Background: an optimization exercise with open tools, aiming at small area. Do not read the settings as production practice. Where RTL was checked, it was by simulation tests only, not by an equivalence proof against the original. Not every run is shown, and edits may drop behaviour that the tests do not exercise. No functional check of the RTL was part of runs 2 to 6. Power and IR drop assume default switching activity.

==> design/flow/design.v <==
module deshake1_57 #(
    parameter EDGE = 1
) (
    input  clk_50m_57 ,
    input  rst_57     ,
    input  key_in_57  ,
    output key_out_57 ,
    output key_rise_57
);
reg [3:0] cnt_57;
always @(posedge clk_50m_57) begin
    if (!key_in_57)
        cnt_57 <= 4'd0;
    else if (!cnt_57[3])
        cnt_57 <= cnt_57 + 4'd1;
    else
        cnt_57 <= {3'b100, (EDGE != 0) & ~rst_57};
end
assign key_out_57  = cnt_57[3];
assign key_rise_57 = cnt_57[3] & ~cnt_57[0];
endmodule
module clock_top_57 (
    input           clk_50m_57,
    input   [7:0]   sw_57 ,
    input   [7:0]   key_57 ,
    output  [6:0]   seg_57,
    output  [7:0]   dig_57,
    output  [7:0]   led_57,
    output          bell_57
);
wire clk = clk_50m_57;
wire rst;
wire [7:0] kout;
wire [7:0] krise;
deshake1_57 #(.EDGE(1)) u_deshake0 (.clk_50m_57(clk), .rst_57(rst), .key_in_57(key_57[0]), .key_out_57(kout[0]), .key_rise_57(krise[0]));
deshake1_57 #(.EDGE(1)) u_deshake1 (.clk_50m_57(clk), .rst_57(rst), .key_in_57(key_57[1]), .key_out_57(kout[1]), .key_rise_57(krise[1]));
deshake1_57 #(.EDGE(1)) u_deshake2 (.clk_50m_57(clk), .rst_57(rst), .key_in_57(key_57[2]), .key_out_57(kout[2]), .key_rise_57(krise[2]));
deshake1_57 #(.EDGE(0)) u_deshake3 (.clk_50m_57(clk), .rst_57(rst), .key_in_57(key_57[3]), .key_out_57(kout[3]), .key_rise_57(krise[3]));
deshake1_57 #(.EDGE(0)) u_deshake4 (.clk_50m_57(clk), .rst_57(rst), .key_in_57(key_57[4]), .key_out_57(kout[4]), .key_rise_57(krise[4]));
deshake1_57 #(.EDGE(0)) u_deshake5 (.clk_50m_57(clk), .rst_57(rst), .key_in_57(key_57[5]), .key_out_57(kout[5]), .key_rise_57(krise[5]));
deshake1_57 #(.EDGE(1)) u_deshake6 (.clk_50m_57(clk), .rst_57(rst), .key_in_57(key_57[6]), .key_out_57(kout[6]), .key_rise_57(krise[6]));
deshake1_57 #(.EDGE(0)) u_deshake7 (.clk_50m_57(clk), .rst_57(rst), .key_in_57(key_57[7]), .key_out_57(kout[7]), .key_rise_57(krise[7]));
assign rst = kout[7];
reg  [1:0] t4;       
reg  [2:0] t5;       
reg  [2:0] t25;      
reg        c500;     
reg  [4:0] t50;      
reg        c1;       
reg  [2:0] t2500;    
reg  [1:0] t3;       
reg  [2:0] t7;       
reg  [5:0] n47;      
reg  [5:0] n37;      
reg  [4:0] n31;      
reg  [4:0] n23;      
reg        n42;      
reg        n35;      
reg        n28;      
wire p        = t4[0];
wire t5_end   = t5 == 3'd4;
wire t25_end  = t5_end & (t25 == 3'd4);           
wire t50_end  = t25_end & p;                      
wire t2500_end= t50_end & (t50 == 5'd24) & c500;  
wire t7_end   = t7 == 3'd6;
wire t25_zero = (t5 == 3'd0) & (t25 == 3'd0);
wire clk5k    = t5[0] ^ p;                        
wire tick5k   = (t5 == 3'd0) & p;                 
wire clk1k    = t5[0] ^ t25[0] ^ p;               
wire tick1k   = t25_zero & p;                     
wire tick1    = t25_zero & ~p & ~c500 & (t50 == 5'd0) & c1;   
always @(posedge clk) begin
    if (rst) begin
        t4 <= 0; t5 <= 0; t25 <= 0; c500 <= 0; t50 <= 0; c1 <= 0; t2500 <= 0;
        t3 <= 0; t7 <= 0; n47 <= 0; n37 <= 0; n31 <= 0; n23 <= 0;
        n42 <= 0; n35 <= 0; n28 <= 0;
    end else begin
        t4 <= t4 + 2'd1;
        t5 <= t5_end ? 3'd0 : t5 + 3'd1;
        if (t5_end) t25 <= (t25 == 3'd4) ? 3'd0 : t25 + 3'd1;
        if (t50_end) begin
            c500 <= ~c500;
            t50  <= (t50 == 5'd24) ? 5'd0 : t50 + 5'd1;
        end
        if (t2500_end) begin
            c1    <= ~c1;
            t2500 <= (t2500 == 3'd4) ? 3'd0 : t2500 + 3'd1;
        end
        t3  <= (t3 == 2'd2) ? 2'd0 : t3 + 2'd1;
        t7  <= t7_end ? 3'd0 : t7 + 3'd1;
        n47 <= (n47 == 6'd46) ? 6'd0 : n47 + 6'd1;
        n37 <= (n37 == 6'd36) ? 6'd0 : n37 + 6'd1;
        n31 <= (n31 == 5'd30) ? 5'd0 : n31 + 5'd1;
        n23 <= (n23 == 5'd22) ? 5'd0 : n23 + 5'd1;
        if (t7_end & p & (t3 == 2'd2)) n42 <= ~n42;
        if (t7_end & t5_end)           n35 <= ~n35;
        if (t7_end & (t4 == 2'd3))     n28 <= ~n28;
    end
end
wire note_do  = n47[0] ^ p;
wire note_re  = n42;
wire note_mi  = n37[0] ^ p;
wire note_fa  = n35;
wire note_so  = n31[0] ^ p;
wire note_la  = n28;
wire note_ti  = clk1k;
wire note_doh = n23[0] ^ p;
reg [2:0] scan;
reg       shine;
always @(posedge clk) begin
    if (rst) begin
        scan  <= 0;
        shine <= 0;
    end else if (tick1k) begin
        scan <= scan + 3'd1;
        if ((t50 == 5'd24) & c500 & (t2500 == 3'd4)) shine <= ~shine;   
    end
end
reg [5:0] mel;
reg [2:0] num;
always @(posedge clk) begin
    if (rst) begin
        mel <= 0;
        num <= 0;
    end else if (tick1) begin
        mel <= mel + 6'd1;
        if ((mel == 6'd63) & (num != 3'd5)) num <= num + 3'd1;
    end
end
wire clock_e   = sw_57[0];
wire correct_e = sw_57[1];
wire run_m     = sw_57[2] & ~sw_57[3];
wire rec_m     = sw_57[2] &  sw_57[3];
wire alarm_m   = sw_57[3] & ~sw_57[2];
wire game_e    = sw_57[5];
wire organ_e   = sw_57[6];
wire bell_e    = sw_57[7];
wire time_m    = sw_57[0] | sw_57[1] | sw_57[2] | sw_57[3];
wire week_m    = ~sw_57[1] & ~sw_57[2] & ~sw_57[3] & sw_57[4] & ~sw_57[5] & ~sw_57[6];
function [5:0] step(input [5:0] v, input dn, input h);
    reg [5:0] lim;
    begin
        lim = h ? 6'd23 : 6'd59;
        if (dn) step = (v == 6'd0) ? lim : v - 6'd1;
        else    step = (v == lim) ? 6'd0 : v + 6'd1;
    end
endfunction
reg [1:0] fc;        
reg       cprev;
reg [5:0] sec, min;
reg [4:0] hour;
reg [1:0] csel;      
wire cclk  = (fc == 2'd0) ? c1 : (fc == 2'd1) ? c500 : (fc == 2'd2) ? clk5k : 1'b0;
wire ctick = cclk & ~cprev;
always @(posedge clk) begin
    if (rst) begin
        fc    <= 0;
        cprev <= 0;
        csel  <= 0;
    end else begin
        if (krise[6]) fc <= fc + 2'd1;
        cprev <= cclk;
        if (krise[2] & correct_e) csel <= (csel == 2'd2) ? 2'd0 : csel + 2'd1;
    end
end
wire       cdn  = ~clock_e & ~krise[0];
wire [5:0] s_n  = step(sec, cdn, 1'b0);
wire [5:0] m_n  = step(min, cdn, 1'b0);
wire [5:0] h_n  = step({1'b0, hour}, cdn, 1'b1);
wire       ckey = correct_e & ~clock_e & (krise[0] | krise[1]);
wire       crun = clock_e & ctick;
wire       s_en = crun | (ckey & (csel == 2'd0));
wire       m_en = (crun & (sec == 6'd59)) | (ckey & (csel == 2'd1));
wire       h_en = (crun & (sec == 6'd59) & (min == 6'd59)) | (ckey & (csel == 2'd2));
always @(posedge clk) begin
    if (rst) begin
        sec <= 0; min <= 0; hour <= 0;
    end else begin
        if (s_en) sec  <= s_n;
        if (m_en) min  <= m_n;
        if (h_en) hour <= h_n[4:0];
    end
end
reg [5:0] asec, amin;
reg [4:0] ahour;
reg [1:0] asel;
reg       wce;
reg [5:0] ssec, smin;    
reg [4:0] shour;
wire       akey = alarm_m & (krise[0] | krise[1]);
wire [5:0] a_in = (asel == 2'd0) ? asec : (asel == 2'd1) ? amin : {1'b0, ahour};
wire [5:0] a_n  = step(a_in, ~krise[0], asel[1]);
always @(posedge clk) begin
    if (rst) begin
        asec <= 0; amin <= 0; ahour <= 0; asel <= 0; wce <= 0;
    end else begin
        if (akey & (asel == 2'd0)) asec  <= a_n;
        if (akey & (asel == 2'd1)) amin  <= a_n;
        if (akey & (asel == 2'd2)) ahour <= a_n[4:0];
        if (alarm_m) begin
            wce <= krise[0];
            if (krise[2]) asel <= (asel == 2'd2) ? 2'd0 : asel + 2'd1;
        end
    end
end
always @(posedge clk) begin
    if (rst) begin
        ssec <= 0; smin <= 0; shour <= 0;
    end else if (tick5k & wce) begin
        ssec <= asec; smin <= amin; shour <= ahour;
    end
end
reg       wpa, wps;
reg [2:0] wd;
always @(posedge clk) begin
    if (rst) begin
        wpa <= 0; wps <= 0; wd <= 0;
    end else if (tick1k) begin
        wpa <= kout[0];
        wps <= kout[1];
        if (week_m) begin
            if (kout[0] & ~wpa)      wd <= (wd == 3'd7) ? 3'd1 : wd + 3'd1;
            else if (kout[1] & ~wps) wd <= (wd == 3'd1) ? 3'd7 : wd - 3'd1;
        end
    end
end
reg        run;
reg  [6:0] fs;
reg  [5:0] ss, ms;
reg  [2:0] wa;       
reg  [2:0] ra;
reg        re;
reg [18:0] m0, m1, m2, m3, m4;
reg [18:0] rd, rec;
wire wr = run_m & krise[1];
always @(posedge clk) begin
    if (rst) begin
        run <= 0;
        fs <= 0; ss <= 0; ms <= 0;
    end else begin
        if (krise[0] & run_m) run <= ~run;
        if (tick5k) begin
            if (kout[2]) begin
                fs <= 0; ss <= 0; ms <= 0;
            end else if (run & run_m) begin
                fs <= (fs == 7'd99) ? 7'd0 : fs + 7'd1;
                if (fs == 7'd99) begin
                    ss <= step(ss, 1'b0, 1'b0);
                    if (ss == 6'd59) ms <= step(ms, 1'b0, 1'b0);
                end
            end
        end
    end
end
always @(posedge clk) begin
    if (rst) begin
        wa <= 3'd1;
        ra <= 0;
        re <= 0;
    end else begin
        if (wr) wa <= wa[2] ? 3'd0 : wa + 3'd1;
        if (rec_m & krise[0]) ra <= ra[2] ? 3'd0 : ra + 3'd1;
        re <= rec_m & krise[0];
    end
end
wire [18:0] lap  = {ms, ss, fs};
wire [18:0] lapd = lap & {19{~rst}};    
always @(posedge clk) begin
    if (rst | (wr & (wa == 3'd0))) m0 <= lapd;
    if (rst | (wr & (wa == 3'd1))) m1 <= lapd;
    if (rst | (wr & (wa == 3'd2))) m2 <= lapd;
    if (rst | (wr & (wa == 3'd3))) m3 <= lapd;
    if (rst | (wr & wa[2]))        m4 <= lapd;
end
wire [18:0] mrd = ra[2] ? m4 : ra[1] ? (ra[0] ? m3 : m2) : (ra[0] ? m1 : m0);
always @(posedge clk) begin
    if (rst) begin
        rd  <= 0;
        rec <= 0;
    end else begin
        if (re) rd <= mrd;
        if (rec_m) rec <= rd;
    end
end
wire [6:0] v_sec  = run_m ? fs : rec_m ? rec[6:0]   : alarm_m ? {1'b0, asec}  : {1'b0, sec};
wire [5:0] v_min  = run_m ? ss : rec_m ? rec[12:7]  : alarm_m ? amin  : min;
wire [5:0] v_hour = run_m ? ms : rec_m ? rec[18:13] : alarm_m ? {1'b0, ahour} : {1'b0, hour};
wire pos_sec  = (scan == 3'd0) | (scan == 3'd1);
wire pos_min  = (scan == 3'd3) | (scan == 3'd4);
wire pos_dash = (scan == 3'd2) | (scan == 3'd5);
wire pos_tens = (scan == 3'd1) | (scan == 3'd4) | (scan == 3'd7);
wire [6:0] v = pos_sec ? v_sec : pos_min ? {1'b0, v_min} : {1'b0, v_hour};
reg [7:0] bcd;
integer bi;
always @(*) begin
    bcd = 8'd0;
    for (bi = 0; bi < 100; bi = bi + 1)
        if (v == bi) bcd = ((bi / 10) << 4) | (bi % 10);
end
wire [3:0] num_d = week_m ? {1'b0, wd} :
                   time_m ? (pos_dash ? 4'd10 : pos_tens ? bcd[7:4] : bcd[3:0]) :
                   4'd15;
assign seg_57 = (num_d == 4'd0) ? 7'b0111111 :
                (num_d == 4'd1) ? 7'b0000110 :
                (num_d == 4'd2) ? 7'b1011011 :
                (num_d == 4'd3) ? 7'b1001111 :
                (num_d == 4'd4) ? 7'b1100110 :
                (num_d == 4'd5) ? 7'b1101101 :
                (num_d == 4'd6) ? 7'b1111101 :
                (num_d == 4'd7) ? 7'b0000111 :
                (num_d == 4'd8) ? 7'b1111111 :
                (num_d == 4'd9) ? 7'b1101111 :
                (num_d == 4'd10) ? 7'b1000000 :
                7'b0000000;
wire       shine_e = correct_e | alarm_m;
wire [1:0] bsel    = alarm_m ? asel : csel;
wire       blink   = shine_e & ~shine & ~pos_dash &
                     (bsel == (pos_sec ? 2'd0 : pos_min ? 2'd1 : 2'd2));
wire [7:0] scan_oh = 8'd1 << scan;
assign dig_57 = week_m ? 8'b11111110 : ~(scan_oh & {8{~blink}});
reg se;        
reg model;     
always @(posedge clk) begin
    if (rst) begin
        se    <= 0;
        model <= 0;
    end else begin
        se <= 1'b1;
        if ((sec == ssec) & (min == smin) & (hour == shour)) model <= 1'b0;
        else if ((sec == 6'd0) & (min == 6'd0))              model <= 1'b1;
    end
end
reg [2:0] pos2;
always @(posedge clk) begin
    if (rst) pos2 <= 0;
    else if (tick1 & game_e) pos2 <= pos2 + 3'd1;
end
wire       cleared = (num == 3'd5) | ((num == 3'd4) & (mel[5:1] != 5'd0));
wire       led1_on = (num == 3'd0) & mel[0] & (mel <= 6'd33);
wire [7:0] led1    = led1_on ? (mel[2] ? 8'b10101010 : 8'b01010101) : 8'd0;
wire [7:0] led0    = cleared ? 8'd0 : (8'd1 << mel[2:0]);
assign led_57 = game_e ? (8'd1 << pos2) : se ? (model ? led1 : led0) : 8'd0;
reg bm, b3;
reg note_m;
always @(*) begin
    case (mel)
        6'd0, 6'd1, 6'd2, 6'd16, 6'd17, 6'd18: note_m = note_doh;
        6'd3, 6'd19, 6'd48, 6'd49, 6'd50, 6'd51: note_m = note_la;
        6'd4, 6'd5, 6'd6, 6'd20, 6'd21, 6'd22, 6'd52, 6'd53, 6'd54, 6'd56, 6'd57, 6'd58, 6'd59, 6'd60, 6'd61: note_m = note_so;
        6'd7, 6'd23, 6'd12, 6'd13, 6'd14, 6'd15, 6'd27, 6'd35, 6'd44, 6'd45, 6'd46, 6'd55: note_m = note_fa;
        6'd8, 6'd9, 6'd10, 6'd24, 6'd25, 6'd26, 6'd32, 6'd33, 6'd34, 6'd40, 6'd41, 6'd42: note_m = note_re;
        6'd11, 6'd43: note_m = note_mi;
        6'd28, 6'd29, 6'd30, 6'd31, 6'd36, 6'd37, 6'd38, 6'd39: note_m = note_do;
        6'd47: note_m = note_ti;
        default: note_m = 1'b0;
    endcase
end
always @(posedge clk) begin
    if (rst) begin
        bm <= 0;
        b3 <= 0;
    end else begin
        bm <= note_m;
        if      (kout[6]) b3 <= note_re;
        else if (kout[5]) b3 <= note_mi;
        else if (kout[4]) b3 <= note_fa;
        else if (kout[3]) b3 <= note_so;
        else if (kout[2]) b3 <= note_la;
        else if (kout[1]) b3 <= note_ti;
        else if (kout[0]) b3 <= note_doh;
    end
end
assign bell_57 = organ_e ? b3 : bell_e ? bm : 1'b0;
endmodule
==> design/flow/run.sh <==
#!/bin/bash
# synth_recipe.tcl (not shown) runs the flow's synth.tcl, then flattens the netlist and writes it again
# the make line also repeats each setting of config.mk as NAME=value (left out here)
make -C /OpenROAD-flow-scripts/flow DESIGN_CONFIG=/design/flow/config.mk WORK_HOME=/design/flow/orfs CLKGATE_MAP_FILE= SYNTH_SCRIPT=/design/flow/synth_recipe.tcl finish
==> design/flow/config.mk <==
export PLATFORM = sky130hd
export DESIGN_NAME = clock_top_57
export DESIGN_NICKNAME = clock_top_57
export VERILOG_FILES = /design/flow/design.v
export SDC_FILE = /design/flow/constraint.sdc
export NUM_CORES = 4
export LEC_CHECK = 0
export CAP_MARGIN = 20
export CORE_MARGIN = 2
export CORE_UTILIZATION = 40
export CTS_BUF_LIST = sky130_fd_sc_hd__clkbuf_8
export CTS_CLUSTER_DIAMETER = 150
export CTS_CLUSTER_SIZE = 16
export SLEW_MARGIN = 20
==> design/flow/constraint.sdc <==
create_clock -name core_clock -period 20.0 [get_ports {clk_50m_57}]
set_input_delay 4.0000 -clock core_clock [delete_from_list [all_inputs] [get_ports {clk_50m_57}]]
set_output_delay 4.0000 -clock core_clock [all_outputs]
set_load 0.01 [all_outputs]
run_1/route_heat.png
21 x 21 tiles, from black (low) to pale yellow (high), scaled to the fullest tile. Values are wire area over tile area, all layers added.
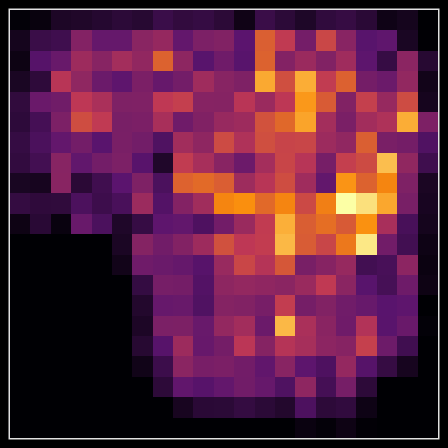
- tiles over half the peak: 15%
- fullest tile: 0.54
- mean over tiles: 0.15
Wirelength per Cell: 17.9 µm
drt total wl: 40500 µm
via count: 12598
GRT Total Usage: 18.4%

run_1/m1.png
Bar = 50 µm. Supply wires on this layer in gray.
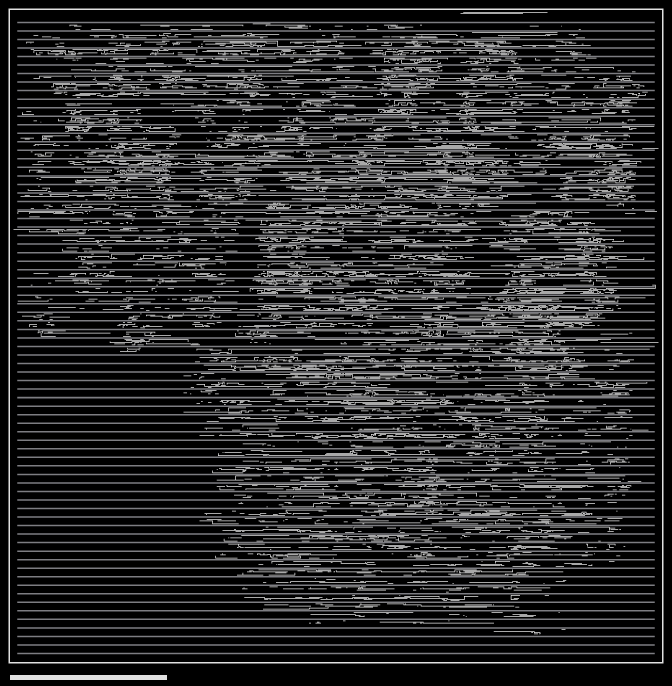
- wire length on this layer: 18400 µm
- share of all routed wire: 46%
- longest straight run: 46.9 µm
- main direction: horizontal
- nets with wire on the layer: 1698
met1 Usage GRT: 25.1%

run_1/m4.png
Supply wires on this layer in gray.
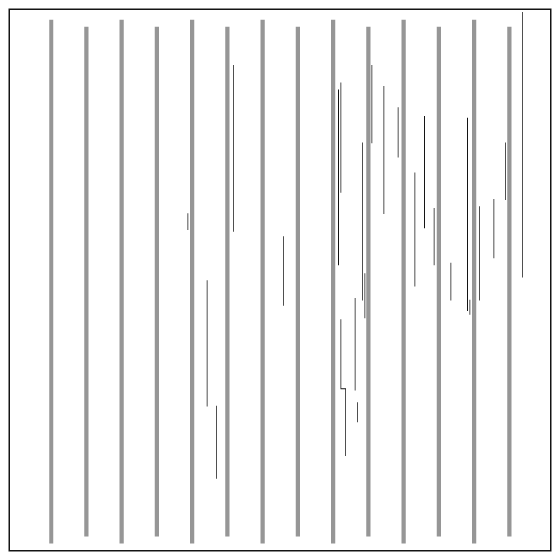
- main direction: vertical
- wire length on this layer: 939 µm
- nets with wire on the layer: 20

==> impl_results.md, run 1 <==
- Status: timing/DRC/antenna clean
- Normalized max-slew margin: 24.9%
- Setup crit end kind: primary output
- Util after Layout: 43.4%
- # rows: 74
- Non-clk invs: 55
- Final-report hold violation count: 0
- Seq pwr: 0.000904 W
- Clkbuf count: 25
- Setup repair bufs after CTS: 0
- Vias in the first global route: 11860
- Warnings, synthesis: 3
- Primary FF master, synth: dfxtp_1
- Worst path most repeated cell: clkdlybuf4s50_1
- Worst setup margin: 7.47 ns
- R2R setup slack: 16.99 ns
- Area leader, netlist: dfxtp_1
- Dpl cells: 2229
- Async SR Flop Fraction: 0%
- Most common cell after layout, fill and taps aside: dfxtp_1
- P_sw: 0.000815 W
- Sequential cell count: 324
- Chip width: 208 µm
- I/O pin cnt: 41
- Register bit count reported by yosys: 324
- Multi-input gate area: 8540 µm²
- CTS tree: done
- WL met3: 1840 µm
- Worst EP arrival: 8.53 ns
- Setup crit start: sw_57[2]
- Die H: 208 µm
- Crit path capture: seg_57[1]
- Setup-failing EPs final: 0
- Worst hold path type: reg -> reg
- Cell-internal power: 0.00128 W
- Main area contributors after synthesis: dfxtp_1 (28%), edfxtp_1 (17%), ha_1 (5.7%)
- CP Max Fanout: 28
- Hold Path Sink: t3[0]$_SDFF_PP0_
- Post-cts resize count: 0
- RR Startpoint: t5[0]$_SDFF_PP0_
- Pwr dens: 118 nW/µm²
- Most numerous cell in the Yosys netlist: dfxtp_1
- Sequential cell area share: 41.9%
- PortBufs: 40
- Count of pins over their slew limit: 0
- WP buf/inv: 4
- Slew at the pin with the worst max-slew slack: 1.13 ns
- Post-synthesis compound-gate area fraction: 13.3%
- Initial antenna violation count: 0
- Setup TNS: 0 ns
- Syn Nets: 1836
- Remaining DRCs: 0
- Core Area: 40900 µm²
- Post-synth EDFFs: 95
- Met2 wire length: 19300 µm
- Global route total overflow: 0
- Fin cells: 2266
- Post-route antenna net violation count: 0
- Hold path startpoint: t3[0]$_SDFF_PP0_
- Tap Cells: 532
- Clock Path Buffers: 3
- Top cell category: multi-input combinational cells
- Comb power frac: 41.0%
- Total CTS buffers: 24
- Family with the most delay on the worst path: buffers and inverters
- Top Consumer: registers
- Pleak: 6.67 nW
- Cell Area, Synth: 16600 µm²
- Multi-input combinational area share: 48.1%
- Vias/cell: 5.56
- CP Cell Sequence: clkdlybuf4s50_1 > buf_4 > clkinv_1 > or4_1 > nor2b_1 > nor2_1 > a311o_1 > a31oi_1 > o211a_1 > a2bb2oi_4 > o21ai_2 > o22ai_1 > clkdlybuf4s50_1
- Non-clock buffer share: 2.92%
- Clock network area share: 2.21%
- Synth top area share: 27.6%
- Mux cell area share after synthesis: 9.28%
- Mean Syn Cell Area: 9.55 µm²
- Synth Area in Adders: 5.78%
- Total of max-cap violations: 0
- M1 wire length: 18400 µm
- Worst R2R Path Depth: 11
- CP startpoint kind: input port
- Share of layout cells above drive strength 1: 6.46%
- Power Total: 0.00210 W
- Share of the yosys chip area belonging to registers: 44.7%
- Synth Area in Simple Gates: 18.2%
- M3 GR Usage: 2.29%
- Comb. pwr: 0.000861 W
- CTS root buf: clkbuf_8
- Max Fclk: 79.8 MHz
- Hold_ws: 0.422 ns
- H-tree depth: 1
- CTS sink count: 324
- Worst hold path depth: 1
- Minimum clock period: 12.53 ns
- Sequential Power Share: 43.1%
- NumNets Final: 1817
- Hold-fix buffers, CTS: 0
- Gate Count Post-Synth: 1743
- DRT iter0 DRCs: 981
- Detailed placer's ending HPWL: 28500 µm
- Max VDD drop: 0.000104 V
- Starting Density: 40.7%
- CTS clk-pin slew, worst paths: 0.09 ns
- Finished Cell Area: 17800 µm²
- M2 GR Usage: 31.1%
- Clock latency (worst-skew pair): 0.61 ns
- XOR/XNOR Fraction of Synth Area: 4.74%
- Area after DPL: 17400 µm²
- Reg area: 7440 µm²
- Top Usage Layer GRT: met2
- Clk pwr: 0.000333 W
- FILL cells: 4065
- Gpl congestion: 0.882
- RSZ-0062 raised after global routing: no
- Die Area: 43200 µm²
run_1/pinout.png
Pins as bars across the die edge, other pins in gray.
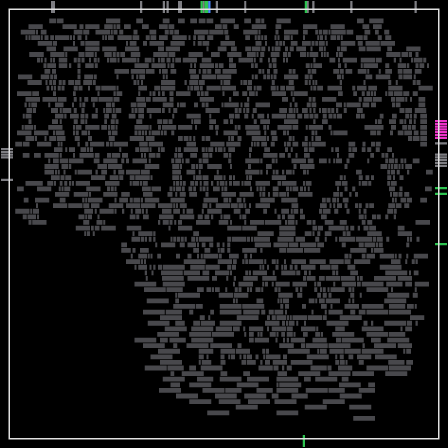

==> run 1 -> run 2 <==
--- a/design/flow/design.v
+++ b/design/flow/design.v
@@ -138,11 +138,15 @@
 wire time_m    = sw_57[0] | sw_57[1] | sw_57[2] | sw_57[3];
 wire week_m    = ~sw_57[1] & ~sw_57[2] & ~sw_57[3] & sw_57[4] & ~sw_57[5] & ~sw_57[6];
-function [5:0] step(input [5:0] v, input dn, input h);
-    reg [5:0] lim;
-    begin
-        lim = h ? 6'd23 : 6'd59;
-        if (dn) step = (v == 6'd0) ? lim : v - 6'd1;
-        else    step = (v == lim) ? 6'd0 : v + 6'd1;
-    end
+function [5:0] inc60(input [5:0] v);
+    inc60 = (v == 6'd59) ? 6'd0 : v + 6'd1;
+endfunction
+function [5:0] dec60(input [5:0] v);
+    dec60 = (v == 6'd0) ? 6'd59 : v - 6'd1;
+endfunction
+function [4:0] inc24(input [4:0] v);
+    inc24 = (v == 5'd23) ? 5'd0 : v + 5'd1;
+endfunction
+function [4:0] dec24(input [4:0] v);
+    dec24 = (v == 5'd0) ? 5'd23 : v - 5'd1;
 endfunction
 reg [1:0] fc;        
@@ -164,20 +168,31 @@
     end
 end
-wire       cdn  = ~clock_e & ~krise[0];
-wire [5:0] s_n  = step(sec, cdn, 1'b0);
-wire [5:0] m_n  = step(min, cdn, 1'b0);
-wire [5:0] h_n  = step({1'b0, hour}, cdn, 1'b1);
-wire       ckey = correct_e & ~clock_e & (krise[0] | krise[1]);
-wire       crun = clock_e & ctick;
-wire       s_en = crun | (ckey & (csel == 2'd0));
-wire       m_en = (crun & (sec == 6'd59)) | (ckey & (csel == 2'd1));
-wire       h_en = (crun & (sec == 6'd59) & (min == 6'd59)) | (ckey & (csel == 2'd2));
 always @(posedge clk) begin
     if (rst) begin
         sec <= 0; min <= 0; hour <= 0;
-    end else begin
-        if (s_en) sec  <= s_n;
-        if (m_en) min  <= m_n;
-        if (h_en) hour <= h_n[4:0];
+    end else if (clock_e) begin
+        if (ctick) begin
+            sec <= inc60(sec);
+            if (sec == 6'd59) begin
+                min <= inc60(min);
+                if (min == 6'd59) hour <= inc24(hour);
+            end
+        end
+    end else if (correct_e) begin
+        if (krise[0]) begin
+            case (csel)
+                2'd0: sec  <= inc60(sec);
+                2'd1: min  <= inc60(min);
+                2'd2: hour <= inc24(hour);
+                default: ;
+            endcase
+        end else if (krise[1]) begin
+            case (csel)
+                2'd0: sec  <= dec60(sec);
+                2'd1: min  <= dec60(min);
+                2'd2: hour <= dec24(hour);
+                default: ;
+            endcase
+        end
     end
 end
@@ -188,15 +203,24 @@
 reg [5:0] ssec, smin;    
 reg [4:0] shour;
-wire       akey = alarm_m & (krise[0] | krise[1]);
-wire [5:0] a_in = (asel == 2'd0) ? asec : (asel == 2'd1) ? amin : {1'b0, ahour};
-wire [5:0] a_n  = step(a_in, ~krise[0], asel[1]);
 always @(posedge clk) begin
     if (rst) begin
         asec <= 0; amin <= 0; ahour <= 0; asel <= 0; wce <= 0;
     end else begin
-        if (akey & (asel == 2'd0)) asec  <= a_n;
-        if (akey & (asel == 2'd1)) amin  <= a_n;
-        if (akey & (asel == 2'd2)) ahour <= a_n[4:0];
         if (alarm_m) begin
+            if (krise[0]) begin
+                case (asel)
+                    2'd0: asec  <= inc60(asec);
+                    2'd1: amin  <= inc60(amin);
+                    2'd2: ahour <= inc24(ahour);
+                    default: ;
+                endcase
+            end else if (krise[1]) begin
+                case (asel)
+                    2'd0: asec  <= dec60(asec);
+                    2'd1: amin  <= dec60(amin);
+                    2'd2: ahour <= dec24(ahour);
+                    default: ;
+                endcase
+            end
             wce <= krise[0];
             if (krise[2]) asel <= (asel == 2'd2) ? 2'd0 : asel + 2'd1;
@@ -246,6 +270,6 @@
                 fs <= (fs == 7'd99) ? 7'd0 : fs + 7'd1;
                 if (fs == 7'd99) begin
-                    ss <= step(ss, 1'b0, 1'b0);
-                    if (ss == 6'd59) ms <= step(ms, 1'b0, 1'b0);
+                    ss <= inc60(ss);
+                    if (ss == 6'd59) ms <= inc60(ms);
                 end
             end
@@ -264,12 +288,15 @@
     end
 end
-wire [18:0] lap  = {ms, ss, fs};
-wire [18:0] lapd = lap & {19{~rst}};    
+wire [18:0] lap = {ms, ss, fs};
 always @(posedge clk) begin
-    if (rst | (wr & (wa == 3'd0))) m0 <= lapd;
-    if (rst | (wr & (wa == 3'd1))) m1 <= lapd;
-    if (rst | (wr & (wa == 3'd2))) m2 <= lapd;
-    if (rst | (wr & (wa == 3'd3))) m3 <= lapd;
-    if (rst | (wr & wa[2]))        m4 <= lapd;
+    if (rst) begin
+        m0 <= 0; m1 <= 0; m2 <= 0; m3 <= 0; m4 <= 0;
+    end else if (wr) begin
+        if (wa == 3'd0) m0 <= lap;
+        if (wa == 3'd1) m1 <= lap;
+        if (wa == 3'd2) m2 <= lap;
+        if (wa == 3'd3) m3 <= lap;
+        if (wa[2])      m4 <= lap;
+    end
 end
 wire [18:0] mrd = ra[2] ? m4 : ra[1] ? (ra[0] ? m3 : m2) : (ra[0] ? m1 : m0);
--- a/design/flow/config.mk
+++ b/design/flow/config.mk
@@ -9,6 +9,3 @@
 export CORE_MARGIN = 2
 export CORE_UTILIZATION = 40
-export CTS_BUF_LIST = sky130_fd_sc_hd__clkbuf_8
-export CTS_CLUSTER_DIAMETER = 150
-export CTS_CLUSTER_SIZE = 16
 export SLEW_MARGIN = 20
run_2/pinout.png
Pins as bars across the die edge, other pins in gray.
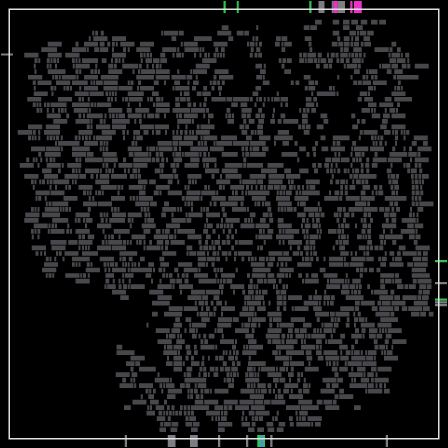
- green: `sw_57` (pins 8; direction input; edge 3 top, 3 bottom, 2 right)
- blue: `bell_57` (pins 1; direction output; edge bottom)
- magenta: `seg_57` (pins 7; direction output; edge top)
chip width: 211 µm
Die H: 211 µm
PortBufs: 40

run_2/critical_path.png
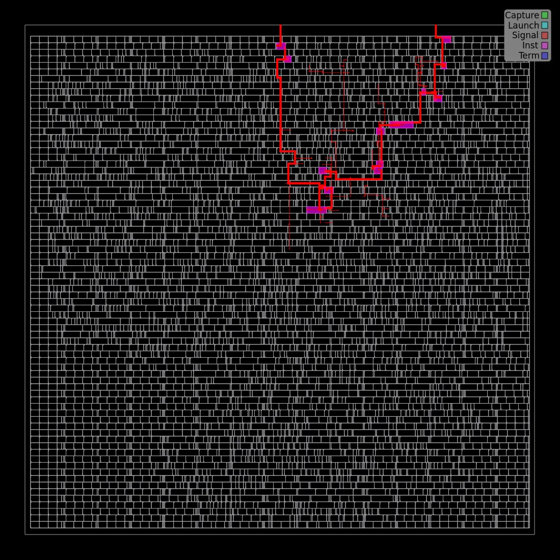
worst setup margin: 7.32 ns
minimum clock period: 12.68 ns
fin cells: 2618
Setup TNS: 0 ns
Util after Layout: 45.3%

==> run 2 against run 1 <==
  * Largest cell class unchanged
  * Critical path depth is the same
  * Synthesized area is 3.4% higher
  * Power rose by 13%
  * Combinational power decreased by 13%
  * Clock power is 120% higher
  * Sequential share of layout area down 7.9 points
  * Via count grew 16%
  * Die area grew 3.3%
  * Critical path type unchanged
  * Synthesized cell count grew 21%
==> impl_results.md, run 2 <==
- Worst hold path type: reg -> reg
- Finished Cell Area: 19100 µm²
- Clkbuf count: 51
- WL met3: 2000 µm
- Initial antenna violation count: 0
- Total CTS buffers: 37
- Power Total: 0.00237 W
- P_sw: 0.000832 W
- CP startpoint kind: input port
- Hold-fix buffers, CTS: 0
- Hold path startpoint: t3[0]$_SDFF_PP0_
- Tap Cells: 539
- Max VDD drop: 0.0000550 V
- Sequential cell area share: 34.0%
- Met2 wire length: 21000 µm
- Area after DPL: 17800 µm²
- WP buf/inv: 4
- Final-report hold violation count: 0
- Reg area: 6490 µm²
- Main area contributors after synthesis: dfxtp_1 (38%), nand2_1 (8.4%), a21oi_1 (6.6%)
- Syn Nets: 2204
- Remaining DRCs: 0
- Worst hold path depth: 1
- Share of layout cells above drive strength 1: 7.07%
- H-tree depth: 2
- Async SR Flop Fraction: 0%
- Largest net degree at the start of global routing: 98
- R2R setup slack: 17.01 ns
- Top Consumer: registers
- Worst path most repeated cell: clkdlybuf4s50_1
- Synth top area share: 37.7%
- Clock latency (worst-skew pair): 0.56 ns
- Hold_ws: 0.425 ns
- Post-synth EDFFs: 0
- Clk pwr: 0.000734 W
- I/O pin cnt: 41
- CTS clk-pin slew, worst paths: 0.06 ns
- Family with the most delay on the worst path: compound AO/OA/AOI/OAI gates
- Worst R2R Path Depth: 9
- Setup crit start: sw_57[2]
- Global route total overflow: 0
- Multi-input gates: 1573
- Multi-input gate area: 9870 µm²
- Most common cell after layout, fill and taps aside: nand2_1
- CTS sink count: 324
- Total of max-cap violations: 0
- Worst path slowest cell: mux4_2
- Status: timing/DRC/antenna clean
- M2 GR Usage: 33.9%
- Pleak: 7.02 nW
- Clock network area share: 6.89%
- Area leader, netlist: dfxtp_1
- Hold Path Sink: t3[0]$_SDFF_PP0_
- Primary FF master, synth: dfxtp_1
- Sequential Power Share: 37.6%
- Detailed placer's ending HPWL: 30900 µm
- Dpl cells: 2552
- Normalized max-slew margin: 27.7%
- Comb. pwr: 0.000746 W
- Mux cell area share after synthesis: 7.66%
- CP Cell Sequence: clkdlybuf4s50_1 > buf_4 > mux4_2 > a32o_1 > a21oi_2 > a41oi_1 > a211oi_1 > o32ai_1 > a221oi_4 > inv_2 > a2111oi_0 > a21oi_1 > clkdlybuf4s50_1
- M1 wire length: 21400 µm
- Sequential cell count: 324
- CTS root buf: clkbuf_16
- Crit path capture: seg_57[1]
- Pwr dens: 124 nW/µm²
- Global-route wire length before repair: 73200 µm
- Warnings, synthesis: 3
- Worst EP arrival: 8.68 ns
- Mean Syn Cell Area: 8.16 µm²
- M3 GR Usage: 3.13%
- Non-clk invs: 58
- Gpl congestion: 0.857
- Post-synthesis compound-gate area fraction: 17.0%
- Slew at the pin with the worst max-slew slack: 1.08 ns
- XOR/XNOR Fraction of Synth Area: 4.58%
- R2r endpoint: min[5]$_SDFFE_PP0P_
- Cell variety after synth: 93
- RSZ-0062 raised after global routing: no
- Synth Area in Simple Gates: 22.4%
- Seq pwr: 0.000894 W
- Cell Area, Synth: 17200 µm²
- RR Startpoint: t4[0]$_SDFF_PP0_
- Post-route antenna net violation count: 0
- Vias/cell: 5.57
- Post-cts resize count: 0
- CTS tree: done
- Critical path depth: 13
- Setup Skew: 0.0161 ns
- DRT iter0 DRCs: 1111
- Non-clock buffer share: 2.80%
- Synth Area in Adders: 5.73%
- Setup crit end kind: primary output
- Register bit count reported by yosys: 324
- Core Area: 42200 µm²
- Setup repair bufs after CTS: 0
- # rows: 75
- Setup-failing EPs final: 0
- CP Max Fanout: 27
- Most numerous cell in the Yosys netlist: nand2_1
- Cell-internal power: 0.00154 W
- Share of the yosys chip area belonging to registers: 37.7%
- Max Fclk: 78.9 MHz
- Synth-to-layout area growth: 11.1%
- Starting Density: 40.7%
- Top Usage Layer GRT: met2
- Comb power frac: 31.4%
- Clock Path Buffers: 3
- Die Area: 44700 µm²
- Vias in the first global route: 13811
- Count of pins over their slew limit: 0
- Gate Count Post-Synth: 2109
- Top cell category: multi-input combinational cells
- FILL cells: 4140
- Multi-input combinational area share: 51.7%
- Drt pass-1 iters: 8
- CP max stage delay: 0.59 ns
- NumNets Final: 2147
run_2/route_heat.png
21 x 21 tiles, from black (low) to pale yellow (high), scaled to the fullest tile. Values are wire area over tile area, all layers added.
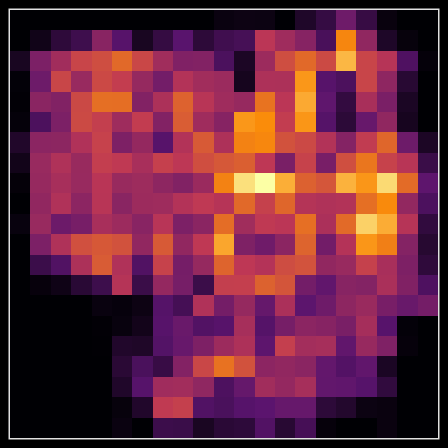
- emptiest ninth of the die: lower left
- mean over tiles: 0.16
- fullest tile: 0.51
- nearly empty tiles: 18%
GRT Total Usage: 20.3%
Wirelength per Cell: 17.4 µm
via count: 14576
drt total wl: 45500 µm

run_2/m1.png
Bar = 50 µm. Supply wires on this layer in gray.
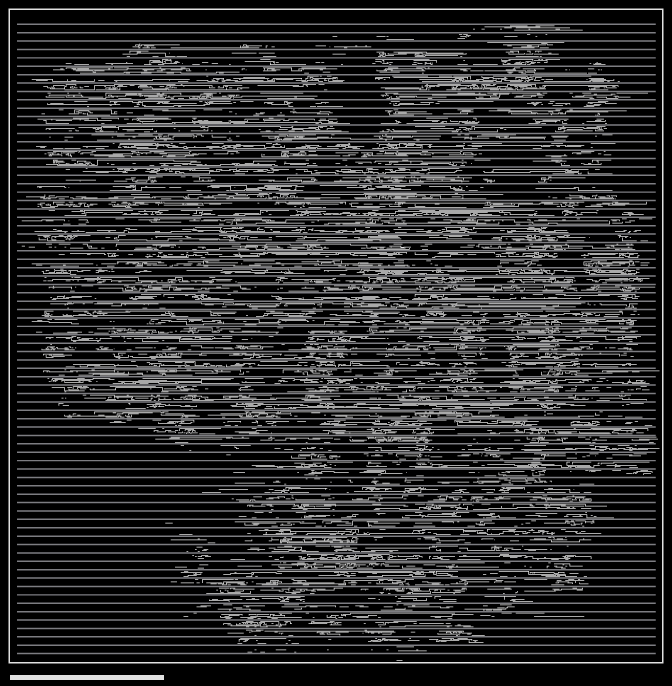
met1 Usage GRT: 27.1%

run_2/m4.png
Supply wires on this layer in gray.
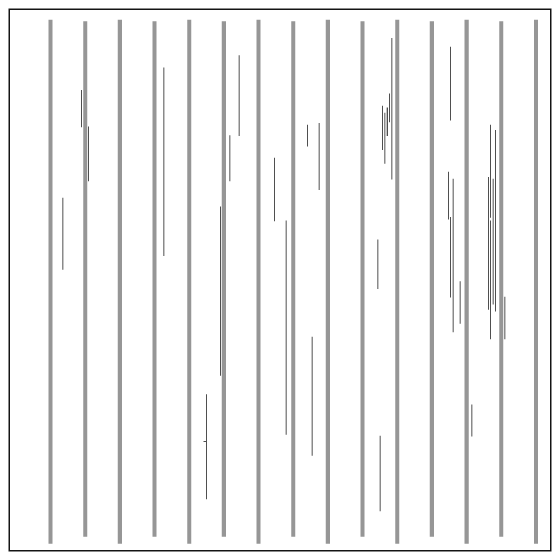

==> run 2 -> run 3 <==
--- a/design/flow/config.mk
+++ b/design/flow/config.mk
@@ -9,3 +9,5 @@
 export CORE_MARGIN = 2
 export CORE_UTILIZATION = 40
+export CTS_BUF_LIST = sky130_fd_sc_hd__clkbuf_16
+export CTS_CLUSTER_SIZE = 20
 export SLEW_MARGIN = 20
run_3/m4.png
Supply wires on this layer in gray.
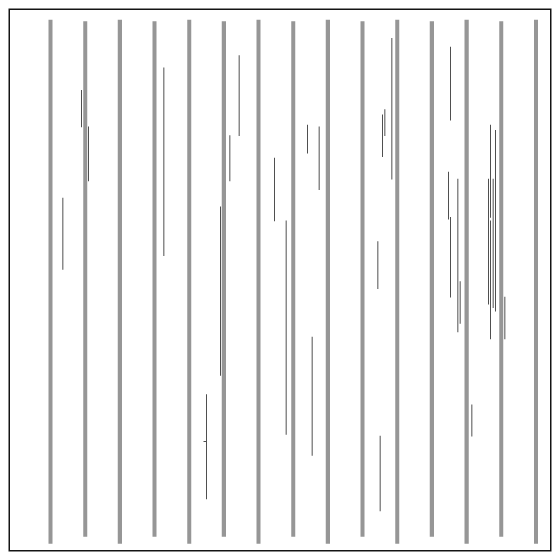
- share of all routed wire: 2.3%
- main direction: vertical
- nets with wire on the layer: 19
- wire length on this layer: 1050 µm
- longest straight run: 83.6 µm
via count: 14607
drt total wl: 45500 µm

run_3/route_heat.png
21 x 21 tiles, from black (low) to pale yellow (high), scaled to the fullest tile. Values are wire area over tile area, all layers added.
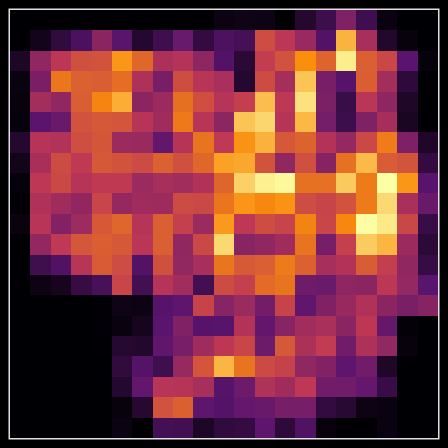
- fullest tile: 0.45
- mean over tiles: 0.16
- emptiest ninth of the die: lower left
- tiles over half the peak: 32%
- nearly empty tiles: 17%
GRT Total Usage: 20.3%
Wirelength per Cell: 17.4 µm

run_3/pinout.png
Pins as bars across the die edge, other pins in gray.
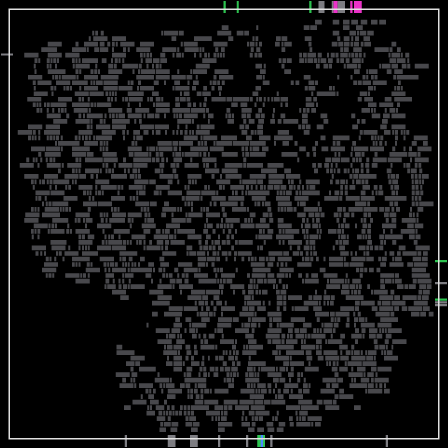
- blue: `bell_57` (pins 1; direction output; edge bottom)
- magenta: `seg_57` (pins 7; direction output; edge top)
- green: `sw_57` (pins 8; direction input; edge 3 top, 3 bottom, 2 right)
- all pins by edge: 18 top, 17 bottom, 5 right, 1 left

run_3/m1.png
Bar = 50 µm. Supply wires on this layer in gray.
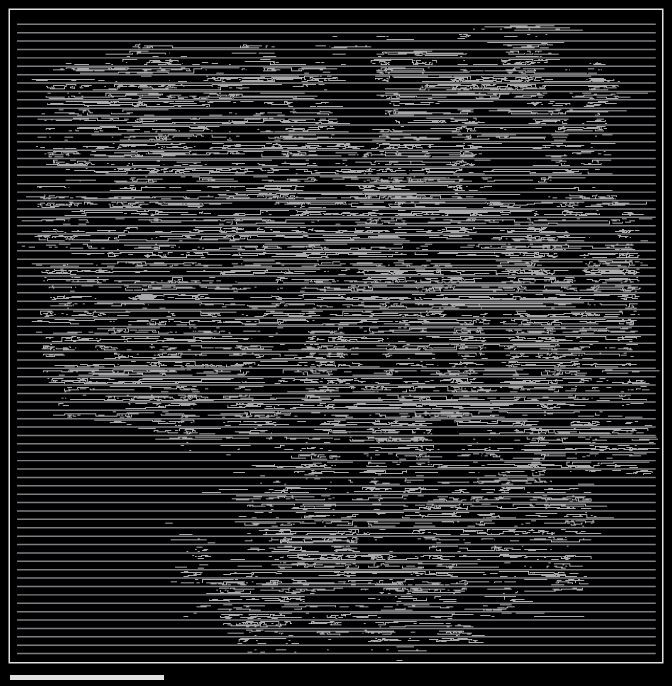
- main direction: horizontal
- longest straight run: 59.3 µm
- share of all routed wire: 47%
- nets with wire on the layer: 2020
- wire length on this layer: 21.4 mm

==> run 3 against run 2 <==
  * Still clean on timing, DRC and antenna
  * First-iteration DRC count is 0.18% higher
  * Non-clock buffer count is the same
  * Synthesized cell count is the same
  * Cell count unchanged
  * Register-to-register slack barely moved
  * Sequential share of layout area up 0.14 points
  * Sequential cell count did not move
  * Via count is 0.21% higher
  * Power shrank 1.4%
  * Die area stayed put
  * Sequential power barely moved
  * Core utilization decreased by 0.19 points
  * Largest power group unchanged
  * Highest routed layer unchanged
==> impl_results.md, run 3 <==
- Multi-input gates: 1573
- Gate Count Post-Synth: 2109
- Worst hold path type: reg -> reg
- Seq pwr: 0.000894 W
- Clock Path Buffers: 3
- Sequential cell count: 324
- Async SR Flop Fraction: 0%
- Post-cts resize count: 0
- Chip width: 211 µm
- Minimum clock period: 12.71 ns
- RSZ-0062 raised after global routing: no
- Setup TNS: 0 ns
- Vias/cell: 5.58
- M1 wire length: 21400 µm
- Total of max-cap violations: 0
- Most common cell after layout, fill and taps aside: nand2_1
- Fin cells: 2618
- Worst setup margin: 7.29 ns
- Setup Skew: 0.0150 ns
- Post-synth EDFFs: 0
- Remaining DRCs: 0
- Area after DPL: 17800 µm²
- Cell-internal power: 0.00151 W
- # rows: 75
- RR Startpoint: t4[0]$_SDFF_PP0_
- P_sw: 0.000832 W
- M3 GR Usage: 3.13%
- Dpl cells: 2552
- Setup crit start: sw_57[2]
- Family with the most delay on the worst path: compound AO/OA/AOI/OAI gates
- Share of the yosys chip area belonging to registers: 37.7%
- Power Total: 0.00234 W
- Synth-to-layout area growth: 10.6%
- Top cell category: multi-input combinational cells
- Cell variety after synth: 93
- Comb. pwr: 0.000747 W
- Initial antenna violation count: 0
- Status: timing/DRC/antenna clean
- Clk pwr share: 29.9%
- WP buf/inv: 4
- Die Area: 44700 µm²
- Gpl congestion: 0.857
- Multi-input gate area: 9870 µm²
- Hold Path Sink: t3[0]$_SDFF_PP0_
- Synth top area share: 37.7%
- Final-report hold violation count: 0
- Worst hold path depth: 1
- Comb power frac: 31.9%
- Worst R2R Path Depth: 9
- CTS clk-pin slew, worst paths: 0.06 ns
- Drt pass-1 iters: 7
- Met2 wire length: 21100 µm
- R2r endpoint: min[5]$_SDFFE_PP0P_
- Non-clk invs: 58
- Mux cell area share after synthesis: 7.66%
- Hold-fix buffers, CTS: 0
- Synth Area in Simple Gates: 22.4%
- Post-route antenna net violation count: 0
- M2 GR Usage: 33.9%
- Normalized max-slew margin: 25.4%
- NumNets Final: 2147
- Total CTS buffers: 37
- CP Max Fanout: 27
- Sequential Power Share: 38.2%
- Multi-input combinational area share: 51.9%
- Slew at the pin with the worst max-slew slack: 1.12 ns
- Vias in the first global route: 13817
- Global-route wire length before repair: 73100 µm
- CP max stage delay: 0.59 ns
- Sequential cell area share: 34.1%
- Pwr dens: 123 nW/µm²
- Non-clock buffer share: 2.81%
- CP startpoint kind: input port
- Tap Cells: 539
- Global route total overflow: 0
- Max Fclk: 78.7 MHz
- Finished Cell Area: 19000 µm²
- Largest net degree at the start of global routing: 98
- Register bit count reported by yosys: 324
- Synth Area in Adders: 5.73%
- Hold path startpoint: t3[0]$_SDFF_PP0_
- Top Usage Layer GRT: met2
- Clock latency (worst-skew pair): 0.56 ns
- Primary FF master, synth: dfxtp_1
- Cell Area, Synth: 17200 µm²
- Most numerous cell in the Yosys netlist: nand2_1
- Syn Nets: 2204
- Starting Density: 40.7%
- Hold_ws: 0.425 ns
- Warnings, synthesis: 3
- H-tree depth: 2
- PortBufs: 40
- Met1 Usage GRT: 27.1%
- XOR/XNOR Fraction of Synth Area: 4.58%
- Clk pwr: 0.000699 W
- Pleak: 7.00 nW
- Max VDD drop: 0.0000552 V
- CP Cell Sequence: clkdlybuf4s50_1 > buf_4 > mux4_2 > a32o_1 > a21oi_2 > a41oi_1 > a211oi_1 > o32ai_1 > a221oi_4 > inv_2 > a2111oi_0 > a21oi_1 > clkdlybuf4s50_1
- Reg area: 6490 µm²
- Area leader, netlist: dfxtp_1
- Share of layout cells above drive strength 1: 6.69%
- Clkbuf count: 37
- Critical path depth: 13
- Post-synthesis compound-gate area fraction: 17.0%
- Top Consumer: registers
- Detailed placer's ending HPWL: 30900 µm
run_3/critical_path.png
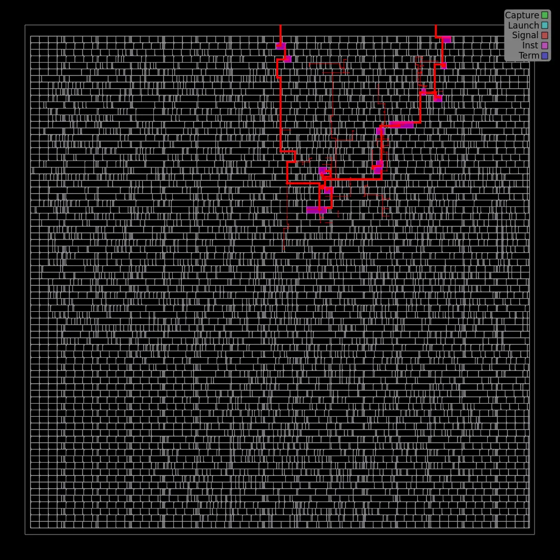

==> run 3 -> run 4 <==
--- a/design/flow/config.mk
+++ b/design/flow/config.mk
@@ -10,4 +10,5 @@
 export CORE_UTILIZATION = 40
 export CTS_BUF_LIST = sky130_fd_sc_hd__clkbuf_16
-export CTS_CLUSTER_SIZE = 20
+export CTS_CLUSTER_DIAMETER = 150
+export CTS_CLUSTER_SIZE = 25
 export SLEW_MARGIN = 20
run_4/critical_path.png
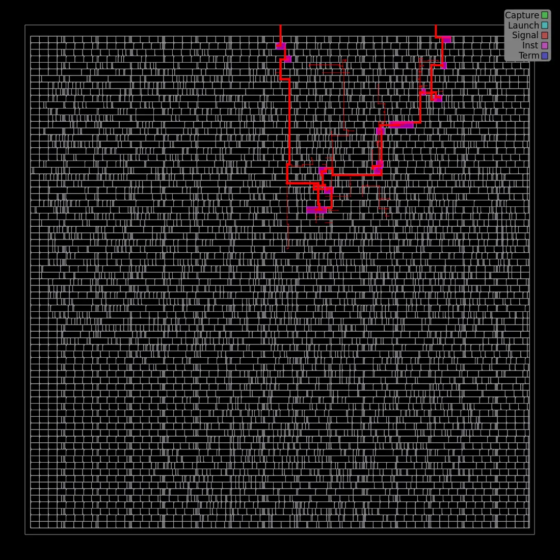
minimum clock period: 12.70 ns
worst setup margin: 7.30 ns

run_4/route_heat.png
21 x 21 tiles, from black (low) to pale yellow (high), scaled to the fullest tile. Values are wire area over tile area, all layers added.
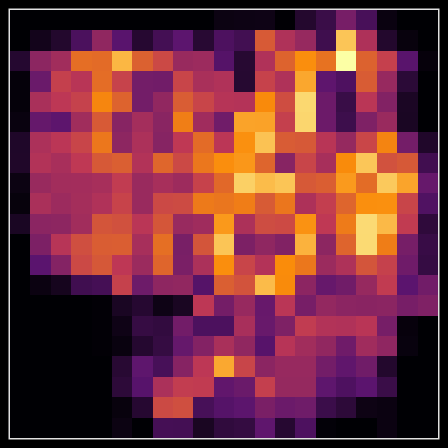
- mean over tiles: 0.16
- nearly empty tiles: 17%
- emptiest ninth of the die: lower left
- densest ninth of the die: center

==> run 4 against run 3 <==
  * Maximum frequency about the same
  * Synthesized area unchanged
  * Via count fell by 1.5%
  * Combinational power about the same
  * Sequential share of layout area increased by 1.4 points
  * Cell count fell by 1.8%
  * Wire length down 1.6%
  * Core utilization fell by 1.8 points
  * Power down 14%
  * Non-clock buffer count stayed put
  * Synthesized cell count stayed put
  * Worst hold slack better by 0.0049 ns
  * Largest power group unchanged
==> impl_results.md, run 4 <==
- Clk pwr: 0.000378 W
- Normalized max-slew margin: 26.4%
- Cell Area, Synth: 17200 µm²
- WL met3: 1690 µm
- Most common cell after layout, fill and taps aside: nand2_1
- Async SR Flop Fraction: 0%
- Setup crit start: sw_57[2]
- Setup repair bufs after CTS: 0
- Chip width: 211 µm
- Worst R2R Path Depth: 9
- Max Fclk: 78.7 MHz
- Cell variety after synth: 93
- Synth-to-layout area growth: 6.16%
- Starting Density: 40.7%
- Crit path capture: seg_57[1]
- Top Consumer: registers
- Family with the most delay on the worst path: compound AO/OA/AOI/OAI gates
- Register bit count reported by yosys: 324
- Sequential Power Share: 44.2%
- M2 GR Usage: 33.8%
- Clk pwr share: 18.8%
- Setup Skew: 0.0192 ns
- I/O pin cnt: 41
- Status: timing/DRC/antenna clean
- Vias/cell: 5.59
- Pwr dens: 110 nW/µm²
- M3 GR Usage: 2.08%
- CTS tree: done
- Most numerous cell in the Yosys netlist: nand2_1
- Util after Layout: 43.2%
- Gate Count Post-Synth: 2109
- Die H: 211 µm
- Non-clk invs: 58
- Wirelength per Cell: 17.4 µm
- # rows: 75
- Multi-input combinational area share: 54.1%
- Global-route wire length before repair: 72200 µm
- RR Startpoint: t4[0]$_SDFF_PP0_
- Post-synth EDFFs: 0
- Synth top area share: 37.7%
- Primary FF master, synth: dfxtp_1
- RSZ-0062 raised after global routing: no
- Sequential cell area share: 35.5%
- CTS sink count: 324
- Drt pass-1 iters: 7
- Worst hold path depth: 1
- Share of the yosys chip area belonging to registers: 37.7%
- Remaining DRCs: 0
- NumNets Final: 2127
- Hold Path Sink: t3[0]$_SDFF_PP0_
- Clock network area share: 2.56%
- Finished Cell Area: 18300 µm²
- Multi-input gates: 1573
- Vias in the first global route: 13579
- CP Max Fanout: 27
- Syn Nets: 2204
- Dpl cells: 2552
- R2r endpoint: min[5]$_SDFFE_PP0P_
- Final-report hold violation count: 0
- Worst path slowest cell: mux4_2
- Comb power frac: 37.0%
- Tap Cells: 539
- Hold-fix buffers, CTS: 0
- Non-clock buffer share: 2.93%
- Max VDD drop: 0.0000533 V
- Setup TNS: 0 ns
- Clkbuf count: 17
- Worst EP arrival: 8.70 ns
- Total of max-cap violations: 0
- Synth Area in Simple Gates: 22.4%
- Synth Area in Adders: 5.73%
- Total CTS buffers: 17
run_4/m4.png
Supply wires on this layer in gray.
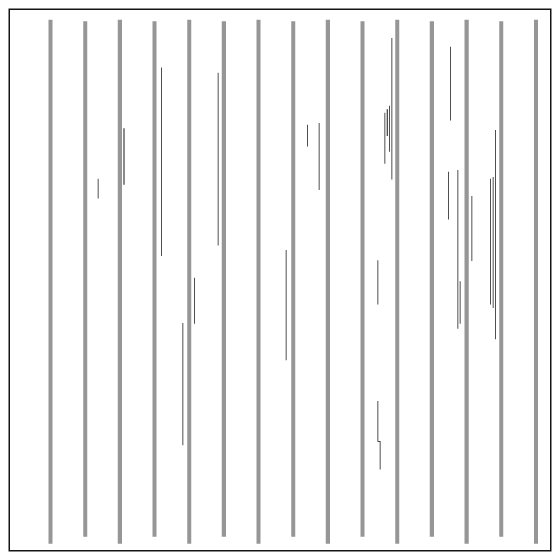
via count: 14387
drt total wl: 44800 µm

run_4/pinout.png
Pins as bars across the die edge, other pins in gray.
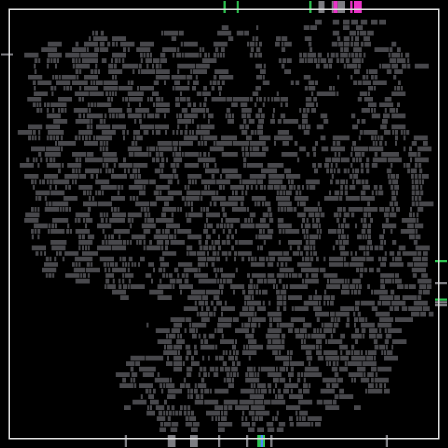
- blue: `bell_57` (pins 1; direction output; edge bottom)
- magenta: `seg_57` (pins 7; direction output; edge top)
- green: `sw_57` (pins 8; direction input; edge 3 top, 3 bottom, 2 right)
- all pins by edge: 18 top, 17 bottom, 5 right, 1 left

run_4/m1.png
Bar = 50 µm. Supply wires on this layer in gray.
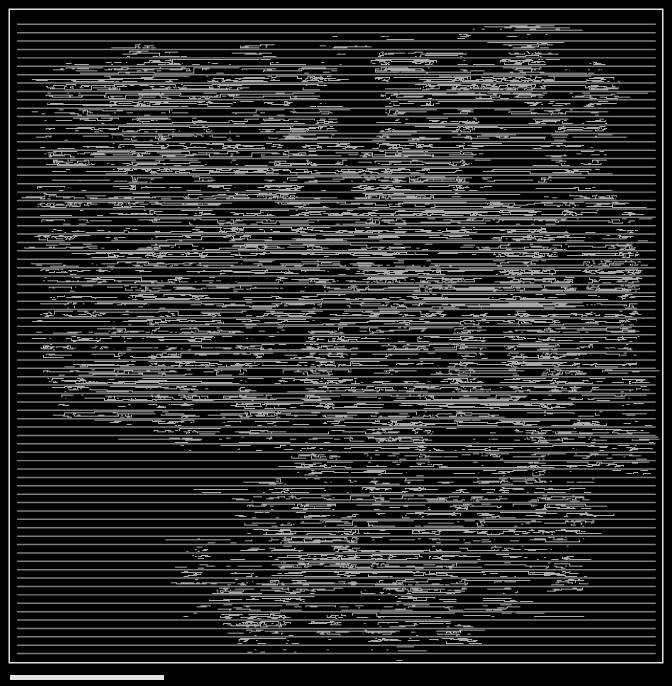

==> run 4 -> run 5 <==
--- a/design/flow/config.mk
+++ b/design/flow/config.mk
@@ -9,6 +9,5 @@
 export CORE_MARGIN = 2
 export CORE_UTILIZATION = 40
-export CTS_BUF_LIST = sky130_fd_sc_hd__clkbuf_16
-export CTS_CLUSTER_DIAMETER = 150
-export CTS_CLUSTER_SIZE = 25
+export CTS_BUF_LIST = sky130_fd_sc_hd__clkbuf_8
+export CTS_CLUSTER_SIZE = 10
 export SLEW_MARGIN = 20
run_5/m1.png
Bar = 50 µm. Supply wires on this layer in gray.
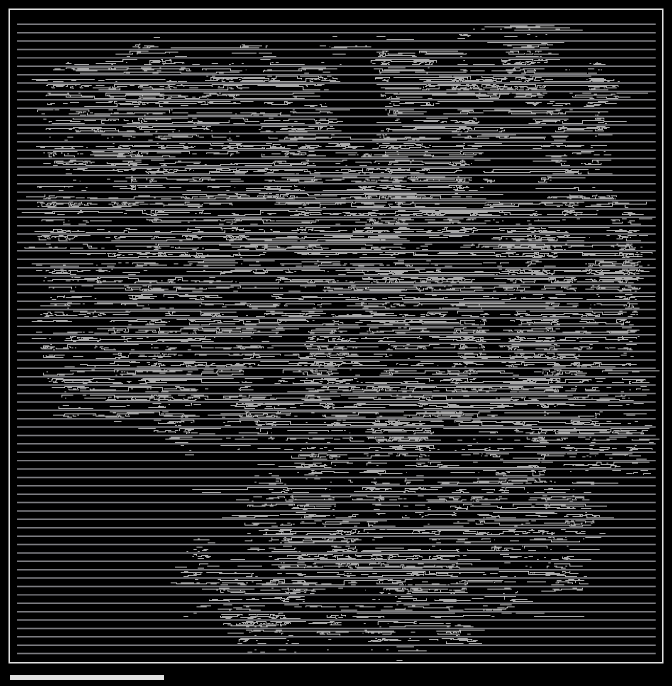
- wire length on this layer: 21.4 mm
- nets with wire on the layer: 2031
- longest straight run: 48.3 µm
- main direction: horizontal
- share of all routed wire: 47%
drt total wl: 45500 µm
met1 Usage GRT: 27.0%

run_5/m4.png
Supply wires on this layer in gray.
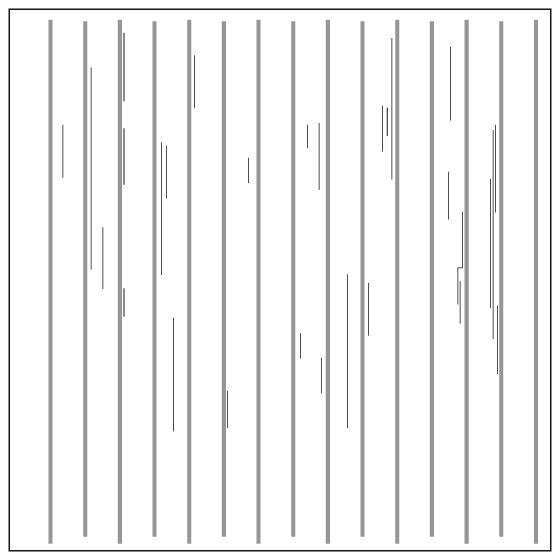
- nets with wire on the layer: 17
- share of all routed wire: 1.9%
- wire length on this layer: 858 µm
- main direction: vertical

==> run 5 against run 4 <==
  * Still clean on timing, DRC and antenna
  * Core utilization is 1.5 points higher
  * Synthesized area did not move
  * Die area is the same
  * Cell area rose by 3.5%
  * Sequential power is essentially flat
  * Count of clock-buffer cells in the layout increased by 50
  * Worst hold slack worse by 0.0070 ns
  * Maximum frequency grew 0.15%
  * Cell count is 3.1% higher
  * Wire length increased by 1.4%
  * Sequential share of layout area decreased by 1.2 points
==> impl_results.md, run 5 <==
- Gate Count Post-Synth: 2109
- Cell-internal power: 0.00141 W
- Chip width: 211 µm
- Tap Cells: 539
- Clkbuf count: 67
- Status: timing/DRC/antenna clean
- RR Startpoint: t4[0]$_SDFF_PP0_
- Main area contributors after synthesis: dfxtp_1 (38%), nand2_1 (8.4%), a21oi_1 (6.6%)
- XOR/XNOR Fraction of Synth Area: 4.58%
- Primary FF master, synth: dfxtp_1
- Largest net degree at the start of global routing: 98
- Global-route wire length before repair: 73300 µm
- Seq pwr: 0.000893 W
- H-tree depth: 2
- P_sw: 0.000825 W
- Max Fclk: 78.8 MHz
- I/O pin cnt: 41
- Total CTS buffers: 54
- Mean Syn Cell Area: 8.16 µm²
- Non-clk invs: 58
- Worst path slowest cell: mux4_2
- Remaining DRCs: 0
- Most common cell after layout, fill and taps aside: nand2_1
- Cell variety after synth: 93
- Top Usage Layer GRT: met2
- Count of pins over their slew limit: 0
- FILL cells: 4170
- Setup TNS: 0 ns
- CTS tree: done
- Post-cts resize count: 0
- Synth top area share: 37.7%
- CP startpoint kind: input port
- Register bit count reported by yosys: 324
- Worst EP arrival: 8.68 ns
- Worst setup margin: 7.32 ns
- Met2 wire length: 21200 µm
- M1 wire length: 21400 µm
- Detailed placer's ending HPWL: 30900 µm
- RSZ-0062 raised after global routing: no
- Sequential cell count: 324
- Synth Area in Simple Gates: 22.4%
- Total of max-cap violations: 0
- Setup crit start: sw_57[2]
- Critical path depth: 13
- M3 GR Usage: 2.88%
- Worst R2R Path Depth: 9
- NumNets Final: 2164
- Comb power frac: 33.4%
- Share of the yosys chip area belonging to registers: 37.7%
- Reg area: 6490 µm²
- Cell Area, Synth: 17200 µm²
- Via count: 14686
- CP max stage delay: 0.59 ns
- Post-route antenna net violation count: 0
- CTS sink count: 324
- Vias/cell: 5.54
- Slew at the pin with the worst max-slew slack: 1.08 ns
- Setup crit end kind: primary output
- Setup-failing EPs final: 0
- Gpl congestion: 0.857
- WP buf/inv: 4
- Util after Layout: 44.7%
- Warnings, synthesis: 3
- Hold path startpoint: t3[0]$_SDFF_PP0_
- Hold Path Sink: t3[0]$_SDFF_PP0_
- # rows: 75
- PortBufs: 40
- GRT Total Usage: 20.2%
- Syn Nets: 2204
- Hold_ws: 0.423 ns
- Clk pwr share: 26.6%
- Vias in the first global route: 13934
- Core Area: 42200 µm²
- R2R setup slack: 17.03 ns
- Starting Density: 40.7%
- Area after DPL: 17800 µm²
- Share of layout cells above drive strength 1: 8.00%
- Sequential Power Share: 40.0%
- Post-synthesis compound-gate area fraction: 17.0%
- Post-synth EDFFs: 0
- CP Max Fanout: 27
- Wirelength per Cell: 17.1 µm
- Power Total: 0.00223 W
- M2 GR Usage: 33.9%
- Async SR Flop Fraction: 0%
- Family with the most delay on the worst path: compound AO/OA/AOI/OAI gates
- Max VDD drop: 0.0000533 V
- Most numerous cell in the Yosys netlist: nand2_1
- Clock latency (worst-skew pair): 0.64 ns
- Clock network area share: 5.83%
- Pwr dens: 118 nW/µm²
- CTS root buf: clkbuf_8
- Setup Skew: 0.0239 ns
- Setup repair bufs after CTS: 0
- Global route total overflow: 0
- Non-clock buffer share: 2.83%
- Top Consumer: registers
- Synth-to-layout area growth: 9.86%
- Multi-input gates: 1573
- Sequential cell area share: 34.3%
- Drt pass-1 iters: 5
- R2r endpoint: min[5]$_SDFFE_PP0P_
- Worst hold path type: reg -> reg
- CTS clk-pin slew, worst paths: 0.06 ns
- Clk pwr: 0.000595 W
- Fin cells: 2651
- Mux cell area share after synthesis: 7.66%
- Pleak: 7.02 nW
- CP Cell Sequence: clkdlybuf4s50_1 > buf_4 > mux4_2 > a32o_1 > a21oi_2 > a41oi_1 > a211oi_1 > o32ai_1 > a221oi_4 > inv_2 > a2111oi_0 > a21oi_1 > clkdlybuf4s50_1
- Area leader, netlist: dfxtp_1
- Worst path most repeated cell: clkdlybuf4s50_1
- Comb. pwr: 0.000746 W
run_5/pinout.png
Pins as bars across the die edge, other pins in gray.
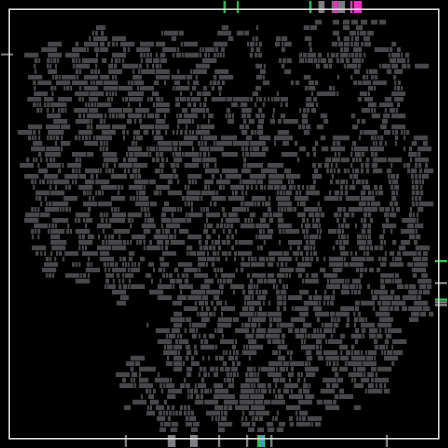

run_5/route_heat.png
21 x 21 tiles, from black (low) to pale yellow (high), scaled to the fullest tile. Values are wire area over tile area, all layers added.
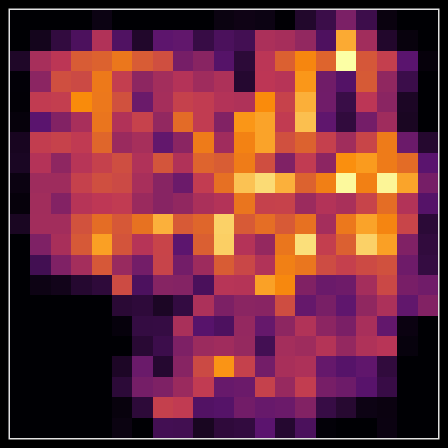
- tiles over half the peak: 30%
- nearly empty tiles: 17%
- emptiest ninth of the die: lower left
- mean over tiles: 0.16
- fullest tile: 0.46

run_5/critical_path.png
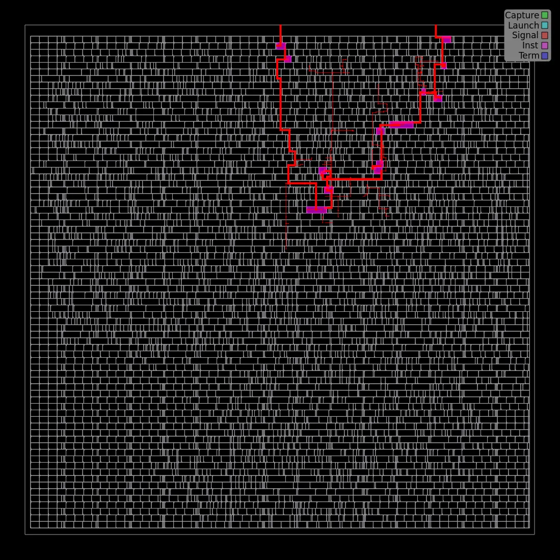

==> run 5 -> run 6 <==
--- a/design/flow/config.mk
+++ b/design/flow/config.mk
@@ -10,4 +10,5 @@
 export CORE_UTILIZATION = 40
 export CTS_BUF_LIST = sky130_fd_sc_hd__clkbuf_8
-export CTS_CLUSTER_SIZE = 10
+export CTS_CLUSTER_DIAMETER = 150
+export CTS_CLUSTER_SIZE = 16
 export SLEW_MARGIN = 20
run_6/critical_path.png
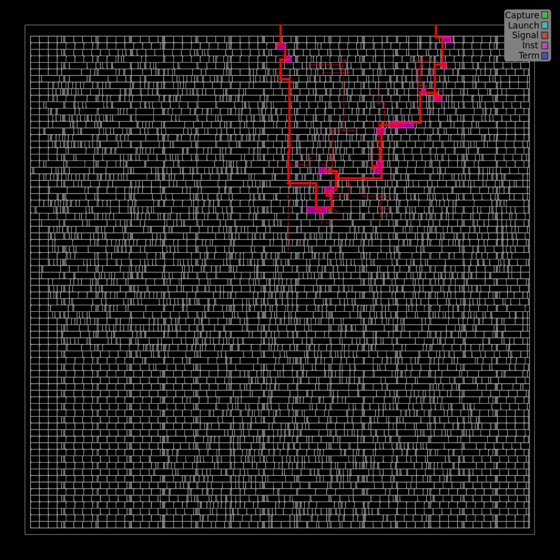
fin cells: 2579
minimum clock period: 12.67 ns

run_6/route_heat.png
21 x 21 tiles, from black (low) to pale yellow (high), scaled to the fullest tile. Values are wire area over tile area, all layers added.
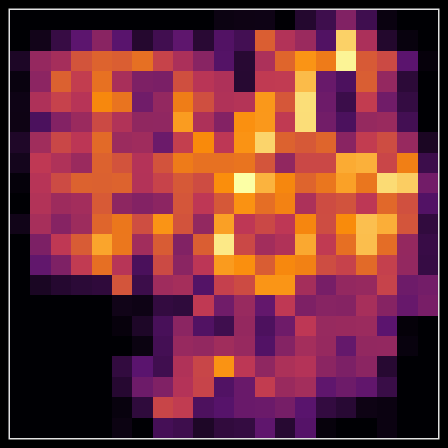
- mean over tiles: 0.16
- tiles over half the peak: 32%
- emptiest ninth of the die: lower left
- fullest tile: 0.44
- nearly empty tiles: 17%

==> run 6 against run 5 <==
  * Still clean
  * Cell area down 3.9%
  * Register-to-register slack worse by 0.05 ns
  * Worst setup slack better by 0.013 ns
==> impl_results.md, run 6 <==
- Family with the most delay on the worst path: compound AO/OA/AOI/OAI gates
- Pwr dens: 108 nW/µm²
- M2 GR Usage: 33.7%
- Cell-internal power: 0.00120 W
- Cell variety after synth: 93
- Setup crit end kind: primary output
- Area after DPL: 17800 µm²
- Sequential cell area share: 35.8%
- Share of the yosys chip area belonging to registers: 37.7%
- Multi-input gates: 1573
- Max Fclk: 78.9 MHz
- Slew at the pin with the worst max-slew slack: 1.10 ns
- Status: timing/DRC/antenna clean
- CTS clk-pin slew, worst paths: 0.10 ns
- Post-cts resize count: 0
- Top cell category: multi-input combinational cells
- P_sw: 0.000761 W
- Initial antenna violation count: 0
- M1 wire length: 21100 µm
- CP max stage delay: 0.59 ns
- Main area contributors after synthesis: dfxtp_1 (38%), nand2_1 (8.4%), a21oi_1 (6.6%)
- NumNets Final: 2134
- Setup repair bufs after CTS: 0
- DRT iter0 DRCs: 1252
- Mux cell area share after synthesis: 7.66%
- CTS root buf: clkbuf_8
- Most numerous cell in the Yosys netlist: nand2_1
- Chip width: 211 µm
- Clock network area share: 1.98%
- Mean Syn Cell Area: 8.16 µm²
- Starting Density: 40.7%
- Vias/cell: 5.59
- Worst path most repeated cell: clkdlybuf4s50_1
- Sequential Power Share: 45.4%
- Setup crit start: sw_57[2]
- Worst hold path type: reg -> reg
- Final-report hold violation count: 0
- Largest net degree at the start of global routing: 98
- Global route total overflow: 0
- Synth-to-layout area growth: 5.54%
- Clock latency (worst-skew pair): 0.63 ns
- Synth Area in Adders: 5.73%
- Comb. pwr: 0.000746 W
- CP startpoint kind: input port
- R2r endpoint: min[5]$_SDFFE_PP0P_
- Non-clk invs: 58
- Fin crit share: 63.4%
- Top Usage Layer GRT: met2
- Gpl congestion: 0.857
- PortBufs: 40
- Multi-input gate area: 9870 µm²
- Worst EP arrival: 8.67 ns
- Hold Path Sink: t3[0]$_SDFF_PP0_
- CTS tree: done
- Register bit count reported by yosys: 324
- Pleak: 6.57 nW
- Met2 wire length: 20800 µm
- Setup Skew: 0.0436 ns
- Share of layout cells above drive strength 1: 5.54%
- RSZ-0062 raised after global routing: no
- Wirelength per Cell: 17.4 µm
- CTS sink count: 324
- GRT Total Usage: 19.9%
- Clk pwr share: 16.6%
- Detailed placer's ending HPWL: 30900 µm
- Count of pins over their slew limit: 0
- Post-route antenna net violation count: 0
- Top Consumer: registers
- Drt pass-1 iters: 9
- Die Area: 44700 µm²
- Core Area: 42200 µm²
- Cell Area, Synth: 17200 µm²
- Synth Area in Simple Gates: 22.4%
- Hold path startpoint: t3[0]$_SDFF_PP0_
- Normalized max-slew margin: 26.4%
- Reg area: 6490 µm²
- Dpl cells: 2552
- Critical path depth: 13
- Tap Cells: 539
- I/O pin cnt: 41
- Die H: 211 µm
- Total CTS buffers: 24
- Post-synthesis compound-gate area fraction: 17.0%
- Hold_ws: 0.427 ns
- Warnings, synthesis: 3
- Hold-fix buffers, CTS: 0
- Sequential cell count: 324
- M3 GR Usage: 2.15%
- Total of max-cap violations: 0
- Util after Layout: 43.0%
- Async SR Flop Fraction: 0%
- Area leader, netlist: dfxtp_1
- Syn Nets: 2204
- RR Startpoint: t4[0]$_SDFF_PP0_
- Multi-input combinational area share: 54.4%
- Global-route wire length before repair: 72400 µm
- Worst path slowest cell: mux4_2
- R2R setup slack: 16.98 ns
- Clk pwr: 0.000326 W
- FILL cells: 4226
- # rows: 75
- Synth top area share: 37.7%
- Comb power frac: 38.0%
- Worst hold path depth: 1
- Clock Path Buffers: 3
- WL met3: 1800 µm
- CP Cell Sequence: clkdlybuf4s50_1 > buf_4 > mux4_2 > a32o_1 > a21oi_2 > a41oi_1 > a211oi_1 > o32ai_1 > a221oi_4 > inv_2 > a2111oi_0 > a21oi_1 > clkdlybuf4s50_1
- Non-clock buffer share: 2.95%
- Crit path capture: seg_57[1]
- Post-synth EDFFs: 0
- Remaining DRCs: 0
- CP Max Fanout: 27
- Gate Count Post-Synth: 2109
- Worst setup margin: 7.33 ns
- Setup-failing EPs final: 0
- Worst R2R Path Depth: 9
- XOR/XNOR Fraction of Synth Area: 4.58%
- Most common cell after layout, fill and taps aside: nand2_1
- Power Total: 0.00196 W
- Finished Cell Area: 18200 µm²
- Clkbuf count: 24
- Max VDD drop: 0.0000533 V
- Vias in the first global route: 13624
- Primary FF master, synth: dfxtp_1
run_6/m1.png
Bar = 50 µm. Supply wires on this layer in gray.
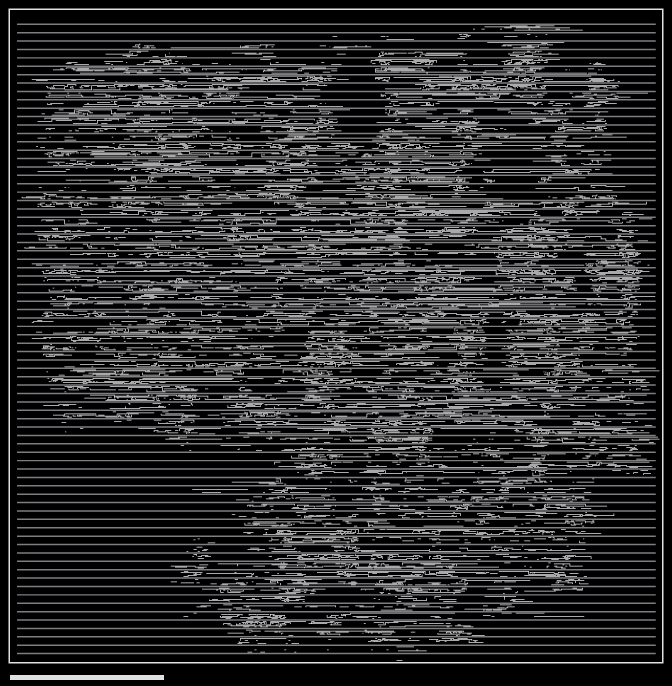
- wire length on this layer: 21.1 mm
- nets with wire on the layer: 2004
- main direction: horizontal
via count: 14414
drt total wl: 44800 µm
met1 Usage GRT: 27.1%

run_6/m4.png
Supply wires on this layer in gray.
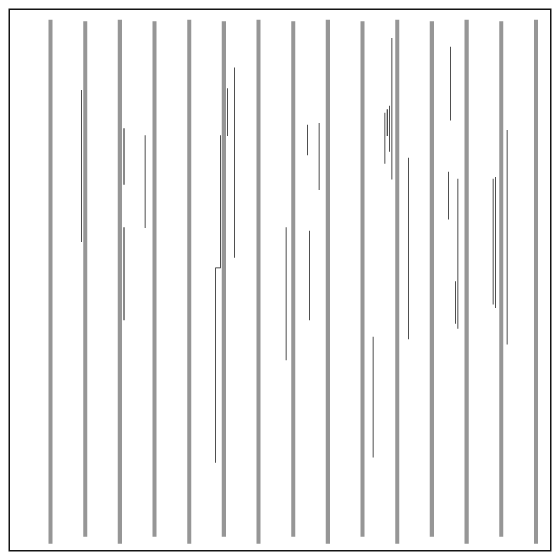

run_6/pinout.png
Pins as bars across the die edge, other pins in gray.
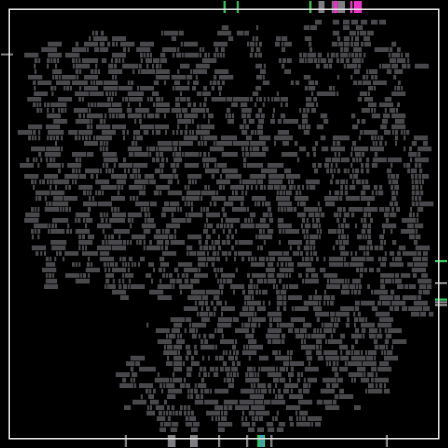

==> run 6 -> run 7 <==
--- a/design/flow/design.v
+++ b/design/flow/design.v
@@ -138,15 +138,11 @@
 wire time_m    = sw_57[0] | sw_57[1] | sw_57[2] | sw_57[3];
 wire week_m    = ~sw_57[1] & ~sw_57[2] & ~sw_57[3] & sw_57[4] & ~sw_57[5] & ~sw_57[6];
-function [5:0] inc60(input [5:0] v);
-    inc60 = (v == 6'd59) ? 6'd0 : v + 6'd1;
-endfunction
-function [5:0] dec60(input [5:0] v);
-    dec60 = (v == 6'd0) ? 6'd59 : v - 6'd1;
-endfunction
-function [4:0] inc24(input [4:0] v);
-    inc24 = (v == 5'd23) ? 5'd0 : v + 5'd1;
-endfunction
-function [4:0] dec24(input [4:0] v);
-    dec24 = (v == 5'd0) ? 5'd23 : v - 5'd1;
+function [5:0] step(input [5:0] v, input dn, input h);
+    reg [5:0] lim;
+    begin
+        lim = h ? 6'd23 : 6'd59;
+        if (dn) step = (v == 6'd0) ? lim : v - 6'd1;
+        else    step = (v == lim) ? 6'd0 : v + 6'd1;
+    end
 endfunction
 reg [1:0] fc;        
@@ -168,31 +164,20 @@
     end
 end
+wire       cdn  = ~clock_e & ~krise[0];
+wire [5:0] s_n  = step(sec, cdn, 1'b0);
+wire [5:0] m_n  = step(min, cdn, 1'b0);
+wire [5:0] h_n  = step({1'b0, hour}, cdn, 1'b1);
+wire       ckey = correct_e & ~clock_e & (krise[0] | krise[1]);
+wire       crun = clock_e & ctick;
+wire       s_en = crun | (ckey & (csel == 2'd0));
+wire       m_en = (crun & (sec == 6'd59)) | (ckey & (csel == 2'd1));
+wire       h_en = (crun & (sec == 6'd59) & (min == 6'd59)) | (ckey & (csel == 2'd2));
 always @(posedge clk) begin
     if (rst) begin
         sec <= 0; min <= 0; hour <= 0;
-    end else if (clock_e) begin
-        if (ctick) begin
-            sec <= inc60(sec);
-            if (sec == 6'd59) begin
-                min <= inc60(min);
-                if (min == 6'd59) hour <= inc24(hour);
-            end
-        end
-    end else if (correct_e) begin
-        if (krise[0]) begin
-            case (csel)
-                2'd0: sec  <= inc60(sec);
-                2'd1: min  <= inc60(min);
-                2'd2: hour <= inc24(hour);
-                default: ;
-            endcase
-        end else if (krise[1]) begin
-            case (csel)
-                2'd0: sec  <= dec60(sec);
-                2'd1: min  <= dec60(min);
-                2'd2: hour <= dec24(hour);
-                default: ;
-            endcase
-        end
+    end else begin
+        if (s_en) sec  <= s_n;
+        if (m_en) min  <= m_n;
+        if (h_en) hour <= h_n[4:0];
     end
 end
@@ -203,24 +188,15 @@
 reg [5:0] ssec, smin;    
 reg [4:0] shour;
+wire       akey = alarm_m & (krise[0] | krise[1]);
+wire [5:0] a_in = (asel == 2'd0) ? asec : (asel == 2'd1) ? amin : {1'b0, ahour};
+wire [5:0] a_n  = step(a_in, ~krise[0], asel[1]);
 always @(posedge clk) begin
     if (rst) begin
         asec <= 0; amin <= 0; ahour <= 0; asel <= 0; wce <= 0;
     end else begin
+        if (akey & (asel == 2'd0)) asec  <= a_n;
+        if (akey & (asel == 2'd1)) amin  <= a_n;
+        if (akey & (asel == 2'd2)) ahour <= a_n[4:0];
         if (alarm_m) begin
-            if (krise[0]) begin
-                case (asel)
-                    2'd0: asec  <= inc60(asec);
-                    2'd1: amin  <= inc60(amin);
-                    2'd2: ahour <= inc24(ahour);
-                    default: ;
-                endcase
-            end else if (krise[1]) begin
-                case (asel)
-                    2'd0: asec  <= dec60(asec);
-                    2'd1: amin  <= dec60(amin);
-                    2'd2: ahour <= dec24(ahour);
-                    default: ;
-                endcase
-            end
             wce <= krise[0];
             if (krise[2]) asel <= (asel == 2'd2) ? 2'd0 : asel + 2'd1;
@@ -253,5 +229,5 @@
 reg  [5:0] ss, ms;
 reg  [2:0] wa;       
-reg  [2:0] ra;
+reg  [4:0] ra;       
 reg        re;
 reg [18:0] m0, m1, m2, m3, m4;
@@ -270,6 +246,6 @@
                 fs <= (fs == 7'd99) ? 7'd0 : fs + 7'd1;
                 if (fs == 7'd99) begin
-                    ss <= inc60(ss);
-                    if (ss == 6'd59) ms <= inc60(ms);
+                    ss <= step(ss, 1'b0, 1'b0);
+                    if (ss == 6'd59) ms <= step(ms, 1'b0, 1'b0);
                 end
             end
@@ -280,49 +256,51 @@
     if (rst) begin
         wa <= 3'd1;
-        ra <= 0;
+        ra <= 5'b00001;
         re <= 0;
     end else begin
         if (wr) wa <= wa[2] ? 3'd0 : wa + 3'd1;
-        if (rec_m & krise[0]) ra <= ra[2] ? 3'd0 : ra + 3'd1;
+        if (rec_m & krise[0]) ra <= {ra[3:0], ra[4]};
         re <= rec_m & krise[0];
     end
 end
-wire [18:0] lap = {ms, ss, fs};
+wire [18:0] lap  = {ms, ss, fs};
+wire [18:0] lapd = lap & {19{~rst}};    
 always @(posedge clk) begin
-    if (rst) begin
-        m0 <= 0; m1 <= 0; m2 <= 0; m3 <= 0; m4 <= 0;
-    end else if (wr) begin
-        if (wa == 3'd0) m0 <= lap;
-        if (wa == 3'd1) m1 <= lap;
-        if (wa == 3'd2) m2 <= lap;
-        if (wa == 3'd3) m3 <= lap;
-        if (wa[2])      m4 <= lap;
-    end
+    if (rst | (wr & (wa == 3'd0))) m0 <= lapd;
+    if (rst | (wr & (wa == 3'd1))) m1 <= lapd;
+    if (rst | (wr & (wa == 3'd2))) m2 <= lapd;
+    if (rst | (wr & (wa == 3'd3))) m3 <= lapd;
+    if (rst | (wr & wa[2]))        m4 <= lapd;
+end
+wire        rd_keep = ~rst & ~re;
+wire [4:0]  rd_sel  = ra & {5{~rst & re}};
+wire [18:0] rd_n = ({19{rd_sel[0]}} & m0) | ({19{rd_sel[1]}} & m1) | ({19{rd_sel[2]}} & m2) |
+                   ({19{rd_sel[3]}} & m3) | ({19{rd_sel[4]}} & m4) | ({19{rd_keep}} & rd);
+always @(posedge clk) begin
+    rd <= rd_n;
+    if (rst) rec <= 0;
+    else if (rec_m) rec <= rd;
 end
-wire [18:0] mrd = ra[2] ? m4 : ra[1] ? (ra[0] ? m3 : m2) : (ra[0] ? m1 : m0);
-always @(posedge clk) begin
-    if (rst) begin
-        rd  <= 0;
-        rec <= 0;
-    end else begin
-        if (re) rd <= mrd;
-        if (rec_m) rec <= rd;
-    end
-end
-wire [6:0] v_sec  = run_m ? fs : rec_m ? rec[6:0]   : alarm_m ? {1'b0, asec}  : {1'b0, sec};
-wire [5:0] v_min  = run_m ? ss : rec_m ? rec[12:7]  : alarm_m ? amin  : min;
-wire [5:0] v_hour = run_m ? ms : rec_m ? rec[18:13] : alarm_m ? {1'b0, ahour} : {1'b0, hour};
+wire clock_m  = ~sw_57[2] & ~sw_57[3];
 wire pos_sec  = (scan == 3'd0) | (scan == 3'd1);
 wire pos_min  = (scan == 3'd3) | (scan == 3'd4);
+wire pos_hour = (scan == 3'd6) | (scan == 3'd7);
 wire pos_dash = (scan == 3'd2) | (scan == 3'd5);
 wire pos_tens = (scan == 3'd1) | (scan == 3'd4) | (scan == 3'd7);
-wire [6:0] v = pos_sec ? v_sec : pos_min ? {1'b0, v_min} : {1'b0, v_hour};
-reg [7:0] bcd;
-integer bi;
-always @(*) begin
-    bcd = 8'd0;
-    for (bi = 0; bi < 100; bi = bi + 1)
-        if (v == bi) bcd = ((bi / 10) << 4) | (bi % 10);
-end
+wire [6:0] v = ({7{run_m   & pos_sec }} & fs)               | ({7{run_m   & pos_min }} & {1'b0, ss})
+             | ({7{run_m   & pos_hour}} & {1'b0, ms})        | ({7{rec_m   & pos_sec }} & rec[6:0])
+             | ({7{rec_m   & pos_min }} & {1'b0, rec[12:7]}) | ({7{rec_m   & pos_hour}} & {1'b0, rec[18:13]})
+             | ({7{alarm_m & pos_sec }} & {1'b0, asec})      | ({7{alarm_m & pos_min }} & {1'b0, amin})
+             | ({7{alarm_m & pos_hour}} & {2'b0, ahour})     | ({7{clock_m & pos_sec }} & {1'b0, sec})
+             | ({7{clock_m & pos_min }} & {1'b0, min})       | ({7{clock_m & pos_hour}} & {2'b0, hour});
+function [3:0] add3(input [3:0] x);
+    add3 = (x >= 4'd5) ? x + 4'd3 : x;
+endfunction
+wire [3:0] dd1 = add3({1'b0, v[6:4]});
+wire [3:0] dd2 = add3({dd1[2:0], v[3]});
+wire [3:0] dd3 = add3({dd2[2:0], v[2]});
+wire [3:0] dd4 = add3({dd3[2:0], v[1]});
+wire [3:0] dd5 = add3({1'b0, dd1[3], dd2[3], dd3[3]});
+wire [7:0] bcd = {dd5[2:0], dd4[3], dd4[2:0], v[0]};
 wire [3:0] num_d = week_m ? {1'b0, wd} :
                    time_m ? (pos_dash ? 4'd10 : pos_tens ? bcd[7:4] : bcd[3:0]) :
==> design/flow/flow/run.sh (new file) <==
#!/bin/bash
# Own layout flow: the standard ORFS flow (standard.sh) with three changes:
#  - synthesis maps all logic (no separate adder-cell mapping) with an area-oriented
#    ABC script (flow/abc_area.script).
#    Flip-flops are mapped before ABC runs, so the registers, their names and cell
#    types are exactly those of the standard synthesis;
#  - port buffers are the smallest buffer (buf_1) instead of clkdlybuf4s50_1;
#  - clock tree synthesis options (flow/cts_args.txt).
# Each tool's full output goes to the ORFS step logs under orfs/logs/ and the whole
# make output to flow_make.log in the folder the flow runs in.
set -euo pipefail
F="$(cd "$(dirname "${BASH_SOURCE[0]}")" && pwd)"
W="$(pwd)"
{
    printf 'proc abc {args} {\n'
    printf '  set i [lsearch -exact $args -script]\n'
    printf '  if {$i >= 0} { lset args [expr {$i + 1}] {%s} }\n' "$F/abc_area.script"
    printf '  puts "own flow: abc with %s"\n' "$F/abc_area.script"
    printf '  yosys abc {*}$args\n'
    printf '}\n'
    cat "$W/synth_recipe.tcl"
} > "$W/own_synth.tcl"
CTS="$(tr '\n' ' ' < "$F/cts_args.txt")"
bash "$W/standard.sh" \
    SYNTH_SCRIPT="$W/own_synth.tcl" \
    ADDER_MAP_FILE= \
    BUFFER_PORTS_ARGS="-buffer_cell sky130_fd_sc_hd__buf_1" \
    CTS_ARGS="$CTS" \
    finish > "$W/flow_make.log" 2>&1
==> design/flow/flow/abc_area.script (new file) <==
strash
dch -f
map -a
mfs2 -a
strash
dch -f
map -a
mfs2 -a
strash
dch -f
map -a
mfs2 -a
strash
dch -f
map -a
mfs2 -a
strash
dch -f
map -a
topo
==> design/flow/flow/cts_args.txt (new file) <==
-sink_clustering_enable -repair_clock_nets -buf_list sky130_fd_sc_hd__clkbuf_8 -sink_clustering_size 12 -sink_clustering_max_diameter 100
==> design/flow/standard.sh (new file) <==
#!/bin/bash
# synth_recipe.tcl (not shown) runs the flow's synth.tcl, then flattens the netlist and writes it again
# the make line also repeats each setting of config.mk as NAME=value (left out here)
make -C /OpenROAD-flow-scripts/flow DESIGN_CONFIG=/design/flow/config.mk WORK_HOME=/design/flow/orfs CLKGATE_MAP_FILE= SYNTH_SCRIPT=/design/flow/synth_recipe.tcl "${@:-finish}"
--- a/design/flow/config.mk
+++ b/design/flow/config.mk
@@ -9,6 +9,3 @@
 export CORE_MARGIN = 2
 export CORE_UTILIZATION = 40
-export CTS_BUF_LIST = sky130_fd_sc_hd__clkbuf_8
-export CTS_CLUSTER_DIAMETER = 150
-export CTS_CLUSTER_SIZE = 16
 export SLEW_MARGIN = 20
removed: design/flow/run.sh
run_7/pinout.png
Pins as bars across the die edge, other pins in gray.
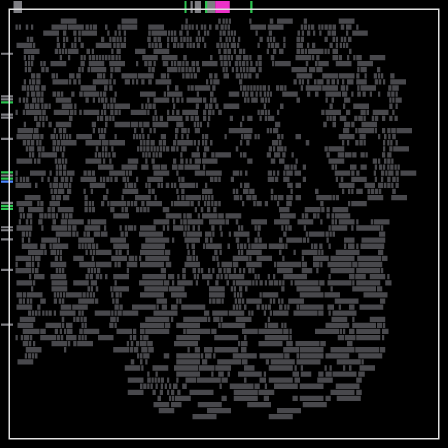
chip width: 191 µm
Die H: 191 µm

run_7/m4.png
Supply wires on this layer in gray.
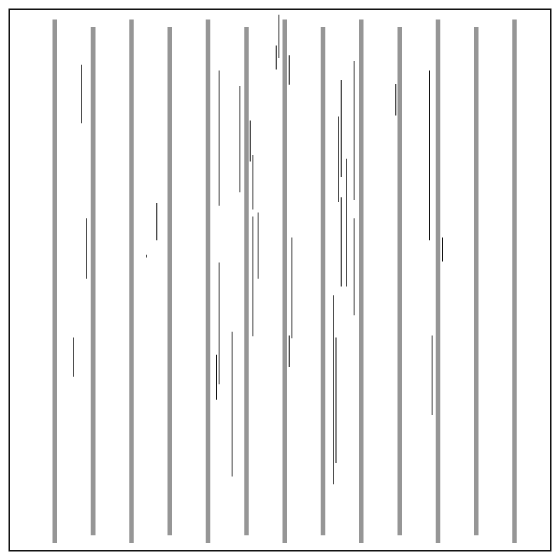
- longest straight run: 66.6 µm
- wire length on this layer: 882 µm
- nets with wire on the layer: 23

==> run 7 against run 6 <==
  * Worst hold slack improved by 0.0072 ns
  * Sequential cell count increased by 2
  * Wire length decreased by 15%
  * Largest cell class is now flip-flops and latches
==> impl_results.md, run 7 <==
- CTS tree: done
- Count of pins over their slew limit: 0
- CTS root buf: clkbuf_8
- Total of max-cap violations: 0
- Power Total: 0.00184 W
- Area leader, netlist: dfxtp_1
- RR Startpoint: u_deshake7.cnt_57[3]$_SDFF_PN0_
- Setup crit end kind: primary output
- Global-route wire length before repair: 60400 µm
- Clock network area share: 3.39%
- M2 GR Usage: 35.1%
- Setup TNS: 0 ns
- Initial antenna violation count: 2
- Remaining DRCs: 0
- Total CTS buffers: 31
- Synth Area in Adders: 0%
- Synth top area share: 33.0%
- Post-synth EDFFs: 95
- Worst hold path type: reg -> reg
- FILL cells: 3482
- Util after Layout: 44.5%
- Multi-input combinational area share: 36.9%
- Multi-input gate area: 5680 µm²
- Critical path depth: 37
- Starting Density: 40.6%
- Die Area: 36600 µm²
- Post-cts resize count: 0
- Worst EP arrival: 9.45 ns
- Gpl congestion: 0.925
- Hold Path Sink: t3[0]$_SDFF_PP0_
- CP Max Fanout: 25
- Met2 wire length: 17800 µm
- Detailed placer's ending HPWL: 26800 µm
- Non-clock buffer share: 1.54%
- Drt pass-1 iters: 5
- Sequential cell area share: 48.6%
- Hold path startpoint: t3[0]$_SDFF_PP0_
- Setup repair bufs after CTS: 0
- Setup crit start: sw_57[2]
- Reg area: 7480 µm²
- Largest net degree at the start of global routing: 73
- Most common cell after layout, fill and taps aside: nor2_1
- Worst hold path depth: 1
- Pleak: 5.48 nW
- # rows: 68
- Global route total overflow: 0
- Cell Area, Synth: 14000 µm²
- Comb power frac: 31.2%
- R2R setup slack: 16.41 ns
- Sequential cell count: 326
- Clock latency (worst-skew pair): 0.62 ns
- Syn Nets: 1726
- Mean Syn Cell Area: 8.21 µm²
- Post-route antenna net violation count: 0
- Slew at the pin with the worst max-slew slack: 1.09 ns
- Vias/cell: 5.36
- PortBufs: 40
- Most numerous cell in the Yosys netlist: nor2_1
- CP startpoint kind: input port
- Warnings, synthesis: 3
- Post-synthesis compound-gate area fraction: 19.4%
- H-tree depth: 1
- Worst path most repeated cell: nand2_1
- Max Fclk: 74.3 MHz
- Hold_ws: 0.435 ns
- Multi-input gates: 1146
- DRT iter0 DRCs: 986
- M1 wire length: 17400 µm
- Cell variety after synth: 37
- Minimum clock period: 13.45 ns
- NumNets Final: 1810
- Synth-to-layout area growth: 9.63%
- Status: timing/DRC/antenna clean
- Async SR Flop Fraction: 0%
- Register bit count reported by yosys: 326
- Worst path slowest cell: nor2_1
- Hold-fix buffers, CTS: 0
- Crit path capture: seg_57[3]
- Primary FF master, synth: dfxtp_1
- RSZ-0062 raised after global routing: no
- R2r endpoint: rd[11]$_DFF_P_
- WL met3: 1960 µm
- Clk pwr: 0.000379 W
- Top cell category: flip-flops and latches
- M3 GR Usage: 3.56%
- Clock Path Buffers: 3
- XOR/XNOR Fraction of Synth Area: 1.37%
- Top Usage Layer GRT: met2
- Clkbuf count: 31
- Pwr dens: 119 nW/µm²
- Worst R2R Path Depth: 8
- Max VDD drop: 0.0000721 V
- Share of layout cells above drive strength 1: 3.27%
- Top Consumer: registers
- Non-clk invs: 237
- Core Area: 34500 µm²
run_7/route_heat.png
38 x 38 tiles, from black (low) to pale yellow (high), scaled to the fullest tile. Values are wire area over tile area, all layers added.
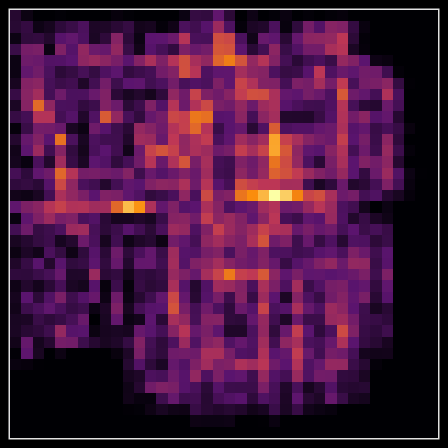
drt total wl: 38000 µm
Wirelength per Cell: 16.8 µm
via count: 12125
GRT Total Usage: 20.9%

run_7/m1.png
Bar = 50 µm. Supply wires on this layer in gray.
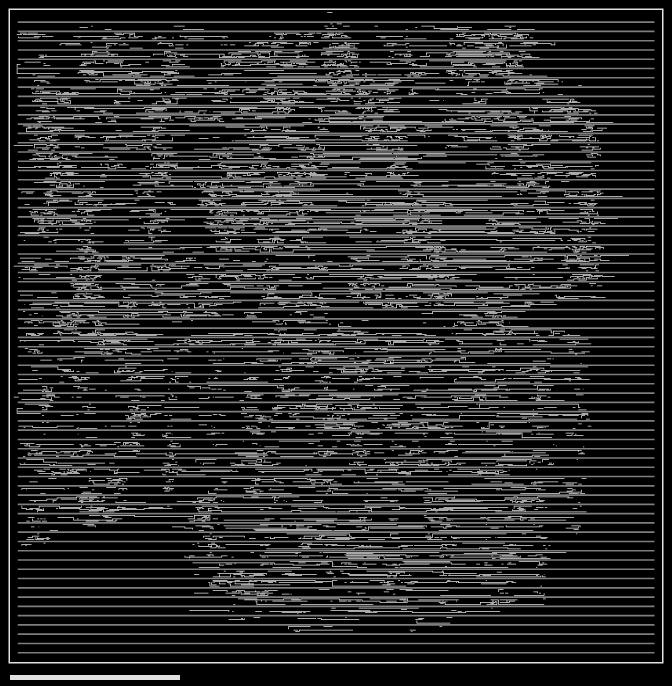
- longest straight run: 46.9 µm
- main direction: horizontal
- share of all routed wire: 46%
met1 Usage GRT: 27.8%

run_7/critical_path.png
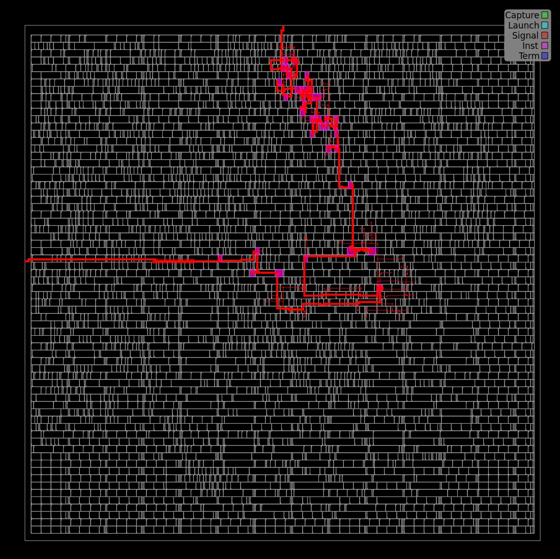

==> run 7 -> run 8 <==
--- a/design/flow/design.v
+++ b/design/flow/design.v
@@ -107,14 +107,10 @@
 wire note_doh = n23[0] ^ p;
 reg [2:0] scan;
-reg       shine;
 always @(posedge clk) begin
-    if (rst) begin
-        scan  <= 0;
-        shine <= 0;
-    end else if (tick1k) begin
-        scan <= scan + 3'd1;
-        if ((t50 == 5'd24) & c500 & (t2500 == 3'd4)) shine <= ~shine;   
-    end
+    if (rst)         scan <= 0;
+    else if (tick1k) scan <= scan + 3'd1;
 end
+wire late  = (t50 == 5'd24) & c500 & clk1k & ~t25_zero;
+wire shine = t2500[0] ^ c1 ^ (late & (t2500 == 3'd4));
 reg [5:0] mel;
 reg [2:0] num;
@@ -343,7 +339,9 @@
 wire       cleared = (num == 3'd5) | ((num == 3'd4) & (mel[5:1] != 5'd0));
 wire       led1_on = (num == 3'd0) & mel[0] & (mel <= 6'd33);
-wire [7:0] led1    = led1_on ? (mel[2] ? 8'b10101010 : 8'b01010101) : 8'd0;
-wire [7:0] led0    = cleared ? 8'd0 : (8'd1 << mel[2:0]);
-assign led_57 = game_e ? (8'd1 << pos2) : se ? (model ? led1 : led0) : 8'd0;
+wire       led_oh  = game_e | (se & ~model & ~cleared);
+wire       led_pat = ~game_e & se & model & led1_on;
+wire [2:0] led_idx = game_e ? pos2 : mel[2:0];
+assign led_57 = ({8{led_oh}} & (8'd1 << led_idx)) |
+                ({8{led_pat}} & (mel[2] ? 8'b10101010 : 8'b01010101));
 reg bm, b3;
 reg note_m;
run_8/critical_path.png
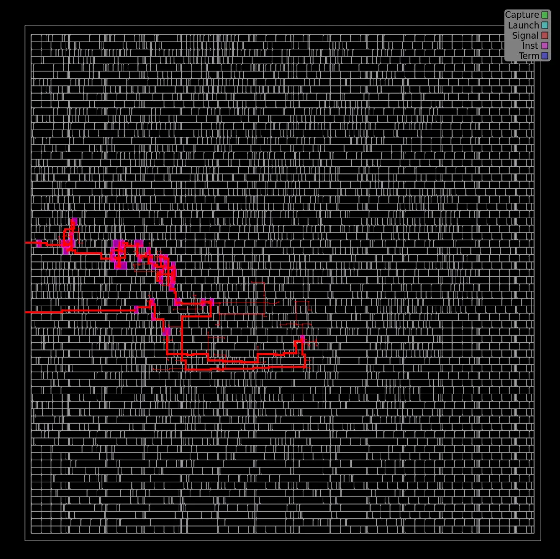
fin cells: 2257
worst setup margin: 6.16 ns

run_8/m4.png
Supply wires on this layer in gray.
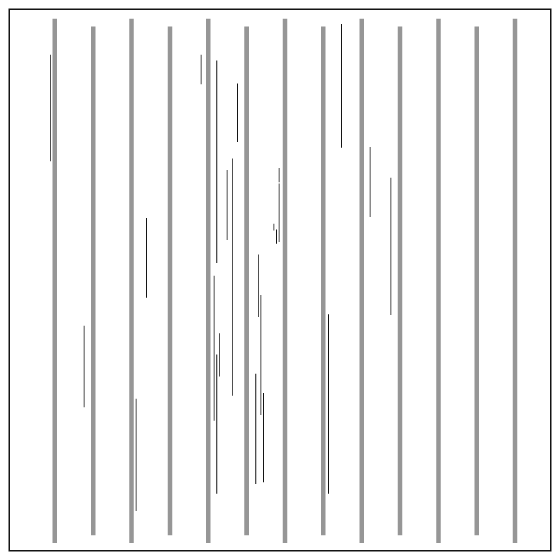
drt total wl: 37700 µm
via count: 11993

run_8/m1.png
Bar = 50 µm. Supply wires on this layer in gray.
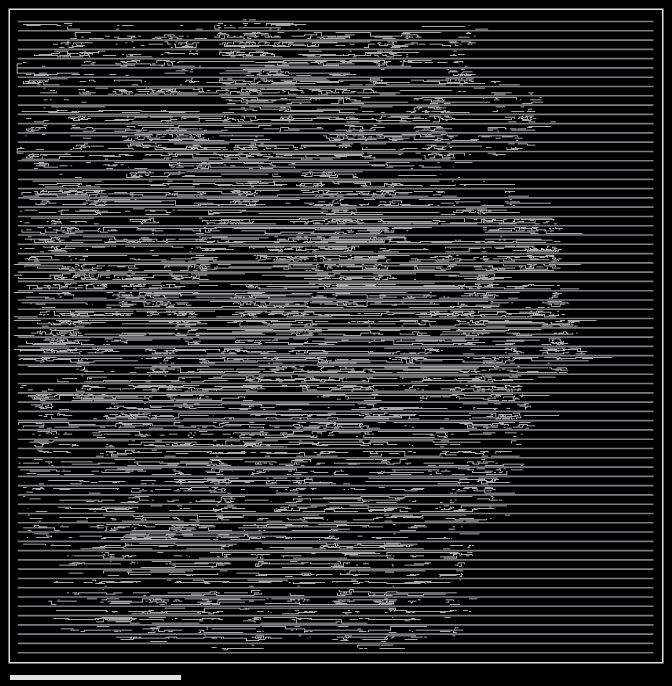
- share of all routed wire: 50%
- longest straight run: 55.2 µm
met1 Usage GRT: 31.5%

run_8/pinout.png
Pins as bars across the die edge, other pins in gray.
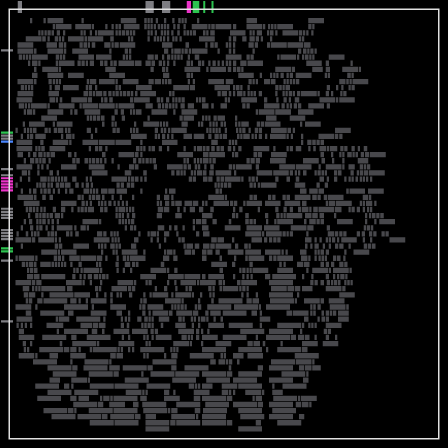
- magenta: `seg_57` (pins 7; direction output; edge 5 left, 2 top)
- green: `sw_57` (pins 8; direction input; edge 5 top, 3 left)
- blue: `bell_57` (pins 1; direction output; edge left)
- all pins by edge: 24 left, 17 top
Die H: 191 µm
chip width: 191 µm

==> run 8 against run 7 <==
  * Worst setup slack worse by 0.39 ns
  * Register-to-register slack gained 0.11 ns
  * Synthesized cell count down 0.23%
  * Clock skew down 0.016 ns
  * Power shrank 0.44%
  * Wire length fell by 0.74%
  * Global-route usage down 0.13 points
  * First-iteration DRC count down 7.1%
  * Clock power shrank 2%
  * Critical path type unchanged
  * Critical endpoint is now seg_57[5]
  * Largest cell class unchanged
==> impl_results.md, run 8 <==
- Async SR Flop Fraction: 0%
- Cell variety after synth: 38
- CP startpoint kind: input port
- Max Fclk: 72.2 MHz
- Hold_ws: 0.433 ns
- WL met3: 1870 µm
- Sequential cell area share: 48.6%
- M3 GR Usage: 2.40%
- DRT iter0 DRCs: 916
- CP max stage delay: 0.63 ns
- Share of layout cells above drive strength 1: 3.50%
- CTS sink count: 325
- Worst hold path type: reg -> reg
- R2r endpoint: ms[3]$_SDFFE_PP0P_
- CTS clk-pin slew, worst paths: 0.08 ns
- FILL cells: 3365
- Vias in the first global route: 10939
- Most numerous cell in the Yosys netlist: nor2_1
- Multi-input gate area: 5610 µm²
- Comb. pwr: 0.000570 W
- Register bit count reported by yosys: 325
- R2R setup slack: 16.52 ns
- Critical path depth: 36
- Largest net degree at the start of global routing: 127
- Post-synth EDFFs: 95
- Clk pwr: 0.000372 W
- CP Max Fanout: 25
- Minimum clock period: 13.84 ns
- GRT Total Usage: 20.8%
- Met2 wire length: 16000 µm
- Status: timing/DRC/antenna clean
- Multi-input combinational area share: 36.6%
- Seq pwr: 0.000887 W
- Area leader, netlist: dfxtp_1
- Non-clock buffer share: 1.65%
- Clkbuf count: 32
- Mux cell area share after synthesis: 0%
- Clock network area share: 3.31%
- Family with the most delay on the worst path: simple AND/OR/NAND/NOR gates
- Clk pwr share: 20.3%
- Warnings, synthesis: 3
- Setup crit start: sw_57[2]
- Post-synthesis compound-gate area fraction: 19.2%
- Top cell category: flip-flops and latches
- Total CTS buffers: 31
- Setup TNS: 0 ns
- Synth top area share: 32.9%
- Core Area: 34500 µm²
- Area after DPL: 14800 µm²
- Util after Layout: 44.5%
- Worst path most repeated cell: nor2_1
- Count of pins over their slew limit: 0
- Setup crit end kind: primary output
- Slew at the pin with the worst max-slew slack: 1.08 ns
- Post-cts resize count: 0
- Setup Skew: 0.0191 ns
- Worst R2R Path Depth: 16
- Sequential Power Share: 48.5%
- Main area contributors after synthesis: dfxtp_1 (33%), edfxtp_1 (20%), nor2_1 (7.6%)
- Gate Count Post-Synth: 1705
- Fin crit share: 69.2%
- Total of max-cap violations: 0
- Top Consumer: registers
- Global-route wire length before repair: 60000 µm
- Final-report hold violation count: 0
- Clock latency (worst-skew pair): 0.62 ns
- Hold-fix buffers, CTS: 0
- Normalized max-slew margin: 27.9%
- Die Area: 36500 µm²
- Max VDD drop: 0.000194 V
- Drt pass-1 iters: 5
- Power Total: 0.00183 W
run_8/route_heat.png
38 x 38 tiles, from black (low) to pale yellow (high), scaled to the fullest tile. Values are wire area over tile area, all layers added.
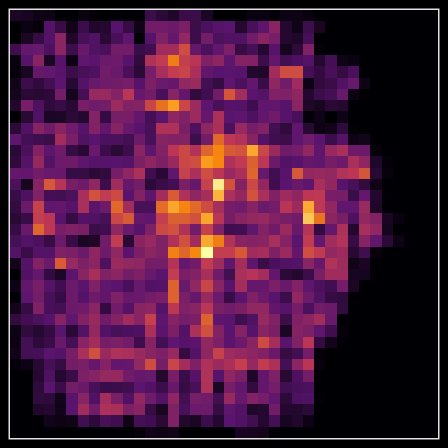

==> run 8 -> run 9 <==
==> design/flow/flow/cts_args.txt (replaced) <==
-sink_clustering_enable -repair_clock_nets -buf_list sky130_fd_sc_hd__clkbuf_8 -sink_clustering_size 12 -sink_clustering_max_diameter 100 -dont_use_dummy_load
run_9/route_heat.png
38 x 38 tiles, from black (low) to pale yellow (high), scaled to the fullest tile. Values are wire area over tile area, all layers added.
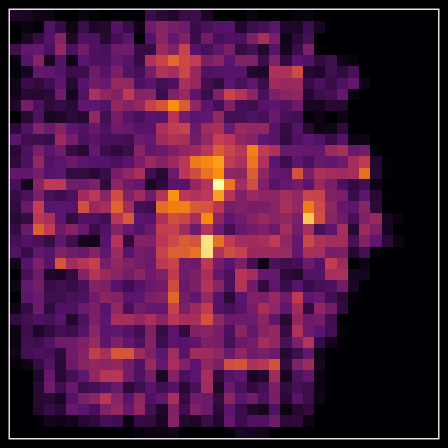
GRT Total Usage: 20.8%
Wirelength per Cell: 16.8 µm
via count: 11991
drt total wl: 37600 µm

run_9/m1.png
Bar = 50 µm. Supply wires on this layer in gray.
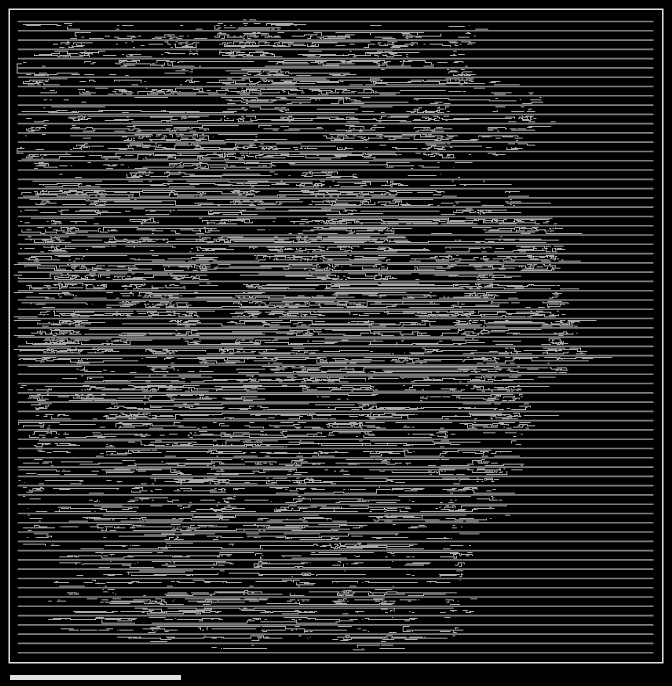
- main direction: horizontal
- share of all routed wire: 49%

run_9/pinout.png
Pins as bars across the die edge, other pins in gray.
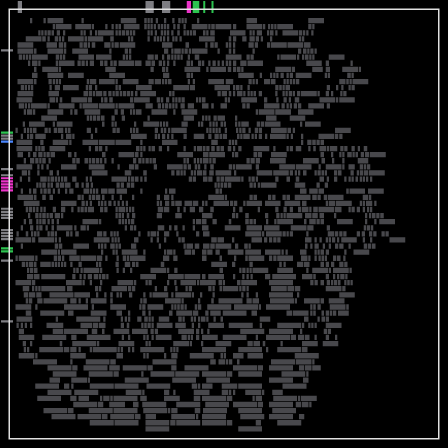
- blue: `bell_57` (pins 1; direction output; edge left)
- green: `sw_57` (pins 8; direction input; edge 5 top, 3 left)
- magenta: `seg_57` (pins 7; direction output; edge 5 left, 2 top)

run_9/critical_path.png
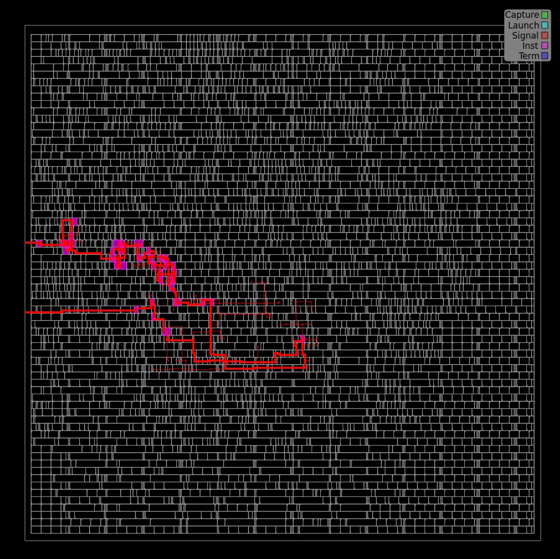
Util after Layout: 44.3%
fin cells: 2242
worst setup margin: 6.10 ns

==> run 9 against run 8 <==
  * Count of clock-buffer cells in the layout down 1
  * Non-clock buffer count unchanged
  * Clock power down 5.6%
  * Sequential share of layout area up 0.26 points
  * Die area unchanged
  * Clock skew up 0.035 ns
  * First-iteration DRC count up 0.44%
  * Core utilization down 0.24 points
  * Register-to-register slack better by 0.09 ns
  * Largest cell class unchanged
==> impl_results.md, run 9 <==
- P_sw: 0.000683 W
- Worst hold path type: reg -> reg
- Non-clock buffer share: 1.66%
- Post-synth EDFFs: 95
- Power Total: 0.00181 W
- M3 GR Usage: 2.44%
- RR Startpoint: t4[0]$_SDFF_PP0_
- Gpl congestion: 0.921
- Mean Syn Cell Area: 8.21 µm²
- Setup crit start: sw_57[2]
- Worst path slowest cell: nor2_1
- Status: timing/DRC/antenna clean
- Main area contributors after synthesis: dfxtp_1 (33%), edfxtp_1 (20%), nor2_1 (7.6%)
- Worst path most repeated cell: nor2_1
- Worst EP arrival: 9.90 ns
- Multi-input gates: 1128
- Clock latency (worst-skew pair): 0.63 ns
- Clk pwr: 0.000351 W
- Final-report hold violation count: 0
- Most common cell after layout, fill and taps aside: nor2_1
- Finished Cell Area: 15300 µm²
- Top cell category: flip-flops and latches
- Clk pwr share: 19.4%
- Starting Density: 40.6%
- Dpl cells: 2209
- Synth Area in Simple Gates: 19.2%
- Vias/cell: 5.35
- Area after DPL: 14800 µm²
- Core Area: 34500 µm²
- Synth-to-layout area growth: 9.07%
- Post-route antenna net violation count: 0
- Share of layout cells above drive strength 1: 3.36%
- Drt pass-1 iters: 5
- Warnings, synthesis: 3
- Pwr dens: 118 nW/µm²
- Total of max-cap violations: 0
- Setup crit end kind: primary output
- CTS root buf: clkbuf_8
- Crit path capture: seg_57[5]
- Most numerous cell in the Yosys netlist: nor2_1
- Slew at the pin with the worst max-slew slack: 1.09 ns
- R2R setup slack: 16.61 ns
- Critical path depth: 36
- CTS tree: done
- Hold Path Sink: t3[0]$_SDFF_PP0_
- Normalized max-slew margin: 27.6%
- Setup repair bufs after CTS: 0
- Top Usage Layer GRT: met1
- NumNets Final: 1806
- Syn Nets: 1722
- Hold-fix buffers, CTS: 0
- CTS clk-pin slew, worst paths: 0.08 ns
- Fin crit share: 69.5%
- Non-clk invs: 252
- Sequential Power Share: 49.1%
- I/O pin cnt: 41
- Setup TNS: 0 ns
- M1 wire length: 18400 µm
- Vias in the first global route: 10914
- # rows: 68
- CTS sink count: 325
- Family with the most delay on the worst path: simple AND/OR/NAND/NOR gates
- Post-synthesis compound-gate area fraction: 19.2%
- Reg area: 7460 µm²
- Max Fclk: 71.9 MHz
- Worst R2R Path Depth: 16
- Hold_ws: 0.433 ns
- Share of the yosys chip area belonging to registers: 53.3%
- Synth Area in Adders: 0%
- Multi-input gate area: 5610 µm²
- Clock Path Buffers: 3
- Sequential cell count: 325
- Met2 wire length: 16000 µm
- Max layer used: met4
- CP Max Fanout: 25
- CP startpoint kind: input port
- Comb. pwr: 0.000569 W
- Mux cell area share after synthesis: 0%
- Commonest non-fill, non-tap cells in the layout: nor2_1 (281), clkinv_1 (251), nand2_1 (236), dfxtp_1 (229), o21ai_0 (146)
- Pleak: 5.41 nW
- Cell-internal power: 0.00112 W
- Setup-failing EPs final: 0
- Sequential cell area share: 48.9%
- Tap Cells: 455
- Die H: 191 µm
- Hold path startpoint: t3[0]$_SDFF_PP0_
- Initial antenna violation count: 0
- CP max stage delay: 0.66 ns
- Primary FF master, synth: dfxtp_1
- Clock network area share: 2.79%
- Worst hold path depth: 1
- Seq pwr: 0.000887 W
- R2r endpoint: ms[3]$_SDFFE_PP0P_
- Chip width: 191 µm
- Post-cts resize count: 0
- Minimum clock period: 13.90 ns
- RSZ-0062 raised after global routing: no
- Cell Area, Synth: 14000 µm²
- DRT iter0 DRCs: 920
- H-tree depth: 1
- Top Consumer: registers
- Global-route wire length before repair: 59900 µm
- Met1 Usage GRT: 31.4%
- WL met3: 2270 µm
- Comb power frac: 31.5%
- Die Area: 36500 µm²
- Clkbuf count: 31
- Register bit count reported by yosys: 325
- Count of pins over their slew limit: 0
- Async SR Flop Fraction: 0%
- Gate Count Post-Synth: 1705
- Detailed placer's ending HPWL: 26600 µm
- Max VDD drop: 0.000194 V
- FILL cells: 3367
- WP buf/inv: 9
- M2 GR Usage: 31.2%
- Area leader, netlist: dfxtp_1
- Remaining DRCs: 0
- Total CTS buffers: 31
- Setup Skew: 0.0540 ns
- Global route total overflow: 0
- Largest net degree at the start of global routing: 127
- Multi-input combinational area share: 36.8%
run_9/m4.png
Supply wires on this layer in gray.
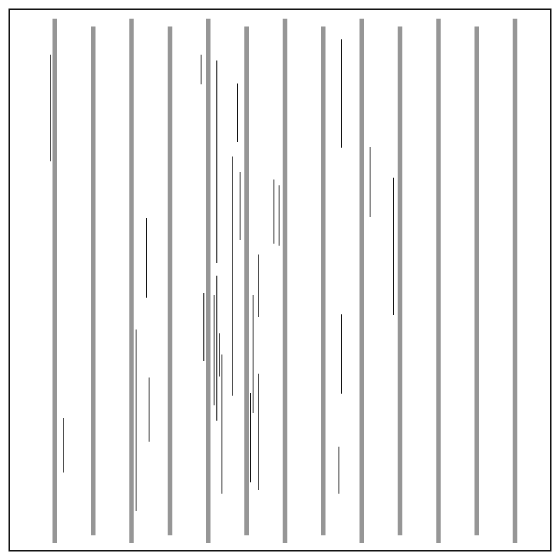

==> run 9 -> run 10 <==
==> design/flow/flow/cts_args.txt (replaced) <==
-sink_clustering_enable -repair_clock_nets -buf_list sky130_fd_sc_hd__clkbuf_8 -sink_clustering_size 14 -sink_clustering_max_diameter 120 -dont_use_dummy_load
--- a/design/flow/config.mk
+++ b/design/flow/config.mk
@@ -6,6 +6,6 @@
 export NUM_CORES = 4
 export LEC_CHECK = 0
-export CAP_MARGIN = 20
+export CAP_MARGIN = 10
 export CORE_MARGIN = 2
 export CORE_UTILIZATION = 40
-export SLEW_MARGIN = 20
+export SLEW_MARGIN = 10
run_10/m4.png
Supply wires on this layer in gray.
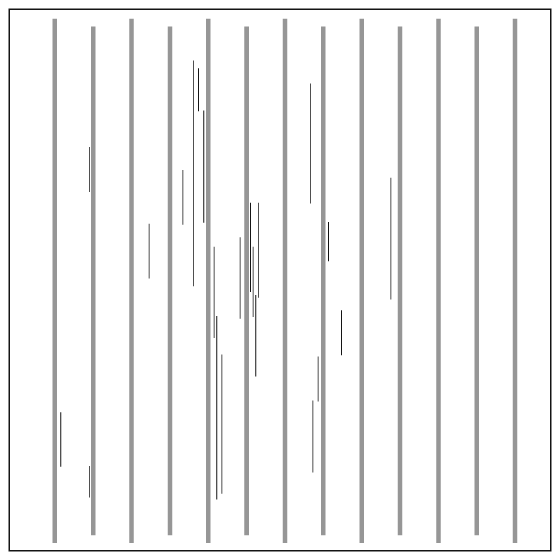
- share of all routed wire: 1.8%
- main direction: vertical
- longest straight run: 79.6 µm
- wire length on this layer: 664 µm
- nets with wire on the layer: 12
via count: 11889
drt total wl: 37200 µm

run_10/route_heat.png
38 x 38 tiles, from black (low) to pale yellow (high), scaled to the fullest tile. Values are wire area over tile area, all layers added.
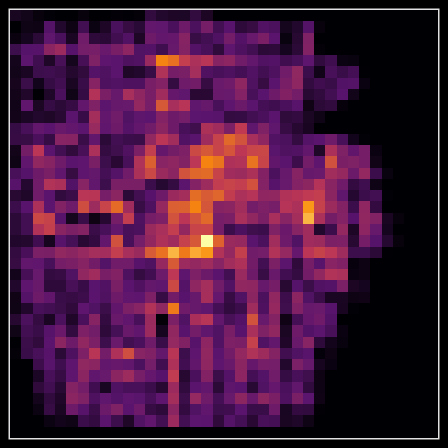
- mean over tiles: 0.16
- emptiest ninth of the die: lower right
- tiles over half the peak: 5.3%
- nearly empty tiles: 25%
- densest ninth of the die: center

run_10/critical_path.png
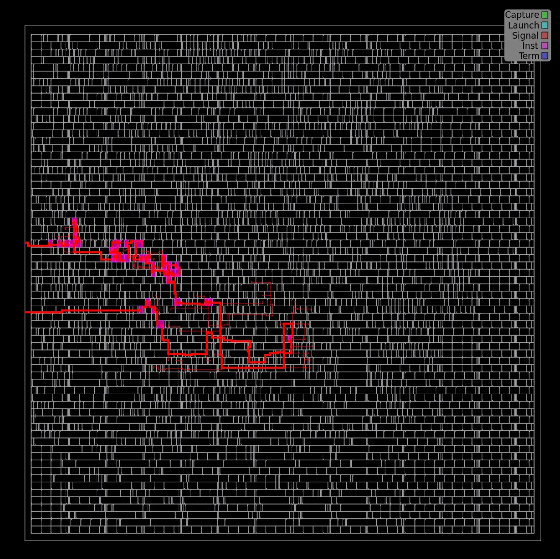
fin cells: 2235
Util after Layout: 44.1%
minimum clock period: 13.90 ns
worst setup margin: 6.10 ns

run_10/m1.png
Bar = 50 µm. Supply wires on this layer in gray.
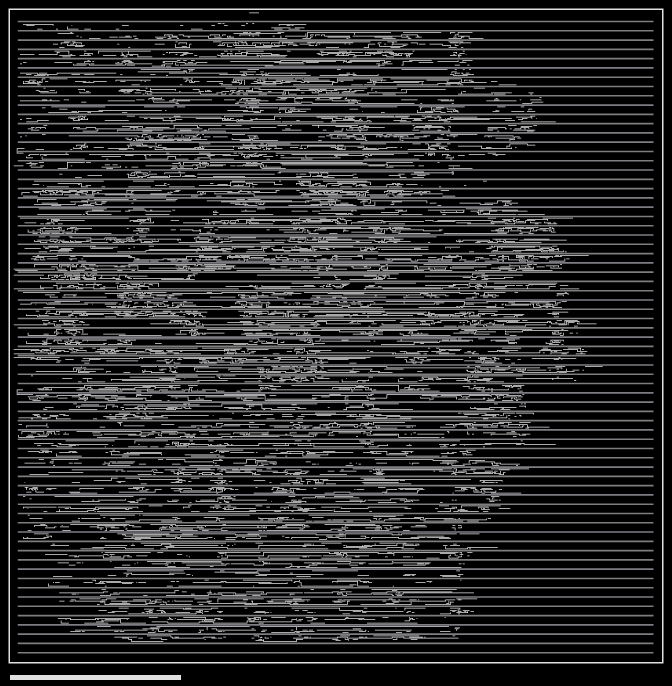
- wire length on this layer: 18400 µm
- nets with wire on the layer: 1724
- longest straight run: 60.3 µm
- share of all routed wire: 50%

==> run 10 against run 9 <==
  * Worst hold slack worse by 0.0018 ns
  * First-iteration DRC count up 17%
  * Wire length is 1.2% lower
  * Global-route usage shrank 0.31 points
  * Core utilization shrank 0.25 points
  * Worst setup slack is essentially flat
  * Highest routed layer unchanged
==> impl_results.md, run 10 <==
- Status: timing/DRC/antenna clean
- Total of max-cap violations: 0
- Setup Skew: 0.0595 ns
- Clk pwr: 0.000327 W
- Largest net degree at the start of global routing: 127
- Global-route wire length before repair: 59400 µm
- Remaining DRCs: 0
- Top Usage Layer GRT: met2
- Synth Area in Adders: 0%
- Setup crit start: sw_57[2]
- Gpl congestion: 0.921
- Worst path slowest cell: nor2_1
- Post-synthesis compound-gate area fraction: 19.2%
- RSZ-0062 raised after global routing: no
- Hold path startpoint: t3[0]$_SDFF_PP0_
- Vias/cell: 5.32
- # rows: 68
- Normalized max-slew margin: 24.6%
- Crit path capture: seg_57[5]
- Met1 Usage GRT: 30.9%
- Pwr dens: 117 nW/µm²
- WP buf/inv: 9
- Met2 wire length: 15800 µm
- GRT Total Usage: 20.5%
- Sw frac: 37.8%
- Clock latency (worst-skew pair): 0.61 ns
- Hold_ws: 0.431 ns
- WS Path Type: in -> out
- Final-report hold violation count: 0
- Reg area: 7460 µm²
- Seq pwr: 0.000886 W
- Setup-failing EPs final: 0
- Family with the most delay on the worst path: simple AND/OR/NAND/NOR gates
- Clkbuf count: 27
- M3 GR Usage: 2.99%
- ANT cells: 0
- Comb. pwr: 0.000568 W
- Primary FF master, synth: dfxtp_1
- Synth Area in Simple Gates: 19.2%
- Slew at the pin with the worst max-slew slack: 1.12 ns
- Comb power frac: 31.9%
- Most common cell after layout, fill and taps aside: nor2_1
- Worst EP arrival: 9.90 ns
- I/O pin cnt: 41
- CP startpoint kind: input port
- Share of the yosys chip area belonging to registers: 53.3%
- Tap Cells: 455
- Core Area: 34500 µm²
- R2r endpoint: sec[0]$_SDFFE_PP0P_
- Chip width: 191 µm
- Commonest cells in the netlist: nor2_1 (283), clkinv_1 (252), nand2_1 (236)
- Crit path required time: 16.00 ns
- Warnings, synthesis: 3
- P_sw: 0.000674 W
- Post-route antenna net violation count: 0
- FILL cells: 3376
- Max layer used: met4
- H-tree depth: 1
- CTS tree: done
- Mean Syn Cell Area: 8.21 µm²
- Detailed placer's ending HPWL: 26300 µm
- Multi-input gate area: 5610 µm²
- Synth-to-layout area growth: 8.46%
- Area leader, netlist: dfxtp_1
- Pre-CTS WS: 6.27 ns
- Share of layout cells above drive strength 1: 2.98%
- Critical path depth: 36
- Top Consumer: registers
- PortBufs: 40
- Clk pwr share: 18.4%
- Non-clock buffer share: 1.47%
- Non-clk invs: 252
- Largest family of logic cells by synthesized area: compound AO/OA/AOI/OAI gates
- WL met3: 2300 µm
- Synth top area share: 32.9%
- Gate Count Post-Synth: 1705
- Register bit count reported by yosys: 325
- Die H: 191 µm
- Worst R2R Path Depth: 9
- XOR/XNOR Fraction of Synth Area: 1.50%
- Sequential cell count: 325
- Hold Path Sink: t3[0]$_SDFF_PP0_
- Cell variety after synth: 38
- Initial antenna violation count: 0
- Max VDD drop: 0.000185 V
- Multi-input gates: 1128
- Starting Density: 40.6%
- Total CTS buffers: 27
- Wirelength per Cell: 16.6 µm
- Global route total overflow: 0
- Hold-fix buffers, CTS: 0
- Setup crit end kind: primary output
- CTS clk-pin slew, worst paths: 0.09 ns
- RR Startpoint: u_deshake0.cnt_57[3]$_SDFF_PN0_
- Cell Area, Synth: 14000 µm²
- Mux cell area share after synthesis: 0%
- Power Total: 0.00178 W
- Fin crit share: 69.5%
- Cell-internal power: 0.00111 W
- Area after DPL: 14800 µm²
- Async SR Flop Fraction: 0%
- Die Area: 36500 µm²
- Dpl cells: 2208
- CP max stage delay: 0.65 ns
- Multi-input combinational area share: 37.0%
- DRT iter0 DRCs: 1077
- R2R setup slack: 16.61 ns
- Main area contributors after synthesis: dfxtp_1 (33%), edfxtp_1 (20%), nor2_1 (7.6%)
- Worst hold path type: reg -> reg
- NumNets Final: 1799
- Setup TNS: 0 ns
- Worst path most repeated cell: nor2_1
- Post-synth EDFFs: 95
- Commonest non-fill, non-tap cells in the layout: nor2_1 (281), clkinv_1 (251), nand2_1 (236), dfxtp_1 (229), o21ai_0 (146)
- Finished Cell Area: 15200 µm²
- Max Fclk: 71.9 MHz
- M2 GR Usage: 31.0%
- CTS root buf: clkbuf_8
- Syn Nets: 1722
- Vias in the first global route: 10828
- Post-cts resize count: 0
- Top cell category: flip-flops and latches
- Worst hold path depth: 1
- Clock network area share: 2.45%
- M1 wire length: 18400 µm
- Most numerous cell in the Yosys netlist: nor2_1
- Clock Path Buffers: 3
- Pleak: 5.36 nW
- Sequential Power Share: 49.8%
- Non-clock buffer count: 48
- Drt pass-1 iters: 6
- CTS sink count: 325
- Sequential cell area share: 49.1%
- Setup repair bufs after CTS: 0
- CP Max Fanout: 25
- Count of pins over their slew limit: 0

## what the ideal ports hide
In the flow no input, the clock included, has a driving cell. The finished layouts below were timed again as built, in two steps. Step 1: set_driving_cell puts a clkbuf_16 on clk_50m_57 and a buf_2 on each other input, an assumption about the parent block. Step 2, shift: input delay + t, output delay - t, t = (earliest + latest rising clock arrival at the registers) / 2. This alone moves slack from input paths to output paths. Slacks: ideal / step 1 / step 2; pairs: ideal / step 1.
run | t, ns | slack for setup (ns) | worst setup path at the end
run 1 | 0.645 | 7.470 / 7.444 / 7.444 | input to output
run 2 | 0.607 | 7.324 / 7.299 / 7.299 | input to output
run 3 | 0.605 | 7.288 / 7.264 / 7.264 | input to output
run 4 | 0.581 | 7.297 / 7.272 / 7.272 | input to output
run 5 | 0.682 | 7.316 / 7.291 / 7.291 | input to output
run 6 | 0.662 | 7.328 / 7.304 / 7.304 | input to output
run 7 | 0.651 | 6.549 / 6.470 / 6.470 | input to output
run 8 | 0.658 | 6.157 / 6.108 / 6.108 | input to output
run 9 | 0.651 | 6.096 / 6.047 / 6.047 | input to output
run 10 | 0.623 | 6.096 / 6.045 / 6.045 | input to output
After both steps setup and hold are still met in every run listed. For run 7, which loses most, drivers alone change the setup slack by -0.079 ns; drivers and shift together by -0.079 ns.
